What follows belongs to an exercise in optimizing a design on an open flow for small area, a short achievable clock period and few clock cycles per item; a production flow would make more cautious choices. Only simulation tests tie the RTL to the original design; equivalence was not proved. The series may have gaps, and a smaller design here may also do less where the tests do not look. No activity file was given, so power comes from the tool's default toggle rates.

`design/flow/design.v`:
```
`default_nettype none
module decrypt_rc4 #(
    parameter K_BYTES_LEN =  3,
    parameter M_BYTES_LEN = 16
) (
    input wire logic                                        clk,         
    input wire logic                                        reset,       
    input wire logic                                        enable,      
    input wire logic    [(K_BYTES_LEN * 8) - 1:0]           key,         
    input wire logic    [(M_BYTES_LEN * 8) - 1:0]           bytes_in,    
    output logic        [(M_BYTES_LEN * 8) - 1:0]           bytes_out,   
    output logic                                            done         
);
    logic st_idle, st_ksa, st_f, st_a, st_r, st_done;
    logic [7:0]  si;         
    logic [7:0]  sp;         
    logic [7:0]  a;          
    logic [7:0]  kk;         
    logic [1:0]  kq;         
    logic        we2;        
    logic [7:0]  n;          
    logic [15:0] w;          
    logic [15:0] dlo, dlo2, wlo;
    logic [31:0] dhi, whi;
    logic [7:0]  dm;         
    logic [7:0]  xr;         
    logic [7:0]  qv;         
    logic        eq_i, eq_j; 
    logic [7:0]   R [0:255];
    logic [7:0]   x;         
    logic [7:0]   wr;        
    logic         init, we;
    assign init = st_idle | st_done;
    assign we   = (st_ksa & we2) | st_f | st_a;
    function automatic logic [47:0] sumdec(input logic [7:0] u, input logic [7:0] v);
        logic [7:0]  h, g;
        logic [3:0]  e [0:7];    
        logic [15:0] lo;
        logic [31:0] hi;
        h = u ^ v;
        g = u & v;
        for (int b = 0; b < 8; b++)
            for (int c = 0; c < 4; c++) begin
                if (b == 0)
                    e[b][c] = (h[0] == c[1]);
                else
                    e[b][c] = ((h[b] ^ c[1]) == (g[b-1] | (h[b-1] & ~c[0])));
            end
        for (int k = 0; k < 16; k++)
            lo[k] = e[0][{k[0], 1'b0}] & e[1][{k[1], k[0]}] &
                    e[2][{k[2], k[1]}] & e[3][{k[3], k[2]}];
        for (int k = 0; k < 32; k++)
            hi[k] = e[4][{k[1], k[0]}] & e[5][{k[2], k[1]}] &
                    e[6][{k[3], k[2]}] & e[7][{k[4], k[3]}];
        sumdec = {hi, lo};
    endfunction
    logic [7:0] xg [0:31];
    always_comb begin
        for (int gi = 0; gi < 32; gi++) begin
            xg[gi] = 8'd0;
            for (int l = 0; l < 8; l++)
                xg[gi] = xg[gi] | ({8{(gi < 16) ? dlo[(gi * 8 + l) % 16] : dlo2[(gi * 8 + l) % 16]}} &
                                   R[(gi * 8 + l + 1) % 256]);
        end
        x = 8'd0;
        for (int gi = 0; gi < 32; gi++)
            x = x | ({8{dhi[gi]}} & xg[gi]);
    end
    always_comb begin
        wr = 8'd0;
        for (int k = 0; k < 16; k++)
            wr = wr | ({8{w[k]}} & R[(240 + k + 2) % 256]);
    end
    function automatic logic [7:0] mask(input integer p);
        logic [7:0] pm;
        pm = p - 1;
        mask = ~pm;
    endfunction
    logic [7:0] Q [0:255];       
    genvar p;
    generate
        for (p = 0; p < 256; p++) begin : g_ent
            localparam logic [7:0] M  = mask(p);
            localparam logic [7:0] MN = mask((p + 1) % 256);
            logic       t1, t2;
            logic [7:0] a, m, q;
            assign t1 = ~(wlo[p % 16] & whi[p / 8]);
            assign t2 = (wlo[p % 16] & whi[p / 8]) | init;
            assign a  = Q[(p + 1) % 256];
            for (genvar b = 0; b < 8; b++) begin : g_bit
                if (M[b] != MN[b]) begin : g_inv
                    rc4_oi u_c (.t1(t1), .t2(t2), .b(~(sp[b] ^ M[b])), .a(a[b]), .y(m[b]));
                end else begin : g_non
                    rc4_o u_c (.t1(t1), .t2(t2), .b(sp[b] ^ M[b]), .a(a[b]), .y(m[b]));
                end
            end
            if (p >= 240) begin : g_win
                assign q = (we && w[(p - 240) % 16]) ? (x ^ M) : m;
            end else begin : g_nowin
                assign q = m;
            end
            always_ff @(posedge clk)
                Q[p] <= q;
            assign R[p] = Q[p] ^ M;
        end
    endgenerate
    logic [7:0] knext;
    always_comb begin
        case (kq)
            2'd0:    knext = key[7:0];
            2'd1:    knext = key[15:8];
            default: knext = key[23:16];
        endcase
    end
    logic       fwd_new, fwd_old;
    logic [7:0] si_next;
    assign fwd_new = st_ksa & ((si ^ a) == 8'hff);    
    assign fwd_old = wlo[0] & whi[0];            
    assign si_next = fwd_new ? si : (fwd_old ? sp : R[1]);
    logic [7:0] tv;          
    assign tv = xr + qv;
    logic [7:0] du, dv;
    always_comb begin
        if (st_ksa) begin
            du = a;
            dv = si;
        end else if (st_f) begin
            du = si_next;
            dv = 8'hfe;
        end else if (st_a || (st_r && n == 8'd16)) begin
            du = xr;
            dv = qv;
        end else begin
            du = a;
            dv = wr;
        end
    end
    logic we_next;
    assign we_next = ~reset & (st_ksa | st_f | (st_r & n < 8'd16));
    always_ff @(posedge clk) begin
        logic [47:0] dd;
        dd = sumdec(du, dv);
        dlo  <= dd[15:0];
        dlo2 <= dd[15:0];
        dhi  <= dd[47:16];
        wlo  <= dd[15:0] & {16{we_next}};
        whi  <= dd[47:16];
    end
    always_ff @(posedge clk) begin
        if (init) begin
            si  <= 8'd0;
            a   <= key[7:0] - 8'd2;
            kk  <= key[15:8];
            kq  <= 2'd2;
            we2 <= 1'b0;
            n   <= 8'd0;
            w   <= 16'h4000;
        end else if (st_ksa) begin
            si  <= si_next;
            sp  <= si;
            a   <= a + si + kk - 8'd1;
            kk  <= knext;
            kq  <= (kq == 2'd2) ? 2'd0 : kq + 2'd1;
            we2 <= 1'b1;
            n   <= n + 8'd1;
        end else if (st_f) begin
            si  <= si_next;
            sp  <= si_next;
            dm  <= si_next - 8'd2;
            w   <= 16'h8000;
            n   <= 8'd1;
        end else if (st_a) begin
            xr  <= x;
            eq_i <= (tv == ~n);
            eq_j <= (tv == dm - 8'd1);
            qv  <= sp + ~{n[6:0] + 7'd1, 1'b0} + {7'd0, n == 8'd16};
            a   <= dm - 8'd2;
            w   <= w >> 1;
        end else if (st_r) begin
            si  <= wr;
            sp  <= wr;
            if (n == 8'd16) begin
                eq_i <= 1'b0;
                eq_j <= 1'b0;
            end
            dm  <= a + wr;
            n   <= n + 8'd1;
        end
    end
    logic [7:0] ks;
    logic [3:0] ob;
    assign ks = eq_i ? sp : (eq_j ? xr : x);
    assign ob = 4'd1 - n[3:0];
    generate
        for (p = 0; p < 16; p++) begin : g_out
            always_ff @(posedge clk)
                if (st_r && n != 8'd1 && ob == p)
                    bytes_out[p*8 +: 8] <= bytes_in[p*8 +: 8] ^ ks;
        end
    endgenerate
    always_ff @(posedge clk) begin
        done <= 1'b0;
        if (reset) begin
            st_idle <= 1'b1;
            st_ksa  <= 1'b0;
            st_f    <= 1'b0;
            st_a    <= 1'b0;
            st_r    <= 1'b0;
            st_done <= 1'b0;
        end else begin
            if (st_idle && enable) begin
                st_idle <= 1'b0;
                st_ksa  <= 1'b1;
            end
            if (st_ksa && n == 8'd255) begin
                st_ksa <= 1'b0;
                st_f   <= 1'b1;
            end
            if (st_f) begin
                st_f <= 1'b0;
                st_a <= 1'b1;
            end
            if (st_a) begin
                st_a <= 1'b0;
                st_r <= 1'b1;
            end
            if (st_r) begin
                if (n == 8'd17) begin
                    st_r    <= 1'b0;
                    st_done <= 1'b1;
                    done    <= 1'b1;
                end else if (n != 8'd16) begin
                    st_r <= 1'b0;
                    st_a <= 1'b1;
                end
            end
            if (st_done && !enable) begin
                st_done <= 1'b0;
                st_idle <= 1'b1;
            end
        end
    end
endmodule
module rc4_oi (input wire logic t1, t2, b, a, output logic y);
    assign y = ~((t1 | b) & (t2 | a));
endmodule
module rc4_o (input wire logic t1, t2, b, a, output logic y);
    assign y = (t1 | b) & (t2 | a);
endmodule
```
`design/flow/constraint.sdc`:
```
create_clock -name core_clock -period 8.0 [get_ports {clk}]
set_input_delay 1.6000 -clock core_clock [delete_from_list [all_inputs] [get_ports {clk}]]
set_output_delay 1.6000 -clock core_clock [all_outputs]
set_load 0.01 [all_outputs]
```
`design/flow/run.sh`:
```
#!/bin/bash
# synth_recipe.tcl (not shown) runs the flow's synth.tcl, then flattens the netlist and writes it again
# the make line also repeats each setting of config.mk as NAME=value (left out here)
make -C /OpenROAD-flow-scripts/flow DESIGN_CONFIG=/design/flow/config.mk WORK_HOME=/design/flow/orfs CLKGATE_MAP_FILE= SYNTH_SCRIPT=/design/flow/synth_recipe.tcl finish
```
`design/flow/config.mk`:
```
export PLATFORM = sky130hd
export DESIGN_NAME = decrypt_rc4
export DESIGN_NICKNAME = decrypt_rc4
export VERILOG_FILES = /design/flow/design.v
export SDC_FILE = /design/flow/constraint.sdc
export NUM_CORES = 4
export LEC_CHECK = 0
export CAP_MARGIN = 20
export CORE_MARGIN = 2
export CORE_UTILIZATION = 40
export PLACE_DENSITY = 0.55
export SETUP_SLACK_MARGIN = 4
export SLEW_MARGIN = 20
export SYNTH_HIERARCHICAL = 1
export SYNTH_MEMORY_MAX_BITS = 4096
export SYNTH_MINIMUM_KEEP_SIZE = 0
export TNS_END_PERCENT = 10
```
Fig. 1: run 1, cell density map
24 x 24 tiles, from dark purple (low) to yellow (high), 0 to 100% covered.
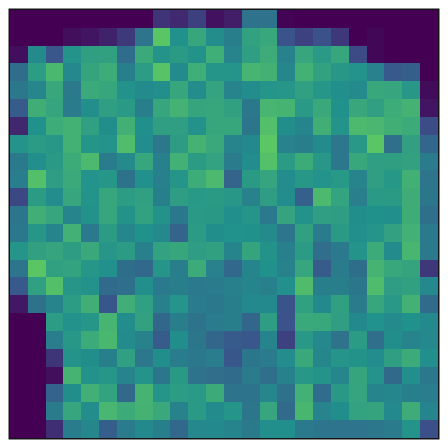
mean over tiles: 45%
fullest tile: 74%
nearly empty tiles: 7.6%
Initial Util: 40.24%
area of the core: 0.2328 mm^2
utilization after layout: 47.47%

Fig. 2: run 1, IR drop over the die
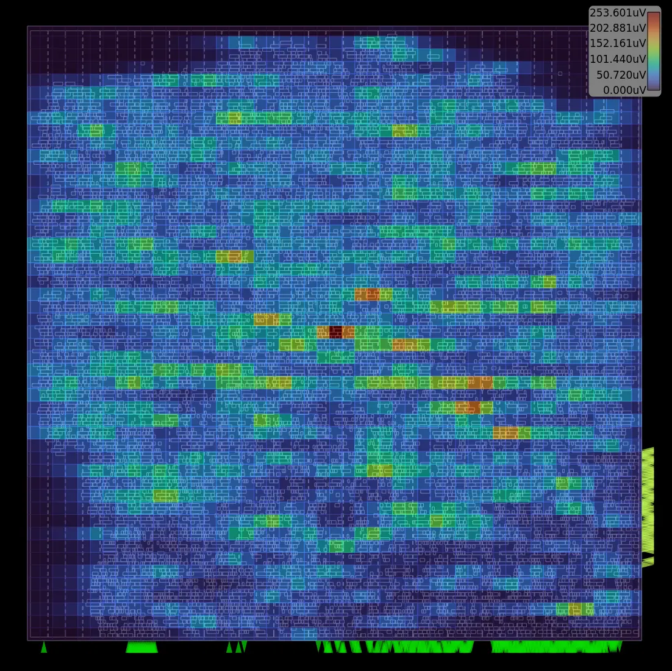
areal power density over the cells: 295.7 mW/mm^2
Total Power: 32.67 mW
Sw Pwr: 10.98 mW
P_int: 21.69 mW

==> run summary, run 1 <==
- The final net count is 9,809.
- The path type of the worst setup path is reg -> reg.
- Across all layers, the routed design uses 90,610 vias.
- The number of enable flip-flop cells after synthesis is approximately 180.
- The area of the multi-input gates is 0.04319 mm^2.
- Across the run, the number of max-cap violations was 0.
- The flip-flop and latch count after synthesis is roughly 2,300.
- The routed design could run at a clock period as short as between 4 and 5 ns.
- The clock passes through at most 4 buffers.
- The number of library cell types mapped by synthesis is 72.
- Of the cells placed in the final design, the portion with a size suffix greater than 1 is around 10%.
- The most congested layer reported by global routing is met2.
- In this run, post-CTS hold repair placed 0 buffers.
- The signal on the critical path passes through clkinv_4 > buf_12 > o21ai_0 > o41ai_4 > o2111ai_2 > or4_1 > buf_4 > nor2_8 > inv_2.
- The register-to-register setup slack is around 3.7 ns.
- The synthesized netlist devotes 1.015% of its cell area to adder and majority cells.
- around 280 I/O pins were placed.
- The share of Yosys cell area claimed by the top area cell type is roughly 46%.
- The hold-critical path endpoint is Q[233][0].
- The library cell used most frequently in the layout, excluding fill and tap cells, is dfxtp_1.
- The launching element of the worst setup path is dlo[8].
- The largest family of logic cells by synthesized area is compound AO/OA/AOI/OAI gates.
- The area growth from synthesis to layout is 17.98%.
- The first global-routing pass estimated ~660 mm of wire.
- The weighted congestion at the end of routability-driven global placement is roughly 1.
- In the post-synthesis netlist, the biggest area contributors are dfxtp_1 (46%), o22a_1 (14%), o22ai_1 (6.2%), edfxtp_1 (5.7%), nand2_1 (4.9%).
- The worst setup path is launched from a flop.
- The largest area contributor in the netlist is dfxtp_1.
- The met1 capacity usage during global routing is between 50% and 60%.
- Each instance of the synthesized netlist takes up on average around 10 um^2.
- The library cell contributing the largest single delay on the critical path is o41ai_4.
- The setup-violating endpoint count in the final report is 0.
- Counting every net in the synthesized netlist gives about 9,500.
- The complex-gate fraction of the synthesized area is around a third.
- The worst hold path begins at Q[234][0].
- The critical path capture point type is a flop.
- The initial antenna violation count is 58.
- In this run, the number of DRC markers left after iteration 0 of detailed routing was 14,070.
- The via count of the first global-routing pass is between 80,000 and 90,000.
- The critical path depth in cells is 9.
- The top layer used by detailed routing is met5.
- The root buffer cell is clkbuf_16.
- The post-route met1 wirelength is between 150 and 200 mm.
- The number of sinks driven by the clock tree is around 2,300.
- The clock latency reported for the late side of the worst-skew pair is between 0.9 and 1 ns.
- The number of hold-slack violations in the final timing report is 0.
- Global routing finished with a remaining overflow of 0.
- The depth of the worst register-to-register path is 9.
- The all-layer global routing usage is 38.59%.
- The run finished with no timing, DRC or antenna violations.
- Across the whole layout, storage elements account for approximately 0.049 mm^2.
- In the routed layout, each cell is associated on average with a via count of 7.006.
- The first detailed-routing pass took 9 iterations.
- During placement, the flow inserted port buffers numbering 283.
- The number of buffers created by CTS is 275.
- The required time at the endpoint of the critical path is ~8.6 ns.
- The headroom to the max-slew limit is 15.02%.
- The fill cell total of the finished layout is between 20,000 and 25,000.
- The actual transition at the worst max-transition pin is 1.273 ns.
- The critical path contains buffers and inverters numbering 4 combined.
- The leakage power is 37.43 nW.
- Entering global routing, the biggest net connects around 130 pins.
- Setup repair after global routing could not meet its margin everywhere.
- The total length of routed wires is about 480 mm.
- The highest achievable clock rate is ~230 MHz.
- Among all flip-flop cells after synthesis, the most frequent one is dfxtp_1.
- The hold path depth is 1.
- The cell area that synthesis handed to floorplanning was 0.09365 mm^2.
- The multiplexer share of the synthesized area is less than 1%.
- The final HPWL from detailed placement is between 300 and 400 mm.
- Global routing consumed, on the met2 layer, 55.00% of the routing resources.
- The kind of cell adding the most delay to the critical path is compound AO/OA/AOI/OAI gates.
- The stage delay of the slowest cell on the critical path is roughly 0.86 ns.
- The worst register-to-register path ends at xr[2].
- The xor-xnor portion of the synthesized cell area is less than 1%.
- The total negative slack for setup checks is 0 ns.
- The CTS tree is yes.
- The post-route fraction of the period consumed by the critical path is 54.27%.
- The worst register-to-register path begins at dlo[8].
- The highest fanout seen on the critical path is 29.
- The routed design uses between 150 and 200 mm of met2 wire.
- The H-tree was split into 5 levels.
- In this run the worst hold path is classified as reg -> reg.
- Counting every instance in the synthesized netlist gives 9,296.
- The number of cells after detailed placement is 12,430.
- Of all flip-flops after synthesis, the portion carrying an async set or reset was 0%.
- In this run the cell area measured after placement is around 0.10 mm^2.
- The met3 wirelength from detailed routing is just over 60 mm.
- The arrival time of data at the critical path endpoint is around 5 ns.
Testbench counts for the RTL of run 1, summed over its fixed seeds: cycles 18,680, items 64.
Fig. 3: run 1, the whole layout, all layers
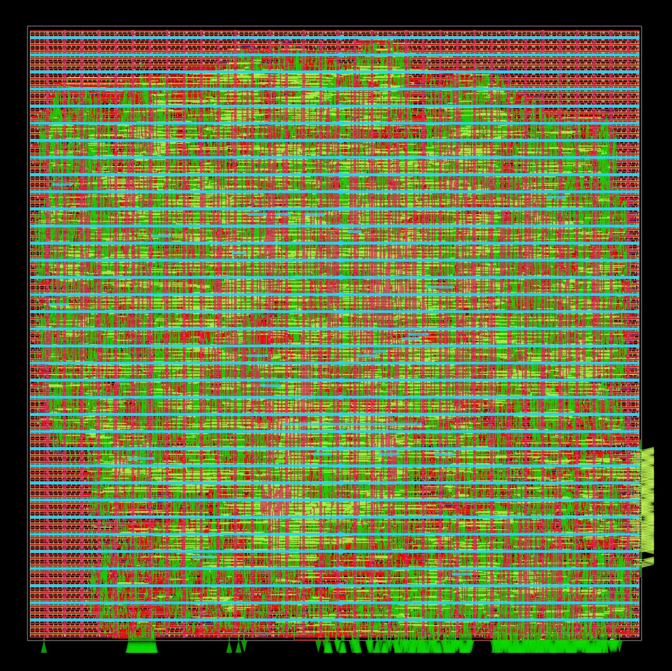
width of the die: 487.9 um
die area: 0.2380 mm^2
final instance area: 0.1105 mm^2
number of placement rows: 177

Fig. 4: run 1, clock network drawn from the DEF
Drawn at 1 px/um.
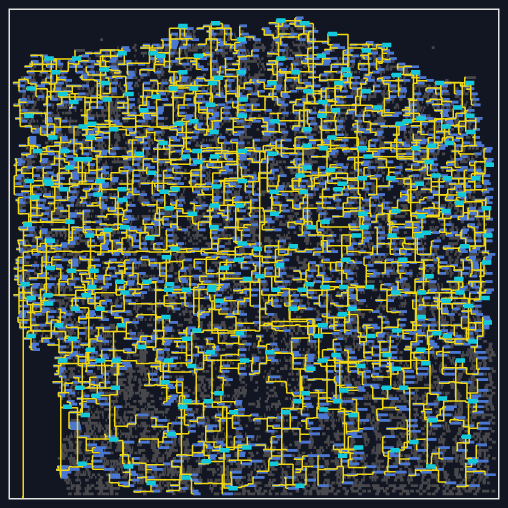
legend:
  flip-flops:
    color: blue
    count: 2,332
  clock-net drivers:
    color: cyan
    count: 275
  clock wires:
    color: yellow
    length: 30.5 mm
routed clock nets: 276
flops lie: spread over the die

==> run 1: cell usage after synthesis (12+ instances only) <==
cell / number
or4_1: 12
a41oi_1: 18
nor4_2: 50
nor3_1: 127
inv_1: 116
a22o_1: 95
nand3_1: 156
xor2_1: 36
nor2_1: 160
dfxtp_1: 2154
o41ai_1: 139
nor4_1: 75
nand3b_1: 34
nand4_1: 85
o21ai_1: 60
clkbuf_1: 284
a211oi_1: 57
ha_1: 60
o22a_1: 1545
o2111ai_1: 136
nand2_1: 1224
or3_1: 128
buf_6: 77
edfxtp_1: 178
a22oi_1: 360
a21oi_1: 196
a221oi_1: 17
xnor2_1: 59
buf_4: 42
buf_2: 120
mux2i_1: 12
o211a_1: 17
o21a_1: 12
o22ai_1: 931
inv_2: 20
buf_1: 27
o21ai_0: 327
a41o_1: 21
==> run 1: power breakdown <==
part | switching, mW | total (mW) | internal [mW]
sequential | 0.489 | 12.7 | 12.2
combinational | 5.38 | 7.33 | 1.95
clock | 5.11 | 12.7 | 7.58
total | 11.0 | 32.7 | 21.7
==> run 1: per-stage QoR <==
stage / total power, mW / hold slack, ns / setup slack [ns]
after global routing: 33.22 / 0.4395 / 3.733
after detailed placement: 19.47 / 0.4322 / 2.831
after floorplan: 16.23 / 0.4202 / 1.642
after CTS: 32.12 / 0.4270 / 3.751
final: 32.67 / 0.4268 / 3.658
after global placement: 19.35 / 0.4265 / 1.335
==> run 1: area by class of cell <==
| type | count | area share (%) |
|---|---|---|
| Sequential cell | 2332 | 43.93 |
| Multi-Input combinational cell | 6277 | 39.09 |
| Clock buffer | 409 | 7.423 |
| Timing Repair Buffer | 561 | 4.751 |
| Tap cell | 3132 | 3.547 |
| Clock inverter | 57 | 0.6500 |
| Inverter | 137 | 0.5492 |
| Antenna cell | 28 | 0.06342 |
==> run 1: registers in the layout, summed over array words and instances, names as in the netlist, 8 cells and up <==
name,flops
Q,2048
a,8
bytes_out,128
dhi,32
dlo,16
dm,8
kk,8
n,8
qv,8
si,8
sp,8
w,16
wlo,16
xr,8
==> run 1: what timing repair did <==
item / CTS / global route
resized for setup: 72 / 78
pin swaps: 13 / 11
setup endpoints to repair: 280 / 301
buffers inserted: 5 / 4
## Run 2: what changed since run 1
--- a/design/flow/config.mk
+++ b/design/flow/config.mk
@@ -9,7 +9,7 @@
 export CORE_MARGIN = 2
 export CORE_UTILIZATION = 40
 export PLACE_DENSITY = 0.55
-export SETUP_SLACK_MARGIN = 4
+export SETUP_SLACK_MARGIN = 3
 export SLEW_MARGIN = 20
 export SYNTH_HIERARCHICAL = 1
 export SYNTH_MEMORY_MAX_BITS = 4096
Fig. 5: run 2, IR drop over the die
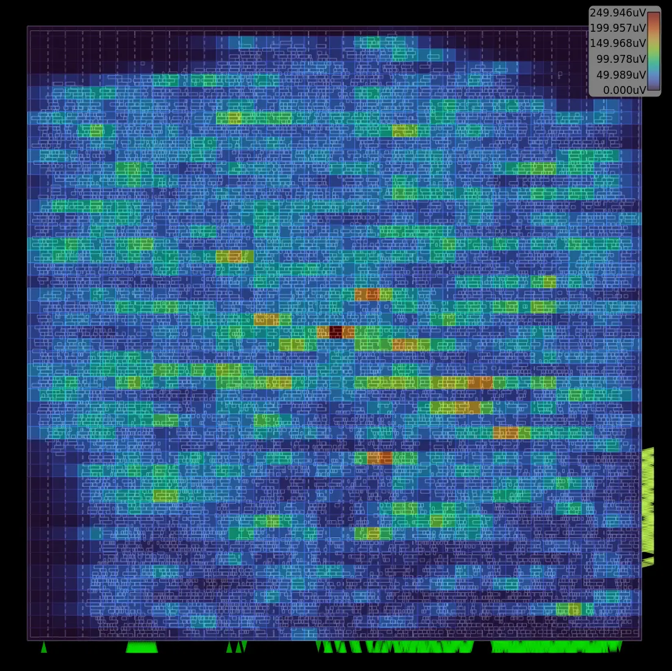
Total Power: 32.30 mW
areal power density over the cells: 294.8 mW/mm^2
P_int: 21.43 mW

Fig. 6: run 2, where the registers sit
Drawn at 1 px/um.
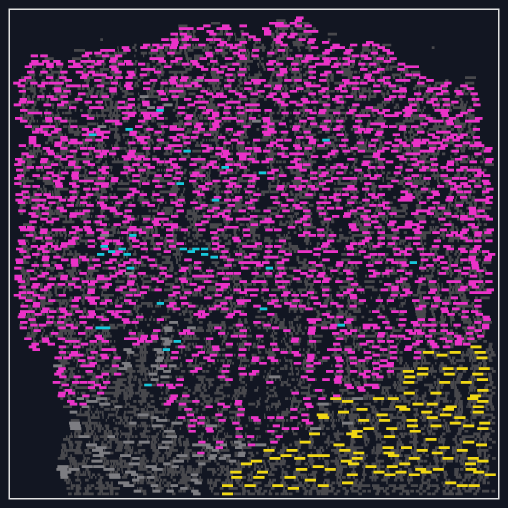
legend:
  `dhi`:
    color: cyan
    flops: 32
  `bytes_out`:
    color: yellow
    flops: 128
    where: south-east
  `Q`:
    color: magenta
    flops: 2,048
not colored: 124
utilization after layout: 47.08%
Power Sequential: 12.6 mW

==> run 2 against run 1 <==
- design area is 0.82% lower
- worst setup slack lost 0.82 ns
- clock skew down 0.0014 ns
- die area did not move
- still clean on timing, DRC and antenna
- first-iteration DRC count rose by 1.0%
- critical path depth unchanged
- clock-buffer cell count is the same
- final cell count about the same
- sequential power barely moved
- sequential share of layout area rose by 0.36 points
- combinational power is 4.9% lower
==> run summary, run 2 <==
- The run finished with no timing, DRC or antenna violations.
- The number of buffers created by CTS is around 280.
- By area the synthesized netlist is led by dfxtp_1 (46%), o22a_1 (14%), o22ai_1 (6.2%), edfxtp_1 (5.7%), nand2_1 (4.9%).
- The clock passes through at most 4 buffers.
- The flip-flop and latch count after synthesis is 2,332.
- Ranked by flip-flop count, first place goes to Q.
- The critical path in this run is classified as reg -> reg.
- The highest achievable clock rate is about 190 MHz.
- The worst path uses between 60 and 70% of the clock period.
- The number of hold-slack violations in the final timing report is 0.
- The multiplexer share of the synthesized area is less than 1%.
- The analysis attributes to cell leakage a power of roughly 37 nW.
- The gate count of the mapped netlist is roughly 9,300.
- The final-layout worst hold slack is about 0.43 ns.
- The largest registers in the layout are Q: 2048 flops, bytes_out: 128 flops, dhi: 32 flops.
- The depth of the worst register-to-register path is 9.
- The worst min-delay path startpoint is Q[234][0].
- At the pin with the least slew margin, the transition time is about 1.3 ns.
- For the finished layout, the period the worst path requires is 5.158 ns.
- Setup violations remaining at the end of the flow were counted as 0.
- For the worst setup path, the data required time is about 8.6 ns.
- The total negative slack for setup checks is 0 ns.
- Of the cells placed in the final design, the portion with a size suffix greater than 1 is 8.972%.
- The number of vias after detailed routing is ~90,000.
- For the worst-skew pair, the clock arrives at the later sink with an insertion delay of about 0.96 ns.
- For hold timing, the worst endpoint is Q[233][0].
- The number of cells after detailed placement is 12,430.
- The critical path capture point type is a flop.
- The I/O pin total is 284.
- STA classifies the critical path startpoint as a flop.
- The maximum level of the CTS H-tree is 5.
- The via count of the first global-routing pass was between 80,000 and 90,000.
- The number of sinks driven by the clock tree is ~2,300.
- The final HPWL from detailed placement is about 320 mm.
- TritonCTS built the clock tree.
- The number of flip-flops under the largest register name is around 2,000.
- The initial antenna violation count is 68.
- The area added between synthesis and finish is 17.01%.
- The complex-gate fraction of the synthesized area is about a third.
- The share of Yosys cell area claimed by the top area cell type is 46.04%.
- The number of max-cap violations is 0.
- The number of rows created at floorplan is 177.
- In the global route stage, overall resource usage came out at about two fifths.
- The number of enable flip-flop cells after synthesis is between 150 and 200.
- The area of the die is between 0.2 and 0.25 mm^2.
- The routed design has 479.1 mm of wire.
- The synthesized area divided by synthesized cell count is 10.07 um^2.
- In this run, post-CTS hold repair placed 0 buffers.
- After synthesis, the largest family of logic cells by area is compound AO/OA/AOI/OAI gates.
- The headroom to the max-slew limit is a little over an eighth.
- Buffers placed on the I/O ports in this run total 283.
- The arrival time of data at the critical path endpoint is 5.79 ns.
- After the first detailed-routing iteration, the DRC count stood at 14,210.
- The tightest min-delay check is of the reg -> reg type.
- Along the worst hold path, the cell count comes to 1.
- The endpoint identified for the worst register-to-register timing path is xr[0].
- The register-to-register setup slack is 2.84 ns.
- The first-pass GRT wire length is around 660 mm.
- The detail-routed via count per cell is between 6 and 7.
- Yosys mapped the design onto slightly above 70 distinct sky130hd cell types.
- In this run the horizontal extent of the chip is just under 500 um.
- Setup repair after global routing could not meet its margin everywhere.
- After clock tree synthesis, the setup repair step added 0 buffers.
- The xor-xnor portion of the synthesized cell area is less than 1%.
- The initial core utilization is about two fifths.
- Routability-driven placement finished with a final weighted congestion of 1.004.
- After global routing the overflow that remains totals 0.
- The synthesized net count is around 9,500.
- Of the total synthesized cell area, the portion taken by full adders, half adders and majority gates is 1.015%.
- The share of synthesized registers carrying an async set or reset is 0%.
- The core region is between 0.2 and 0.25 mm^2.
- After synthesis, the most frequently instantiated cells are dfxtp_1 (2,154), o22a_1 (1,545), nand2_1 (1,224).
- In this run the critical register-to-register path is launched from dlo[0].
- The root buffer cell is clkbuf_16.
- After synthesis the cells add up to approximately 0.094 mm^2.
- For this run, the post-layout net count is 9,800.
- The first detailed-routing pass took 9 iterations.
Fig. 7: run 2, clock network drawn from the DEF
Drawn at 1 px/um.
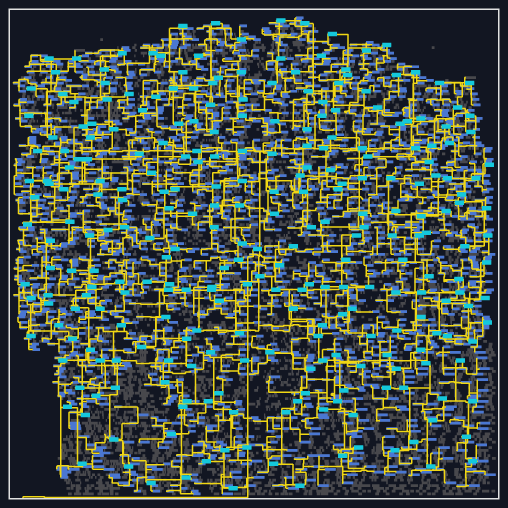
legend:
  flip-flops:
    color: blue
    count: 2,332
  clock wires:
    color: yellow
    length: 30.6 mm
  clock-net drivers:
    color: cyan
    count: 275
routed clock nets: 276
flops lie: spread over the die
clock-net power: 12.7 mW
final clock skew: 0.06594 ns

## run 2: cell counts after synthesis
Identical to the previous run, type by type.
## run 2: worst max path at each step
stage / from / endpoint / slack (ns) / cells after the start
after floorplan: sp[5] / dhi[17] / 1.64 / 10
after global placement: dlo[14] / xr[2] / 1.34 / 10
after detailed placement: dlo[0] / xr[3] / 2.83 / 9
after CTS: dlo[8] / bytes_out[22] / 3.01 / 11
after global routing: dlo[0] / bytes_out[6] / 2.98 / 11
final: dlo[0] / xr[0] / 2.84 / 9
## run 2: Yosys stat by module (local to each module, per instance)
module | cells inside | flip-flops and latches | area, um^2 | copies in the design
decrypt_rc4 | 7248 | 2332 | 76990 | 1
rc4_o | 1 | 0 | 8.758 | 1538
rc4_oi | 1 | 0 | 6.256 | 510
## run 2: critical path, stage by stage (launching register included)
cell and delay, ns:
dfxtp_2 0.31, buf_4 0.24, inv_4 0.39, buf_12 0.36, o21ai_0 0.18, o41ai_2 0.70, o2111ai_1 0.80, or4_2 1.26
nor2_8 0.28, inv_2 0.15
## run 2: what timing repair did
action | CTS | global route
setup endpoints to repair | 33 | 12
hold endpoints to repair | 0 | 0
gates resized for setup | 1 | 3
## run 2: layout make-up
type	count	area (um^2)
timing repair buffer	552	5005
antenna	30	75.07
clock inverter	57	718.2
clock buffer	409	8202
multi-input combinational	6277	42560
fill	21660	123200
inverter	137	568.0
tap	3132	3919
sequential	2332	48540
## run 2: through the flow
step           cell area [um^2]  worst slack (ns)  util (%)  power (mW)
2_1_floorplan             93880             1.642         -       16.23
3_3_place_gp             100300             1.335     43.09       19.35
3_5_place_dp             100500             2.831     43.18       19.47
4_1_cts                  109400             3.008     47.02       31.96
5_1_grt                  109600             2.981     47.07       32.83
6_report                 109600             2.842     47.08       32.30
## run 2: power breakdown
part	switching, mW	total (mW)	internal (mW)
Sequential	0.480	12.6	12.2
Combinational	5.28	6.97	1.69
Clock	5.11	12.7	7.58
## run 2: per-layer routing
metal	wire (um)	GRT usage, %
met3	60640	12.62
met5	364	0
met4	34550	23.80
met2	196600	54.87
met1	186900	50.23
## run 2: kinds of logic (layout without fill, tap and decap cells)
group | Yosys count | count (layout)
AO/OA/AOI/OAI | 3983 | 3983
flip-flops | 2332 | 2332
AND/OR/NAND/NOR | 2112 | 2112
buffers and inverters | 687 | 1155
XOR/XNOR | 99 | 99
adder cells (fa/ha/maj) | 70 | 70
multiplexers | 13 | 13
other | 0 | 30
## Run 3: what changed since run 2
--- a/design/flow/design.v
+++ b/design/flow/design.v
@@ -125,7 +125,7 @@
             du = a;
             dv = si;
         end else if (st_f) begin
-            du = si_next;
+            du = fwd_old ? sp : R[1];    
             dv = 8'hfe;
         end else if (st_a || (st_r && n == 8'd16)) begin
             du = xr;
--- a/design/flow/config.mk
+++ b/design/flow/config.mk
@@ -8,8 +8,11 @@
 export CAP_MARGIN = 20
 export CORE_MARGIN = 2
 export CORE_UTILIZATION = 40
+export CTS_BUF_LIST = sky130_fd_sc_hd__clkbuf_8 sky130_fd_sc_hd__clkbuf_16
+export CTS_CLUSTER_DIAMETER = 80
+export CTS_CLUSTER_SIZE = 30
 export PLACE_DENSITY = 0.55
-export SETUP_SLACK_MARGIN = 3
+export SETUP_SLACK_MARGIN = 4.5
 export SLEW_MARGIN = 20
 export SYNTH_HIERARCHICAL = 1
 export SYNTH_MEMORY_MAX_BITS = 4096
Fig. 8: run 3, the whole layout, all layers
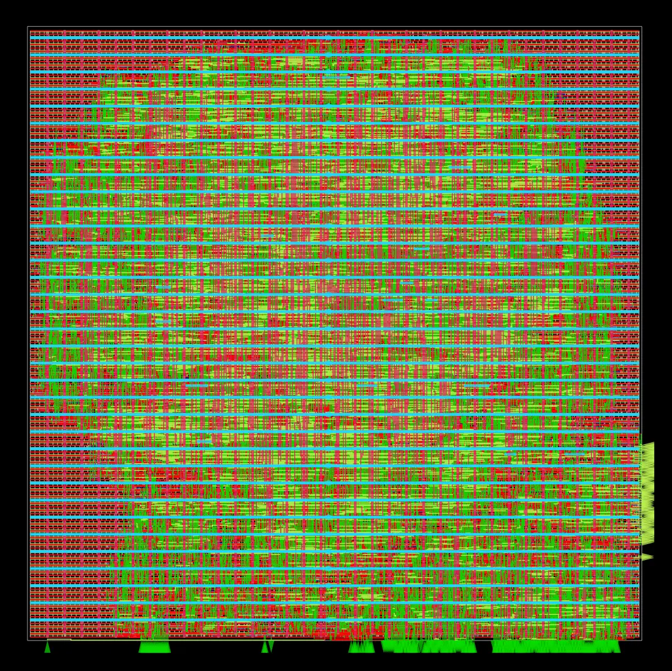
post-route insts no fill: 12,750
utilization after layout: 47.13%

Fig. 9: run 3, where the registers sit
Drawn at 1 px/um.
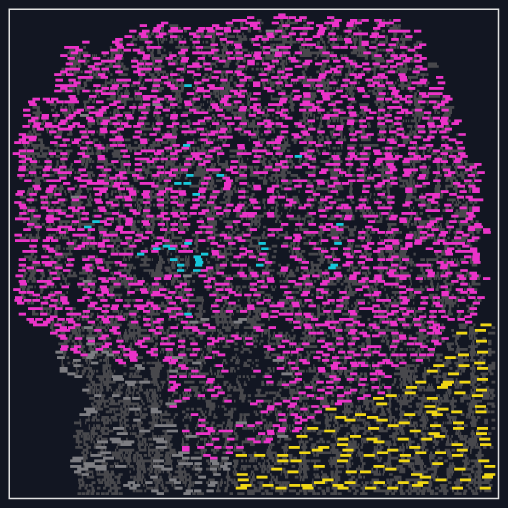
legend:
  `Q`:
    color: magenta
    flops: 2,048
  `dhi`:
    color: cyan
    flops: 32
  `bytes_out`:
    color: yellow
    flops: 128
    where: south-east
not colored: 124
Reg area: 0.04854 mm^2
flip-flop and latch share of the layout cell area: 44.29%

==> run 3 against run 2 <==
- clock skew is 0.0016 ns higher
- final cell count decreased by 1.4%
- sequential power is essentially flat
- synthesized cell count increased by 0.20%
- combinational power up 21%
- largest cell class unchanged
- largest power group is now registers
- maximum frequency increased by 39%
- sequential cell count is the same
- utilization about the same
- sequential share of layout area about the same
==> run summary, run 3 <==
- The clock passes through at most 3 buffers.
- Once placement completed, the tool counted placed cells totaling between 10,000 and 15,000.
- The most frequently used flop master after synthesis is dfxtp_1.
- The run finished with no timing, DRC or antenna violations.
- In this design, the stage delay of the slowest critical-path cell is 0.60 ns.
- In the finished design, the share of the clock period the worst path needs comes to a little under half.
- The switching share of power is a little under two fifths.
- The register ranked first by flip-flop count is Q.
- Counting flops with an async set or reset pin after synthesis yields a share of 0%.
- The worst setup slack after layout is ~4.3 ns.
- The leading cell type in the layout, fill and taps excluded is dfxtp_1.
- The share of Yosys cell area claimed by the top area cell type is 46.09%.
- The sequential group share of total power is 42.8%.
- The register with the most flip-flops in the layout has roughly 2,000 of them.
- The power in the clock group is between 8 and 9 mW.
- The analysis attributes to net switching a power of 11.20 mW.
- After routing, the total negative slack on setup checks comes to 0 ns.
- The final-layout worst hold slack is approximately 0.43 ns.
- The maximum level of the CTS H-tree is 4.
- The signal on the critical path passes through buf_6 > a22oi_2 > nand4_1 > a21oi_2 > nand2_1 > or4_4 > buf_12 > nor2_4 > buf_4 > inv_1.
- Averaged over all synthesized cells, the footprint is between 10 and 15 um^2.
- Sequential cells consume a total of ~13 mW.
- Global routing used 38.74% of the available tracks across all layers.
- The required time at the endpoint of the critical path is 8.60 ns.
- At the pin with the least slew margin, the transition time is about 1.4 ns.
- The highest achievable clock rate is roughly 270 MHz.
- Summed over all layers, the routed wires come to just under 500 mm.
- Entering global routing, the biggest net connects 130 pins.
- The root buffer cell chosen for the clock tree is clkbuf_16.
- The top contributor to total power is registers.
- The largest area contributor in the netlist is dfxtp_1.
- Timing analysis after detailed placement gives a worst setup slack of ~2.7 ns.
- For this design the top-level I/O count stands at between 200 and 300.
- The setup-violating endpoint count in the final report is 0.
- Power comes to roughly 30 mW.
- The number of iterations in the first detailed-routing pass is 7.
- In this run the horizontal extent of the chip is around 490 um.
- The library cell with the highest instance count after synthesis is dfxtp_1.
- The synthesized net count is 9,540.
- STA classifies the critical path endpoint as a flop.
- Clock latency on the worst-skew pair, taken at its later pin, is 0.89 ns.
- The path class of the tightest hold or removal check is reg -> reg.
- The initial antenna violation count was 60.
- The post-synthesis cell area is 0.09356 mm^2.
- The total overflow reported by the global router is 0.
- The gate count of the mapped netlist is slightly above 9,000.
- Compared with the post-synthesis result, the final layout area differs by 17.13%.
- The fill cell total of the finished layout is around 22,000.
- The first global-routing pass estimated 664.8 mm of wire.
- The final net count is between 9,000 and 10,000.
- The number of buffers created by CTS is 133.
- In the final layout, the registers with the most flip-flops are Q: 2048 flops, bytes_out: 128 flops, dhi: 32 flops.
- The area of the multi-input gates is 0.04444 mm^2.
- After floorplanning, the core was divided into ~180 placement rows.
Testbench counts for the RTL of run 3, summed over its fixed seeds: cycles 18,680, items 64.
Fig. 10: run 3, cell density map
24 x 24 tiles, from dark purple (low) to yellow (high), 0 to 100% covered.
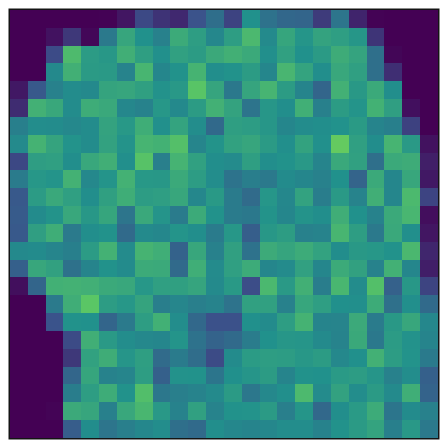
mean over tiles: 44%
fullest tile: 76%
tiles over 75% full: 0.20%
nearly empty tiles: 8.9%
area of the core: 0.2325 mm^2
Initial Util: 40.23%

## run 3: changes by cell type after synthesis, moves of 10 or more
cell,previous run,this run
nor4_1,75,128
a211oi_1,57,22
a21oi_1,196,164
o211a_1,17,49
clkbuf_1,284,314
o21ai_0,327,355
nor4_2,50,24
o22ai_1,931,917
buf_4,42,29
a41o_1,21,11
## run 3: per-layer routing
layer / vias up / track usage, % / routed length [um]
li1: 37230 / - / -
met1: 45170 / 51.01 / 188600
met2: 6848 / 54.88 / 200000
met3: 1509 / 12.26 / 65000
met4: 32 / 23.74 / 33790
met5: - / 0 / 190
## run 3: final timing paths
kind	from	to	slack [ns]	cells after the start
worst min register to register	Q[59][0]	Q[58][0]	0.43	1
worst max register to register	dlo[4]	xr[7]	4.28	10
worst min-delay path	Q[59][0]	Q[58][0]	0.43	1
worst max-delay path	dlo[4]	xr[7]	4.28	10
## run 3: cell type report
class,count,area share [%]
Timing Repair Buffer,662,6.510
Timing Repair inverter,2,0.01256
Multi-Input combinational cell,6285,40.55
Inverter,138,0.6428
Antenna cell,42,0.09591
Sequential cell,2332,44.29
Clock buffer,151,3.345
Clock inverter,96,1.070
Tap cell,3043,3.474
## run 3: repair_timing
action | in CTS | in global routing
hold buffers | 0 | 0
buffers inserted | 49 | 56
pin swaps | 53 | 81
cloned | 9 | 16
endpoints found under the setup margin | 339 | 308
resized for setup | 331 | 197
## run 3: logic make-up after synthesis
group / after synthesis / share of synthesized area, %
multiplexers: 18 / 0.1966
buffers and inverters: 700 / 3.735
AO/OA/AOI/OAI: 3932 / 31.61
AND/OR/NAND/NOR: 2164 / 10.65
XOR/XNOR: 99 / 0.9883
adder cells (fa/ha/maj): 70 / 1.016
flip-flops: 2332 / 51.80
## run 3: critical path: cells and delay by family (launching register included)
kind                   cells  cell delay (ns)
buffers and inverters      4             0.62
AND/OR/NAND/NOR            4             1.49
AO/OA/AOI/OAI              2             0.72
flip-flops                 1             0.45
## run 3: Yosys stat by module (local to each module, per instance)
| module | area [um^2] | cells | times used | flops+latches |
|---|---|---|---|---|
| decrypt_rc4 | 76900 | 7267 | 1 | 2332 |
| rc4_o | 8.758 | 1 | 1538 | 0 |
| rc4_oi | 6.256 | 1 | 510 | 0 |
## Run 4: what changed since run 3
--- a/design/flow/design.v
+++ b/design/flow/design.v
@@ -11,7 +11,7 @@
     output logic        [(M_BYTES_LEN * 8) - 1:0]           bytes_out,   
     output logic                                            done         
 );
-    logic st_idle, st_ksa, st_f, st_a, st_r, st_done;
+    logic st_idle, st_ksa, st_f, st_a, st_r, st_w, st_done;
     logic [7:0]  si;         
     logic [7:0]  sp;         
     logic [7:0]  a;          
@@ -24,6 +24,7 @@
     logic [31:0] dhi, whi;
     logic [7:0]  dm;         
     logic [7:0]  xr;         
+    logic [7:0]  xh;         
     logic [7:0]  qv;         
     logic        eq_i, eq_j; 
     logic [7:0]   R [0:255];
@@ -118,7 +119,7 @@
     assign fwd_old = wlo[0] & whi[0];            
     assign si_next = fwd_new ? si : (fwd_old ? sp : R[1]);
     logic [7:0] tv;          
-    assign tv = xr + qv;
+    assign tv = xh + qv;
     logic [7:0] du, dv;
     always_comb begin
         if (st_ksa) begin
@@ -127,7 +128,10 @@
         end else if (st_f) begin
             du = fwd_old ? sp : R[1];    
             dv = 8'hfe;
-        end else if (st_a || (st_r && n == 8'd16)) begin
+        end else if (st_a) begin
+            du = xh;
+            dv = qv;
+        end else if (st_r && n == 8'd16) begin
             du = xr;
             dv = qv;
         end else begin
@@ -137,6 +141,10 @@
     end
     logic we_next;
     assign we_next = ~reset & (st_ksa | st_f | (st_r & n < 8'd16));
+    always_ff @(posedge clk) begin
+        xr <= x;
+        xh <= xr;
+    end
     always_ff @(posedge clk) begin
         logic [47:0] dd;
         dd = sumdec(du, dv);
@@ -170,7 +178,6 @@
             w   <= 16'h8000;
             n   <= 8'd1;
         end else if (st_a) begin
-            xr  <= x;
             eq_i <= (tv == ~n);
             eq_j <= (tv == dm - 8'd1);
             qv  <= sp + ~{n[6:0] + 7'd1, 1'b0} + {7'd0, n == 8'd16};
@@ -191,11 +198,19 @@
     logic [3:0] ob;
     assign ks = eq_i ? sp : (eq_j ? xr : x);
     assign ob = 4'd1 - n[3:0];
+    logic [7:0] ks_r;
+    logic [3:0] ob_r;
+    logic       ow_r;
+    always_ff @(posedge clk) begin
+        ks_r <= ks;
+        ob_r <= ob;
+        ow_r <= st_r && n != 8'd1;
+    end
     generate
         for (p = 0; p < 16; p++) begin : g_out
             always_ff @(posedge clk)
-                if (st_r && n != 8'd1 && ob == p)
-                    bytes_out[p*8 +: 8] <= bytes_in[p*8 +: 8] ^ ks;
+                if (ow_r && ob_r == p)
+                    bytes_out[p*8 +: 8] <= bytes_in[p*8 +: 8] ^ ks_r;
         end
     endgenerate
     always_ff @(posedge clk) begin
@@ -206,6 +221,7 @@
             st_f    <= 1'b0;
             st_a    <= 1'b0;
             st_r    <= 1'b0;
+            st_w    <= 1'b0;
             st_done <= 1'b0;
         end else begin
             if (st_idle && enable) begin
@@ -226,13 +242,17 @@
             end
             if (st_r) begin
                 if (n == 8'd17) begin
-                    st_r    <= 1'b0;
-                    st_done <= 1'b1;
-                    done    <= 1'b1;
+                    st_r <= 1'b0;
+                    st_w <= 1'b1;
                 end else if (n != 8'd16) begin
                     st_r <= 1'b0;
                     st_a <= 1'b1;
                 end
+            end
+            if (st_w) begin
+                st_w    <= 1'b0;
+                st_done <= 1'b1;
+                done    <= 1'b1;
             end
             if (st_done && !enable) begin
                 st_done <= 1'b0;
Fig. 11: run 4, where the registers sit
Drawn at 1 px/um.
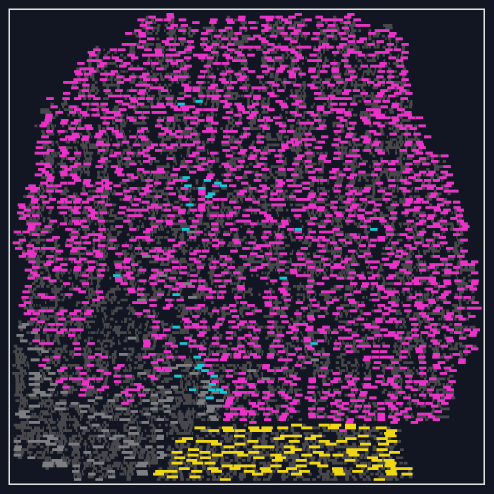
legend:
  `dhi`:
    color: cyan
    flops: 32
  `bytes_out`:
    color: yellow
    flops: 128
  `Q`:
    color: magenta
    flops: 2,048
    where: spread over the die
not colored: 146

Fig. 12: run 4, the whole layout, all layers
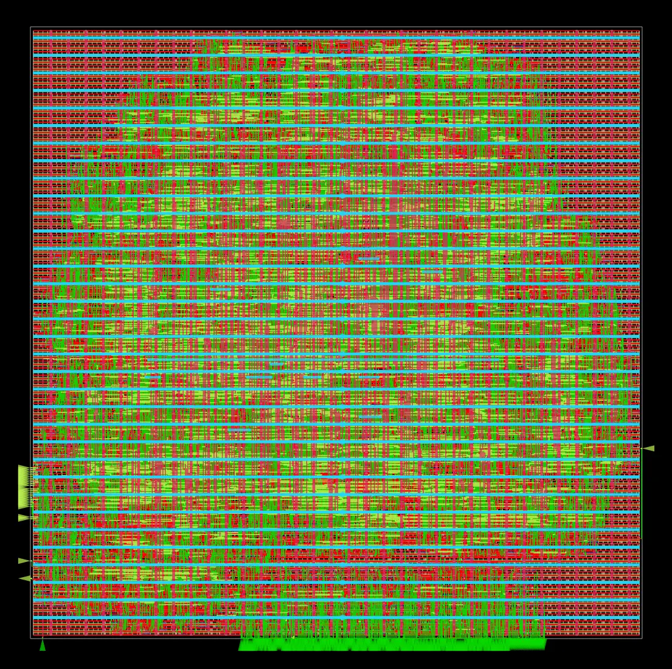
number of placement rows: 172
post-route insts no fill: 11,480
aggregate routed wire length: 434.4 mm
final instance area: 0.1018 mm^2
die area: 0.2243 mm^2

==> run 4 against run 3 <==
- combinational power shrank 29%
- register-to-register slack got worse by 0.13 ns
- synthesized cell count down 12%
- clock skew is 0.012 ns higher
- largest power group unchanged
- highest routed layer unchanged
==> run summary, run 4 <==
- The run finished with no timing, DRC or antenna violations.
- The largest area contributor in the netlist is dfxtp_1.
- The capturing point of the worst reg2reg path is Q[247][4].
- The initial core utilization is roughly two fifths.
- The root buffer cell is clkbuf_16.
- The number of library cell types mapped by synthesis is 83.
- The core region is 0.2195 mm^2.
- The hold path depth is 0.
- In the global route stage, met1 resource usage came out at between 40% and 50%.
- The register ranked first by flip-flop count is Q.
- The synthesized design devotes to its leading area cell type 49.57% of total area.
- The met2 wirelength from detailed routing is between 150 and 200 mm.
- The met2 usage is ~54%.
- The synthesized net count is about 8,500.
- Registers are responsible for between 40% and 50% of the overall power.
- The I/O pin total is about 280.
- The switching share of power is about a third.
- The area added between synthesis and finish is 15.37%.
- The path type of the worst setup path is reg -> reg.
- In this design, the stage delay of the slowest critical-path cell is 0.71 ns.
- The worst hold path belongs to the class reg -> reg.
- The initial antenna violation count came to 32.
- The area of the multi-input gates is 0.03848 mm^2.
- The beginning of the worst register-to-register path is dlo[7].
- The CTS tree is yes.
- The synthesized netlist occupies a cell area of about 0.088 mm^2.
- The routed layout has about 80,000 vias.
- Measured on the finished design, the core utilization comes to approximately 46%.
- For this run, global-route usage on met3 was measured as between 10% and 20%.
- No sink is reached through more buffers than the 3 on the longest clock path.
- The smallest clock period supported by the final layout is computed as about 3.9 ns.
- The kind of cell adding the most delay to the critical path is simple AND/OR/NAND/NOR gates.
- Entering global routing, the biggest net connects 130 pins.
- Registers take about 0.049 mm^2.
- The first-pass GRT wire length is approximately 600 mm.
- STA classifies the critical path startpoint as a flop.
- The number of iterations in the first detailed-routing pass is 6.
- The share of synthesized registers carrying an async set or reset is 0%.
- The clock tree skew after final layout is around 0.079 ns.
- The first routing iteration left 12,970 violations.
- The peak supply drop is between 0.3 and 0.4 mV.
- After detailed routing, the wire length on met1 is about 170 mm.
- Once placement finished, the instance area stood at ~0.095 mm^2.
- The leading cell type in the layout, fill and taps excluded is dfxtp_1.
- The actual transition at the worst max-transition pin is 1.323 ns.
- Together, buffers and inverters on the worst path number 2.
- During placement, the flow inserted port buffers numbering about 280.
- Walking the worst path, the cells encountered are inv_4 > buf_4 > o22ai_1 > o41ai_1 > nand4_1 > nor4_2 > nand2_4 > mux2_2.
- The portion of total power attributed to the clock network is 29.7%.
- The all-layer global routing usage is between 30% and 40%.
- The final net count is 8,714.
- The tree built by TritonCTS fans out to around 2,400 sinks.
- The headroom to the max-slew limit is a little over a tenth.
- The hold buffer count at cts is 0.
- For the worst-skew pair, the clock arrives at the later sink with an insertion delay of ~0.90 ns.
- After detailed routing, the average wire length per cell comes to about 38 um.
- The synthesized design contains 170 enable-type register cells.
- In the routed layout, each cell is associated on average with a via count of ~7.
- Sequential elements use 55.36% of the synthesized area.
- The setup check on the worst reg-to-reg path leaves a slack of ~4.1 ns.
- The register with the most flip-flops in the layout has between 2,000 and 2,500 of them.
- The largest registers in the layout are Q: 2048 flops, bytes_out: 128 flops, dhi: 32 flops.
- The flip-flop and latch count after synthesis is between 2,000 and 2,500.
- The arrival time of data at the critical path endpoint is between 4 and 5 ns.
- The library cell contributing the largest single delay on the critical path is o41ai_1.
- The most used flip-flop cell after synthesis is dfxtp_1.
- The via count of the first global-routing pass is between 70,000 and 80,000.
- The worst min-delay path startpoint is xr[3].
- The highest fanout seen on the critical path is 18.
- The synthesized area divided by synthesized cell count is about 11 um^2.
- The worst path meets setup with roughly 4.1 ns of slack.
- Yosys attributes the largest share of cell area to dfxtp_1 (50%), o22a_1 (15%), o22ai_1 (6.4%), edfxtp_1 (5.8%), nand2_1 (4.1%).
- The maximum level of the CTS H-tree is 3.
- Routed signal wires occupy layers up through met5.
- The depth of the worst register-to-register path is 8.
- The final-layout worst hold slack is 0.3986 ns.
- For this design the static power due to leakage is roughly 34 nW.
- The critical path capture point type is a flop.
- The number of hold-slack violations in the final timing report is 0.
- Per report_power, the combinational group accounts for 22.4% of the total.
- The total negative slack for setup checks is 0 ns.
- Routability-driven placement finished with a final weighted congestion of a little under 1.
- The path with the worst hold slack has its endpoint at xh[3].
- The clock-pin slew on the worst setup and hold paths is ~0.11 ns.
- The layout has 20,360 filler cells.
- Global routing finished with a remaining overflow of 0.
- The highest achievable clock rate is ~260 MHz.
- Setup repair after global routing could not meet its margin everywhere.
- The post-route fraction of the period consumed by the critical path is between 40% and 50%.
- The floorplan step set the die width to 473.6 um.
- The gate count of the mapped netlist is around 8,200.
- The required time at the endpoint of the critical path is 8.73 ns.
- The number of buffers created by CTS is roughly 120.
- met2 is the most crowded layer.
- The number of max-cap violations is 0.
- Prior to clock tree synthesis, the placed netlist has a worst setup slack of around 2.6 ns.
- Setup violations remaining at the end of the flow were counted as 0.
- The share of post-route cells with drive strength above 1 is around 10%.
- The final HPWL from detailed placement is about 290 mm.
- The routed design uses 53.34 mm of met3 wire.
- Among all cell types in the netlist, the one instantiated most often is dfxtp_1.
- The commonest cells after synthesis are dfxtp_1 (2,184), o22a_1 (1,538), nand2_1 (955).
Testbench counts for the RTL of run 4, summed over its fixed seeds: cycles 18,744, items 64.
Fig. 13: run 4, IR drop over the die
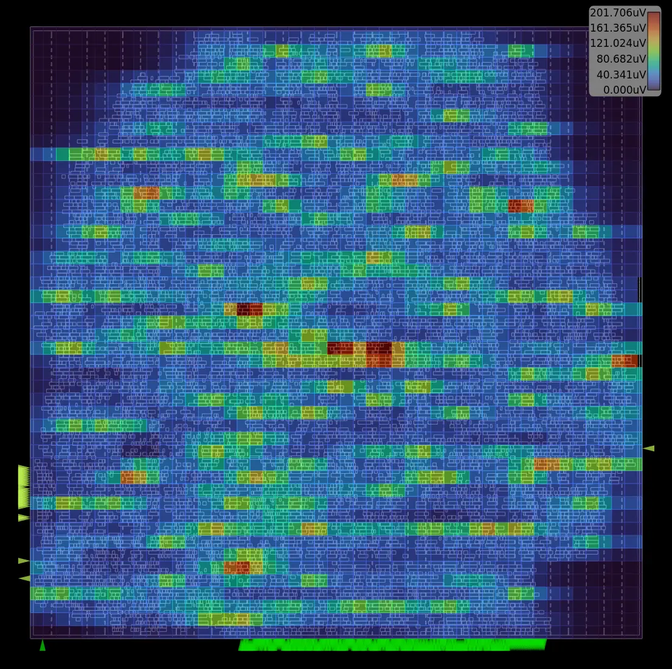
areal power density over the cells: 264.7 mW/mm^2
Sw Pwr: 9.464 mW
Total Power: 26.94 mW
P_int: 17.48 mW

## run 4: what timing repair did
action | 4_1_cts | 5_1_grt
buffers inserted | 43 | 23
endpoints found under the setup margin | 208 | 184
cloned | 10 | 2
resized for setup | 217 | 55
pin swaps | 23 | 21
## run 4: logic make-up (layout without fill, tap and decap cells)
kind of cell | after synthesis | count (layout) | share of synthesized area [%]
other cells | 0 | 15 | 0
flops | 2354 | 2354 | 55.36
simple gates | 1363 | 1363 | 6.538
mux | 114 | 114 | 1.430
xor+xnor | 223 | 223 | 2.280
compound gates | 3583 | 3583 | 30.80
fa+ha+maj | 68 | 68 | 1.050
buf+inv | 532 | 892 | 2.549
## run 4: power by group through the flow
stage / Combinational [mW] / Sequential, mW / Clock (mW)
finish: 6.03 / 12.9 / 7.99
global route: 6.08 / 12.9 / 8.43
CTS: 5.67 / 12.9 / 7.99
detailed placement: 4.99 / 13.2 / 0
global placement: 4.93 / 13.2 / 0
floorplan: 2.79 / 12.9 / 0
## run 4: area by class of cell
type                            count  area share, %
Clock buffer                      130          3.119
Clock inverter                     99          1.301
Multi-Input combinational cell   5351          37.81
Inverter                          122         0.6713
Sequential cell                  2354          48.07
Timing Repair Buffer              538          5.416
Antenna cell                       15        0.03689
Timing Repair inverter              3        0.04058
Tap cell                         2871          3.530
## run 4: per-stage QoR
step / cells / total power [mW]
final: 11480 / 26.94
after global routing: 11470 / 27.45
after CTS: 11440 / 26.55
after detailed placement: 11160 / 18.17
after global placement: 11160 / 18.12
after floorplan: 8237 / 15.66
## run 4: worst register-to-register path, cell delays in order (launching register included)
cell	delay, ns
dfxtp_4	0.47
inv_4	0.31
buf_4	0.38
o22ai_1	0.16
o41ai_1	0.71
nand4_1	0.29
nor4_2	0.61
nand2_4	0.36
mux2_2	0.42
## run 4: worst max path at each step
stage,end,start,slack (ns),cells after the start
2_1_floorplan,wlo[4],sp[1],1.27,11
3_3_place_gp,ks_r[0],dlo[4],0.49,9
3_5_place_dp,Q[245][7],dlo[5],2.65,9
4_1_cts,dm[7],w[8],4.38,14
5_1_grt,Q[245][2],dlo[0],4.29,10
6_report,Q[247][4],dlo[7],4.15,8
## run 4: per-module statistics from Yosys, one instance, submodules excluded
module	cells	cell area [um^2]
rc4_oi	1	6.256
decrypt_rc4	6189	71540
rc4_o	1	8.758
## Run 5: what changed since run 4
--- a/design/flow/config.mk
+++ b/design/flow/config.mk
@@ -12,9 +12,9 @@
 export CTS_CLUSTER_DIAMETER = 80
 export CTS_CLUSTER_SIZE = 30
 export PLACE_DENSITY = 0.55
-export SETUP_SLACK_MARGIN = 4.5
+export SETUP_SLACK_MARGIN = 5
 export SLEW_MARGIN = 20
 export SYNTH_HIERARCHICAL = 1
 export SYNTH_MEMORY_MAX_BITS = 4096
 export SYNTH_MINIMUM_KEEP_SIZE = 0
-export TNS_END_PERCENT = 10
+export TNS_END_PERCENT = 5
Fig. 14: run 5, clock network drawn from the DEF
Drawn at 1 px/um.
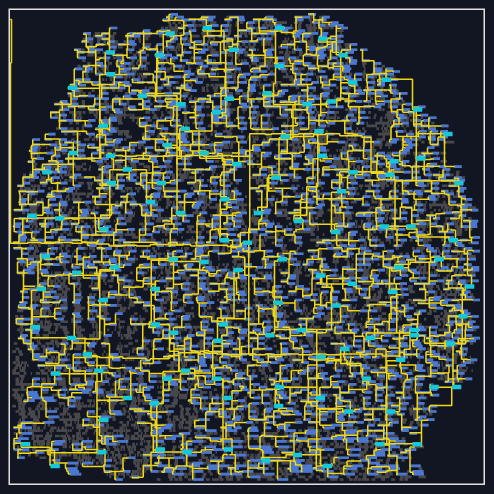
legend:
  flip-flops:
    color: blue
    count: 2,354
  clock wires:
    color: yellow
    length: 26.3 mm
  clock-net drivers:
    color: cyan
    count: 120
flops lie: spread over the die

Fig. 15: run 5, cell density map
24 x 24 tiles, from dark purple (low) to yellow (high), 0 to 100% covered.
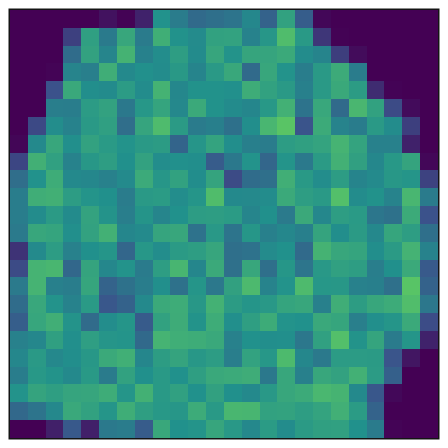
fullest tile: 73%
nearly empty tiles: 11%
mean over tiles: 44%
emptiest ninth of the die: north-east

==> run 5 against run 4 <==
- still clean
- first-iteration DRC count is 4.7% lower
- combinational power is 1% higher
- area after synthesis stayed put
- sequential power hardly changed
- final cell count is 0.35% higher
- worst setup slack better by 0.047 ns
- wire length is 1.6% higher
- worst hold slack worse by 0.0038 ns
- synthesized cell count stayed put
- largest cell class unchanged
==> run summary, run 5 <==
- The part of the total power dissipated in combinational logic is between 20% and 30%.
- The run finished with no timing, DRC or antenna violations.
- The power density of the placed cells is between 200 and 300 mW/mm^2.
- The clock-pin slew on the worst setup and hold paths is 0.11 ns.
- In this run, post-CTS hold repair placed 0 buffers.
- In this run switching power makes up between 30% and 40% of total power.
- Across the VDD grid, the largest voltage drop is 0.2698 mV.
- The share of post-route cells with drive strength above 1 is 9.988%.
- The via count of the first global-routing pass is roughly 77,000.
- Once the clock tree was built, the resizer swapped ~230 gates to a different size.
- The maximum buffer depth of the clock tree is 3.
- The number of buffers created by CTS is 120.
- The flip-flop and latch count after synthesis is 2,354.
- Entering global routing, the biggest net connects 130 pins.
- The all-layer global routing usage is roughly 38%.
- The first-pass GRT wire length is slightly above 600 mm.
- The area of the die is 0.2243 mm^2.
- The filler cells instantiated in the layout total around 20,000.
- The most numerous cell type found on the critical path is buf_12.
- Counting every instance in the synthesized netlist gives slightly above 8,000.
- The largest registers in the layout are Q: 2048 flops, bytes_out: 128 flops, dhi: 32 flops.
- The setup-violating endpoint count in the final report is 0.
- The number of flip-flops under the largest register name is 2,048.
- The actual transition at the worst max-transition pin is approximately 1.3 ns.
- Once the clock tree was built, the setup fixing pass inserted 76 buffers.
- In this run the number of H-tree levels came out at 3.
- CTS placed an instance of clkbuf_16 at the clock tree root.
- The share of synthesized registers carrying an async set or reset is 0%.
- The largest single stage delay on the critical path is 0.69 ns.
- Walking the worst path, the cells encountered are buf_12 > nand2_1 > o21ai_1 > o41ai_4 > nand4_1 > or4_4 > buf_12 > or4b_4 > mux2_4.
- The number of buffer cells added on primary ports is 283.
- The endpoint identified for the worst register-to-register timing path is Q[240][2].
- The area added between synthesis and finish is 16.08%.
- The class of the most critical hold timing path is reg -> reg.
- Counting both buffers and inverters, the worst setup path holds a total of 2.
- The final route contains between 80,000 and 90,000 vias.
- The largest area contributor in the netlist is dfxtp_1.
- The clock tree skew after final layout is about 0.050 ns.
- The area of the core region is 0.2195 mm^2.
- Subtracting the final worst setup slack from the clock period gives 3.807 ns.
- The congestion estimate from routability-driven global placement came to between 0.9 and 1.
- With fillers left out, the area of the finished cells amounts to approximately 0.1 mm^2.
- Registers are responsible for between 40% and 50% of the overall power.
- In this run, the clock network consumes between 20% and 30% of the power.
- The total overflow left after global routing is 0.
- The tree built by TritonCTS fans out to roughly 2,400 sinks.
- For the worst flop-to-flop path, the logic depth is 9.
- The initial utilization of the core area, before any placement, comes to between 40% and 50%.
- The critical path is of the reg -> reg type.
- Among all stages on the critical path, the largest delay is contributed by o41ai_4.
- The post-route fraction of the period consumed by the critical path is 47.59%.
- The clock latency reported for the late side of the worst-skew pair is a little under 0.9 ns.
- The beginning of the worst register-to-register path is dlo[4].
- After layout, the design draws a total of 27.03 mW.
- STA puts the critical path data required time at 8.77 ns.
- The cell family contributing the most delay on the critical path is simple AND/OR/NAND/NOR gates.
- Pin placement for this block handled around 280 I/O pins.
- In the final timing run, aggregate negative setup slack is 0 ns.
- The floorplan die width is about 470 um.
- The number of hold-slack violations in the final timing report is 0.
- The part of the Yosys area used for sequential elements is 55.36%.
- The number of library cell types mapped by synthesis is 83.
- The arrival time of data at the critical path endpoint is about 4.6 ns.
- Of the post-synthesis cell area, the dominant cell type holds slightly below 50%.
- The highest achievable clock rate is approximately 260 MHz.
- The number of rows created at floorplan is ~170.
- Sorting the synthesized cells by how often they occur yields dfxtp_1 (2,184), o22a_1 (1,538), nand2_1 (955).
- The critical path depth in cells is 9.
- The internal power of the cells totals 17.62 mW.
- Among all flip-flop cells after synthesis, the most frequent one is dfxtp_1.
- Setup repair after global routing could not meet its margin everywhere.
- The mapped netlist covers between 0.08 and 0.09 mm^2.
- The highest fanout seen on the critical path is 21.
- The initial antenna violation count is 36.
- The hold path depth is 0.
- Among all cell types in the netlist, the one instantiated most often is dfxtp_1.
- The number of max-cap violations is 0.
- Detailed placement finished with a half-perimeter wire length of around 280 mm.
- Counting every net in the synthesized netlist gives between 8,000 and 9,000.
- The average instance in the mapped netlist occupies around 11 um^2.
- The placed instance area is between 0.09 and 0.1 mm^2.
- Dividing the detail-routed wire length by the instance count gives roughly 38 um.
- The violation count after the first detailed-routing iteration is ~12,000.
- The register-to-register setup slack is roughly 4.2 ns.
- The worst setup path is launched from a flop.
- The detail-routed via count per cell is 7.014.
- Hold is met by a little under 0.4 ns.
Fig. 16: run 5, where the registers sit
Drawn at 1 px/um.
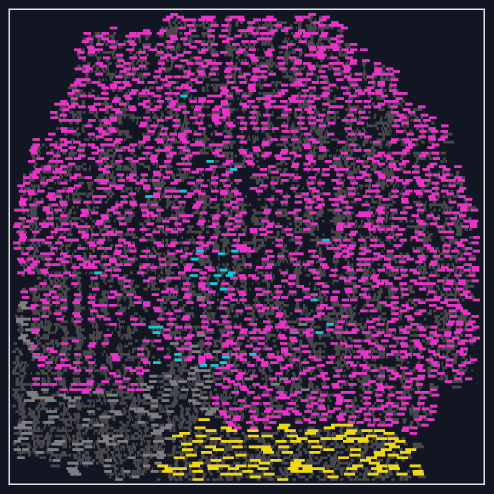
legend:
  `bytes_out`:
    color: yellow
    flops: 128
  `dhi`:
    color: cyan
    flops: 32
  `Q`:
    color: magenta
    flops: 2,048
    where: spread over the die
not colored: 146
Reg area: 0.04891 mm^2
flip-flop and latch share of the layout cell area: 47.77%
utilization after layout: 46.65%
Power Sequential: 12.9 mW

run 5: changes by cell type in the layout (fill, tap and decap cells not counted), moves of 7 or more:
| cell | before | now |
|---|---|---|
| buf_4 | 190 | 202 |
| o21ai_0 | 294 | 303 |
| buf_6 | 16 | 26 |
| buf_12 | 23 | 34 |
| o21ai_1 | 30 | 19 |
| clkinv_8 | 28 | 21 |
| o41ai_1 | 66 | 57 |
| diode_2 | 15 | 22 |
| o41ai_4 | 21 | 29 |
run 5: area by class of cell:
| class | instances | area [um^2] | share of cell area [%] |
|---|---|---|---|
| flip-flops and latches | 2354 | 48910 | 47.77 |
| multi-input cells | 5352 | 38670 | 37.77 |
| repair buffers | 572 | 5927 | 5.788 |
| well taps | 2871 | 3592 | 3.508 |
| clock buffers | 126 | 3108 | 3.035 |
| clock inverters | 99 | 1356 | 1.325 |
| inverters | 122 | 705.7 | 0.6892 |
| repair inverters | 5 | 66.31 | 0.06476 |
| diodes | 22 | 55.05 | 0.05377 |
run 5: cell families after synthesis:
family,Yosys count,synth area share [%]
buffers and inverters,532,2.549
adders and majority gates,68,1.050
muxes,114,1.430
xor gates and xnor gates,223,2.280
and+or+nand+nor,1363,6.538
AOI/OAI and AO/OA,3583,30.80
DFF,2354,55.36
run 5: per-layer routing:
layer  vias up  share of wire [%]  track usage, %
met5         -              0.041               0
met4        26                7.5           23.71
met3      1413                 13           12.41
met2      6053                 41           53.29
met1     40280                 39           49.20
li1      33050                  -               -
run 5: worst min path at each step:
stage	startpoint	end	slack, ns
6_report	xr[4]	xh[4]	0.39
5_1_grt	xr[4]	xh[4]	0.40
4_1_cts	xr[4]	xh[4]	0.39
3_5_place_dp	xr[4]	xh[4]	0.38
3_3_place_gp	xr[6]	xh[6]	0.38
2_1_floorplan	xr[2]	xh[2]	0.34
run 5: power groups by stage:
stage | Sequential (mW) | Combinational [mW] | Clock, mW
2_1_floorplan | 12.9 | 2.79 | 0
3_3_place_gp | 13.2 | 4.87 | 0
3_5_place_dp | 13.2 | 4.92 | 0
4_1_cts | 12.9 | 5.68 | 8.05
5_1_grt | 12.9 | 6.16 | 8.44
6_report | 12.9 | 6.11 | 8.02
run 5: metrics by stage:
step	cells	setup WS, ns
after floorplan	8237	1.266
after global placement	11160	2.326
after detailed placement	11170	2.874
after CTS	11480	4.415
after global routing	11510	4.256
final	11520	4.193
## Run 6: what changed since run 5
--- a/design/flow/design.v
+++ b/design/flow/design.v
@@ -20,6 +20,7 @@
     logic        we2;        
     logic [7:0]  n;          
     logic [15:0] w;          
+    logic        dw;         
     logic [15:0] dlo, dlo2, wlo;
     logic [31:0] dhi, whi;
     logic [7:0]  dm;         
@@ -29,6 +30,7 @@
     logic        eq_i, eq_j; 
     logic [7:0]   R [0:255];
     logic [7:0]   x;         
+    logic [7:0]   xq;        
     logic [7:0]   wr;        
     logic         init, we;
     assign init = st_idle | st_done;
@@ -63,14 +65,14 @@
                 xg[gi] = xg[gi] | ({8{(gi < 16) ? dlo[(gi * 8 + l) % 16] : dlo2[(gi * 8 + l) % 16]}} &
                                    R[(gi * 8 + l + 1) % 256]);
         end
-        x = 8'd0;
+        xq = 8'd0;
         for (int gi = 0; gi < 32; gi++)
-            x = x | ({8{dhi[gi]}} & xg[gi]);
+            xq = xq | ({8{dhi[gi]}} & xg[gi]);
     end
     always_comb begin
         wr = 8'd0;
         for (int k = 0; k < 16; k++)
-            wr = wr | ({8{w[k]}} & R[(240 + k + 2) % 256]);
+            wr = wr | ({8{w[k]}} & R[(239 + k + 2) % 256]);
     end
     function automatic logic [7:0] mask(input integer p);
         logic [7:0] pm;
@@ -95,8 +97,8 @@
                     rc4_o u_c (.t1(t1), .t2(t2), .b(sp[b] ^ M[b]), .a(a[b]), .y(m[b]));
                 end
             end
-            if (p >= 240) begin : g_win
-                assign q = (we && w[(p - 240) % 16]) ? (x ^ M) : m;
+            if (p >= 239 && p <= 254) begin : g_win
+                assign q = (dw && w[(p - 239) % 16] && !(wlo[p % 16] && whi[p / 8])) ? (xr ^ M) : m;
             end else begin : g_nowin
                 assign q = m;
             end
@@ -141,9 +143,11 @@
     end
     logic we_next;
     assign we_next = ~reset & (st_ksa | st_f | (st_r & n < 8'd16));
+    assign x = (dw && dlo[13] && dhi[31]) ? xr : xq;
     always_ff @(posedge clk) begin
         xr <= x;
         xh <= xr;
+        dw <= we & ~reset;
     end
     always_ff @(posedge clk) begin
         logic [47:0] dd;
@@ -175,15 +179,16 @@
             si  <= si_next;
             sp  <= si_next;
             dm  <= si_next - 8'd2;
-            w   <= 16'h8000;
             n   <= 8'd1;
         end else if (st_a) begin
             eq_i <= (tv == ~n);
             eq_j <= (tv == dm - 8'd1);
             qv  <= sp + ~{n[6:0] + 7'd1, 1'b0} + {7'd0, n == 8'd16};
             a   <= dm - 8'd2;
+            if (n == 8'd1)
+                w <= 16'h8000;
+        end else if (st_r) begin
             w   <= w >> 1;
-        end else if (st_r) begin
             si  <= wr;
             sp  <= wr;
             if (n == 8'd16) begin
@@ -196,7 +201,7 @@
     end
     logic [7:0] ks;
     logic [3:0] ob;
-    assign ks = eq_i ? sp : (eq_j ? xr : x);
+    assign ks = eq_i ? sp : (eq_j ? xr : xq);
     assign ob = 4'd1 - n[3:0];
     logic [7:0] ks_r;
     logic [3:0] ob_r;
--- a/design/flow/config.mk
+++ b/design/flow/config.mk
@@ -9,8 +9,8 @@
 export CORE_MARGIN = 2
 export CORE_UTILIZATION = 40
 export CTS_BUF_LIST = sky130_fd_sc_hd__clkbuf_8 sky130_fd_sc_hd__clkbuf_16
-export CTS_CLUSTER_DIAMETER = 80
-export CTS_CLUSTER_SIZE = 30
+export CTS_CLUSTER_DIAMETER = 70
+export CTS_CLUSTER_SIZE = 24
 export PLACE_DENSITY = 0.55
 export SETUP_SLACK_MARGIN = 5
 export SLEW_MARGIN = 20
Fig. 17: run 6, IR drop over the die
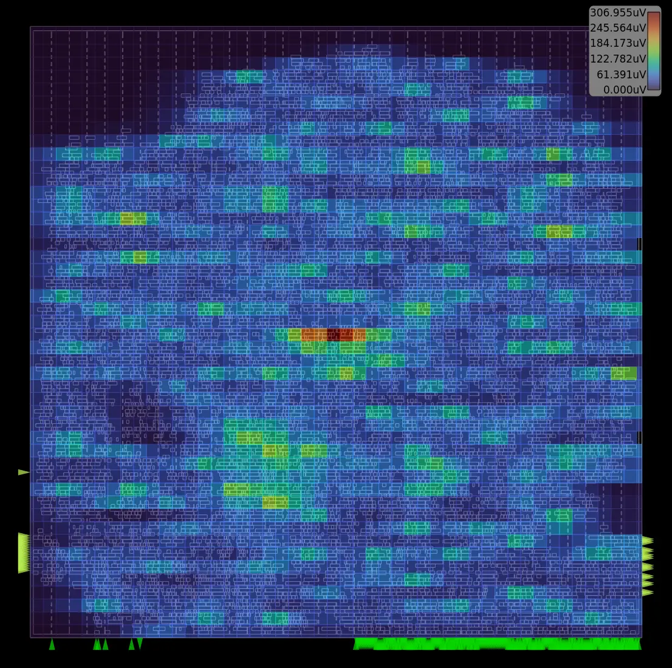
areal power density over the cells: 279.9 mW/mm^2
P_int: 18.84 mW
Total Power: 29.44 mW
Sw Pwr: 10.60 mW

Fig. 18: run 6, where the registers sit
Drawn at 1 px/um.
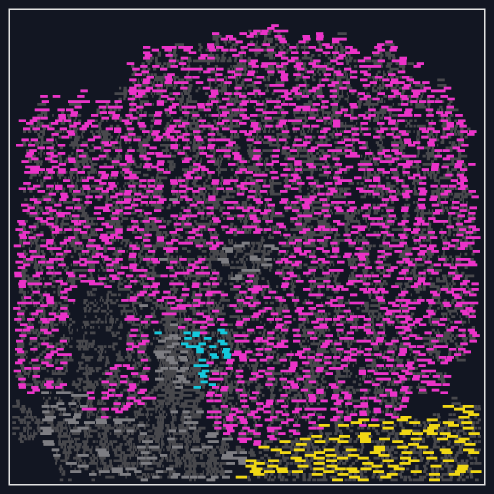
legend:
  `bytes_out`:
    color: yellow
    flops: 128
  `Q`:
    color: magenta
    flops: 2,048
    where: spread over the die
  `dhi`:
    color: cyan
    flops: 32
not colored: 147

==> run 6 against run 5 <==
- final cell count rose by 1.2%
- critical path depth did not move
- die area rose by 0.12%
- worst hold slack improved by 0.026 ns
- clock-buffer cell count rose by 34
- total power rose by 8.9%
- wire length rose by 6.2%
- non-clock buffer count rose by 127
- sequential power barely moved
- critical endpoint is now ks_r[3]
- largest cell class unchanged
==> run summary, run 6 <==
- Leaving out fill and tap cells, the most frequent cell in the layout is dfxtp_1.
- In this run the biggest area consumer among cell types represents slightly below 50% of the synthesized area.
- The post-route cell area is roughly 0.11 mm^2.
- The clock tree skew after final layout is roughly 0.051 ns.
- At the placement stage, the worst setup path has a slack of about 3.6 ns.
- CTS built an H-tree with a depth of 4.
- Counting buffers and inverters, the worst setup path is 9 cells deep.
- The signal on the critical path passes through clkinv_8 > buf_4 > buf_4 > o22ai_1 > o41ai_2 > nand4_1 > nor4_4 > nand2_1 > o21a_1.
- Across the VDD grid, the largest voltage drop is 0.2629 mV.
- The number of iterations in the first detailed-routing pass is 8.
- In the final layout, the registers with the most flip-flops are Q: 2048 flops, bytes_out: 128 flops, dhi: 32 flops.
- The number of sinks driven by the clock tree is between 2,000 and 2,500.
- In the finished design, the share of the clock period the worst path needs comes to roughly two fifths.
- Synthesis instantiated 75 different standard cells from the library.
- The area of the core region is between 0.2 and 0.25 mm^2.
- The root buffer cell is clkbuf_16.
- The number of enable flip-flop cells after synthesis is ~180.
- The number of hold-slack violations in the final timing report is 0.
- The capturing element of the worst setup path is ks_r[3].
- Summed over all failing endpoints, the final setup total negative slack is 0 ns.
- The area growth from synthesis to layout is 19.12%.
- The highest achievable clock rate is between 200 and 300 MHz.
- Buffers inserted during clock tree synthesis total 141.
- The number of rows created at floorplan is between 150 and 200.
- The final net count is approximately 8,900.
- Setup slack closes at around 4.6 ns.
- The count of cells in the finished layout, fillers not included, comes to around 12,000.
- Among all stages on the critical path, the largest delay is contributed by nand4_1.
- For the finished layout, the period the worst path requires is roughly 3.4 ns.
- After technology mapping, the gate count stands at 8,234.
- The first global-routing pass estimated around 630 mm of wire.
- STA classifies the critical path endpoint as a flop.
- The worst setup path is of the reg -> reg kind.
- The flow ran to the end and the layout has no timing, DRC or antenna violations.
- The weighted congestion at the end of routability-driven global placement is 0.9835.
- The final HPWL from detailed placement is roughly 290 mm.
- The maximum number of pins on one net before global-route repair is between 100 and 150.
- The post-detailed-route wirelength per cell is around 40 um.
- The buffers plus inverters on the worst setup path is 3.
- Setup repair after global routing could not meet its margin everywhere.
- The launching element of the worst setup path is dlo[6].
- The most prevalent standard cell on the critical path is buf_4.
Testbench counts for the RTL of run 6, summed over its fixed seeds: cycles 18,744, items 64.
Fig. 19: run 6, cell density map
24 x 24 tiles, from dark purple (low) to yellow (high), 0 to 100% covered.
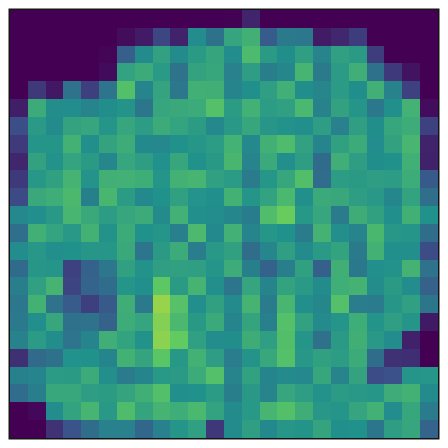
nearly empty tiles: 9.5%
emptiest ninth of the die: north-west
tiles over 75% full: 0.90%
mean over tiles: 45%
fullest tile: 84%

## run 6: cell type report
class,instances,area [um^2]
multi-input cells,5335,39000
repair inverters,10,97.59
fillers,20150,114300
inverters,119,706.9
repair buffers,699,7752
flip-flops and latches,2355,49060
clock inverters,87,1011
diodes,20,50.05
well taps,2871,3592
clock buffers,160,3936
## run 6: repair_timing
item                                    in CTS  in global routing
gates resized for setup                    451                170
hold buffers                                 0                  0
cloned                                      38                  8
endpoints found under the setup margin     481                888
endpoints found under the hold margin        0                  0
setup buffers                              142                 42
pin swaps                                   44                 50
## run 6: logic make-up (layout without fill, tap and decap cells)
| kind of cell | Yosys count | count (layout) | share of synthesized area [%] |
|---|---|---|---|
| adder cells (fa/ha/maj) | 68 | 68 | 1.048 |
| AND/OR/NAND/NOR | 1335 | 1335 | 6.463 |
| XOR/XNOR | 223 | 223 | 2.277 |
| other | 0 | 20 | 0 |
| AO/OA/AOI/OAI | 3596 | 3596 | 30.92 |
| multiplexers | 113 | 113 | 1.404 |
| flip-flops | 2355 | 2355 | 55.40 |
| buffers and inverters | 544 | 1075 | 2.489 |
## run 6: how the worst min path moves through the flow
| stage | startpoint | end | slack (ns) | cells past startpoint |
|---|---|---|---|---|
| after detailed placement | Q[77][0] | Q[76][0] | 0.43 | 1 |
| final | n[1] | ob_r[1] | 0.42 | 0 |
| after CTS | n[1] | ob_r[1] | 0.43 | 0 |
| after floorplan | xr[3] | xh[3] | 0.35 | 0 |
| after global placement | Q[231][0] | Q[230][0] | 0.43 | 1 |
| after global routing | n[1] | ob_r[1] | 0.43 | 0 |
## run 6: modules after synthesis (local to each module, per instance)
module | cell area (um^2) | times used | flip-flops and latches
rc4_o | 8.758 | 1538 | 0
rc4_oi | 6.256 | 510 | 0
decrypt_rc4 | 71650 | 1 | 2355
## run 6: per-layer routing
| layer | part of all wire (%) | global-route usage, % |
|---|---|---|
| met2 | 40 | 55.64 |
| met1 | 38 | 50.34 |
| met3 | 14 | 14.91 |
| met4 | 8.4 | 26.57 |
| met5 | 0.12 | 0 |
## run 6: report_power, final
group / switching [mW] / internal (mW) / total (mW)
sequential: 0.620 / 12.5 / 13.1
combinational: 5.37 / 2.47 / 7.83
clock: 4.62 / 3.91 / 8.53
## Run 7: what changed since run 6
--- a/design/flow/config.mk
+++ b/design/flow/config.mk
@@ -5,7 +5,7 @@
 export SDC_FILE = /design/flow/constraint.sdc
 export NUM_CORES = 4
 export LEC_CHECK = 0
-export CAP_MARGIN = 20
+export CAP_MARGIN = 25
 export CORE_MARGIN = 2
 export CORE_UTILIZATION = 40
 export CTS_BUF_LIST = sky130_fd_sc_hd__clkbuf_8 sky130_fd_sc_hd__clkbuf_16
@@ -13,7 +13,7 @@
 export CTS_CLUSTER_SIZE = 24
 export PLACE_DENSITY = 0.55
 export SETUP_SLACK_MARGIN = 5
-export SLEW_MARGIN = 20
+export SLEW_MARGIN = 35
 export SYNTH_HIERARCHICAL = 1
 export SYNTH_MEMORY_MAX_BITS = 4096
 export SYNTH_MINIMUM_KEEP_SIZE = 0
Fig. 20: run 7, where the registers sit
Drawn at 1 px/um.
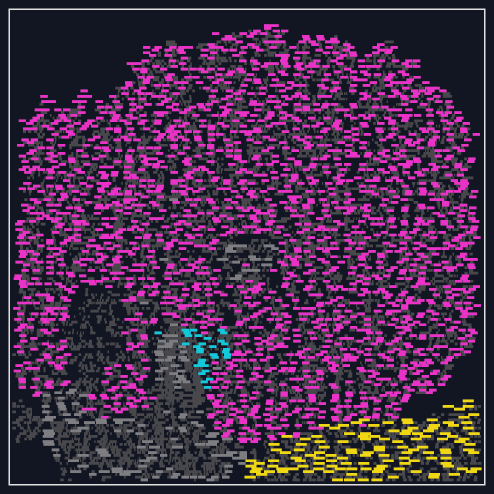
legend:
  `bytes_out`:
    color: yellow
    flops: 128
  `dhi`:
    color: cyan
    flops: 32
  `Q`:
    color: magenta
    flops: 2,048
    where: spread over the die

Fig. 21: run 7, cell density map
24 x 24 tiles, from dark purple (low) to yellow (high), 0 to 100% covered.
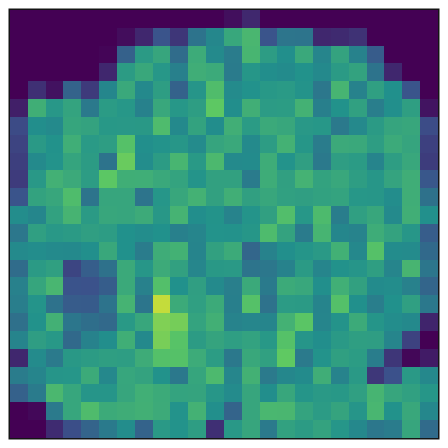
emptiest ninth of the die: north-west
nearly empty tiles: 9.5%
mean over tiles: 45%
tiles over 75% full: 1.0%

==> run 7 against run 6 <==
- clock power rose by 2.5%
- register-to-register slack got worse by 0.03 ns
- maximum frequency fell by 0.90%
- final cell count barely moved
- sequential power barely moved
- global-route usage rose by 0.48 points
- largest cell class unchanged
==> run summary, run 7 <==
- The flow ran to the end and the layout has no timing, DRC or antenna violations.
- The number of flip-flops under the largest register name is 2,048.
- The number of sinks driven by the clock tree is approximately 2,400.
- The number of buffer cells added on primary ports is between 200 and 300.
- After Yosys synthesis, full adders, half adders and majority gates account for between 1 and 1.5% of the synthesized area.
- The path type of the worst setup path is reg -> reg.
- The cell sitting at the root of the clock tree is a clkbuf_16.
- Dividing the synthesized area by the synthesized cell count gives 10.73 um^2.
- After synthesis, the share of cell area in mux cells is under 10%.
- The total overflow reported by the global router is 0.
- The register ranked first by flip-flop count is Q.
- dfxtp_1 is the most common cell in the netlist.
- The maximum level of the CTS H-tree is 4.
- The initial core utilization is around two fifths.
- The part of the Yosys area used for sequential elements is 55.40%.
- The placed instances occupy a cell area of around 0.095 mm^2.
- The share of synthesized registers carrying an async set or reset is 0%.
- The final net count is about 9,000.
- Dividing the detail-routed wire length by the instance count gives 40.27 um.
- The largest area contributor in the netlist is dfxtp_1.
- The clock latency reported for the late side of the worst-skew pair is ~0.88 ns.
- The setup-violating endpoint count in the final report is 0.
- The gate count of the mapped netlist is approximately 8,200.
- Setup repair after global routing could not meet its margin everywhere.
- The clock-pin slew on the worst setup and hold paths is about 0.10 ns.
- After synthesis, the largest family of logic cells by area is compound AO/OA/AOI/OAI gates.
- The number of library cell types mapped by synthesis is 75.
- The share of synthesized cell area in and, or, nand and nor gates is about 6.5%.
- The clock tree skew after final layout is approximately 0.05 ns.
- The area added between synthesis and finish is 19.48%.
- The detail-routed via count per cell is slightly above 7.
- The highest achievable clock rate is ~300 MHz.
- The first-pass GRT wire length is 637.8 mm.
- The library cell used most frequently in the layout, excluding fill and tap cells, is dfxtp_1.
- After Yosys synthesis, XOR and XNOR cells account for approximately 2.3% of the synthesized area.
- Routability-driven placement finished with a final weighted congestion of 0.9835.
- The required time at the endpoint of the critical path is a little under 9 ns.
- The hold buffer count at cts is 0.
- The worst-case IR drop observed on VDD is 0.3273 mV.
- The flip-flop and latch count after synthesis is 2,355.
- The all-layer global routing usage is between 40 and 50%.
- The number of nets handed over by synthesis was approximately 8,500.
- The critical path capture point type is a flop.
- The initial antenna violation count is 45.
- The final HPWL from detailed placement is roughly 290 mm.
Fig. 22: run 7, the whole layout, all layers
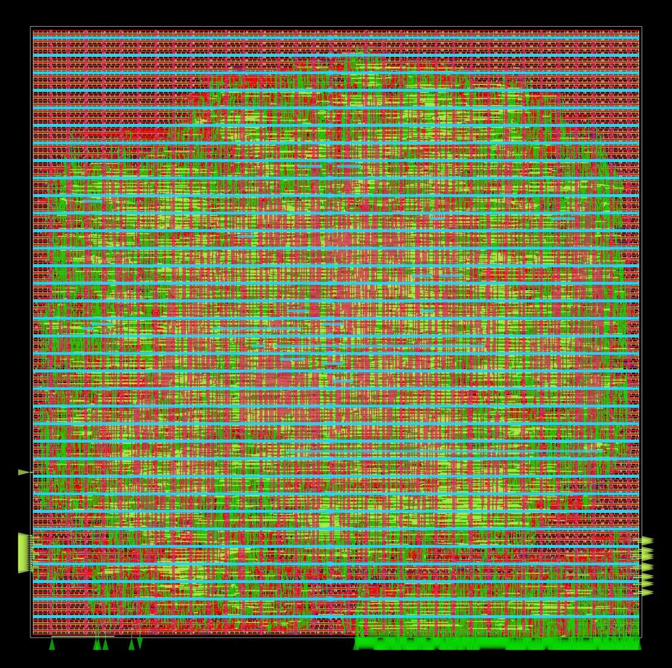
width of the die: 473.9 um
aggregate routed wire length: 469.3 mm
die area: 0.2246 mm^2
number of placed I/O pins: 284
post-route insts no fill: 11,650

==> run 7: cell counts after synthesis <==
Identical to the previous run, type by type.
==> run 7: repair_timing <==
item | CTS | global route
resized for setup | 460 | 119
buffers inserted | 148 | 15
endpoints found under the setup margin | 376 | 732
pin swaps | 48 | 45
cloned | 47 | 1
==> run 7: power breakdown <==
part	total, mW	internal [mW]	switching (mW)
registers	13.1	12.5	0.607
logic	7.81	2.48	5.34
clock network	8.74	4.08	4.66
total	29.6	19.0	10.6
==> run 7: final cells by class <==
type | instances | area [um^2]
Timing Repair Buffer | 689 | 7989
Sequential cell | 2355 | 49060
Timing Repair inverter | 9 | 78.83
Antenna cell | 20 | 50.05
Clock inverter | 90 | 1084
Tap cell | 2871 | 3592
Multi-Input combinational cell | 5335 | 38930
Inverter | 119 | 728.2
Fill cell | 20190 | 114000
Clock buffer | 166 | 4008
==> run 7: path summary, 6_finish.rpt <==
path | startpoint | end | slack, ns | cells past startpoint
max | dlo[4] | ks_r[3] | 4.61 | 10
max reg2reg | dlo[4] | ks_r[3] | 4.61 | 10
min reg2reg | Q[221][1] | Q[220][1] | 0.43 | 1
min | Q[221][1] | Q[220][1] | 0.43 | 1
==> run 7: stage by stage <==
step | std cells | hold slack, ns | worst slack (ns) | total power [mW] | utilization (%)
5_1_grt | 11640 | 0.4258 | 4.717 | 29.99 | 48.05
3_3_place_gp | 11150 | 0.4253 | 3.111 | 19.09 | 43.31
3_5_place_dp | 11160 | 0.4299 | 3.616 | 19.17 | 43.50
4_1_cts | 11610 | 0.4304 | 4.745 | 28.94 | 47.71
6_report | 11650 | 0.4326 | 4.612 | 29.62 | 48.07
2_1_floorplan | 8234 | 0.3462 | 1.373 | 16.14 | -
==> run 7: per-layer routing <==
layer,vias up,wire [um],track usage [%]
met2,6619,186700,55.92
li1,33350,-,-
met4,40,40870,28.79
met3,1884,66520,16.05
met5,-,693,0.7138
met1,41130,174500,49.88
==> run 7: worst register-to-register path, stage by stage (launching register included) <==
cell	delay, ns
dfxtp_4	0.38
buf_12	0.14
inv_16	0.12
buf_6	0.17
buf_4	0.15
o22ai_1	0.08
o41ai_2	0.53
nand4_1	0.81
nor4_4	0.52
nand2_1	0.17
o21a_1	0.19

## Gallery

Clock network drawn from the DEF.
Drawn at 1 px/um.
panel A
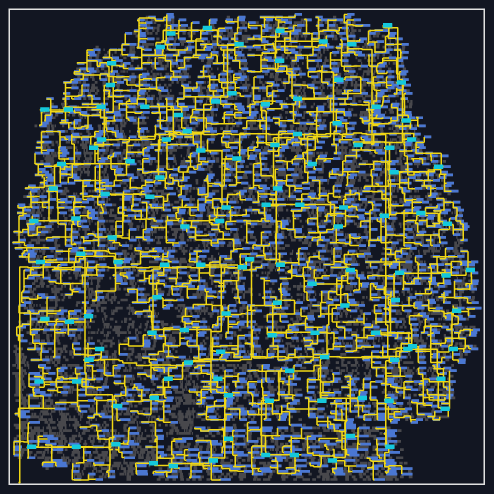
panel B
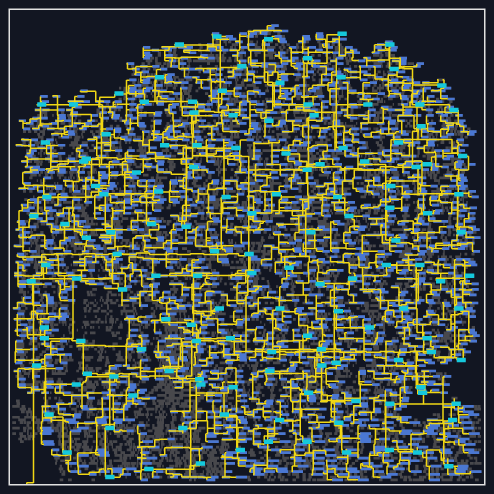
panel C
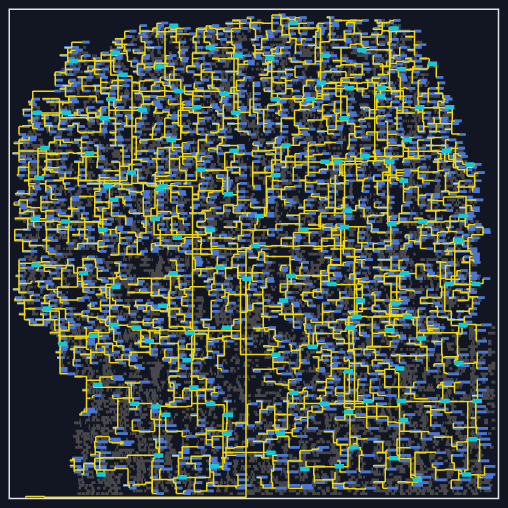
| picture | from |
|---|---|
| panel B | run 6 |
| panel A | run 4 |
| panel C | run 3 |

Key to panel B:
legend:
  clock-net drivers:
    color: cyan
    count: 141
  clock wires:
    color: yellow
    length: 26.7 mm
  flip-flops:
    color: blue
    count: 2,355
flops lie: spread over the die


==> gallery <==
IR drop over the die.
image #1
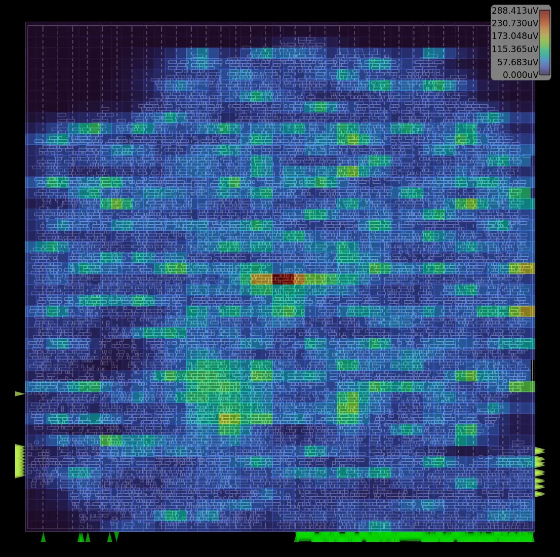
image #2
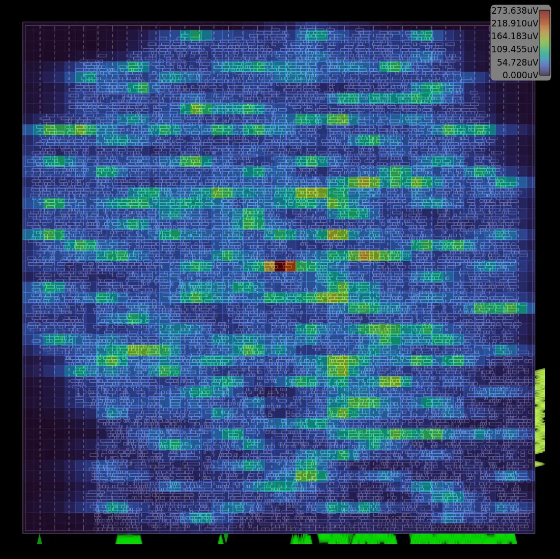
image #3
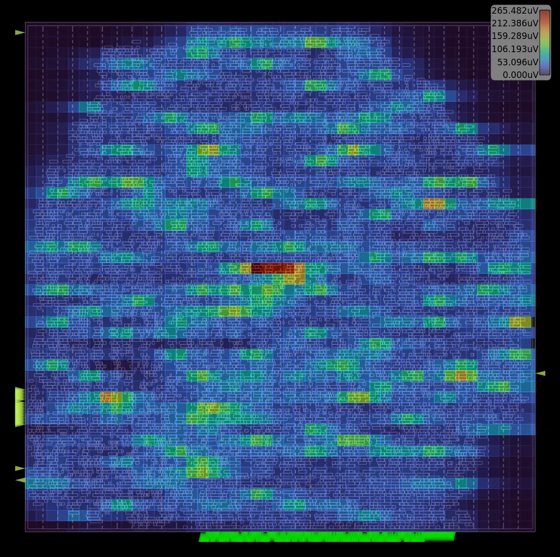
Image #2 is run 3.
Image #1 is run 7.
Image #3 is run 5.

-- static timing again, ports no longer ideal --
How much do the figures lean on ideal ports? The routed layouts below were timed once more, with nothing changed but the port constraints.
Step 1, drivers: a clkbuf_16 drives clk and a buf_2 each remaining input, both assumed.
Step 2 also shifts input and output timing later by t, the mid clock arrival at the registers, as if the neighbouring blocks saw the same clock.
Slacks: ideal ports / drivers / drivers and shift; pairs: ideal ports / drivers.
run | t, ns | slack for setup (ns) | hold slack, ns
run 1 | 1.027 | 3.658 / 3.658 / 3.658 | 0.427 / 0.427 / 0.427
run 2 | 1.013 | 2.842 / 2.842 / 2.842 | 0.430 / 0.430 / 0.430
run 3 | 0.953 | 4.279 / 4.279 / 4.279 | 0.427 / 0.427 / 0.427
run 4 | 0.964 | 4.146 / 4.146 / 4.146 | 0.399 / 0.399 / 0.399
run 5 | 0.953 | 4.193 / 4.193 / 4.193 | 0.395 / 0.395 / 0.395
run 6 | 0.954 | 4.642 / 4.642 / 4.524 | 0.421 / 0.421 / 0.421
run 7 | 0.960 | 4.612 / 4.612 / 4.553 | 0.433 / 0.433 / 0.433
After both steps every run listed still meets setup and hold. For run 6, which loses most, drivers alone change the setup slack by 0.000 ns; drivers and shift together by -0.118 ns.
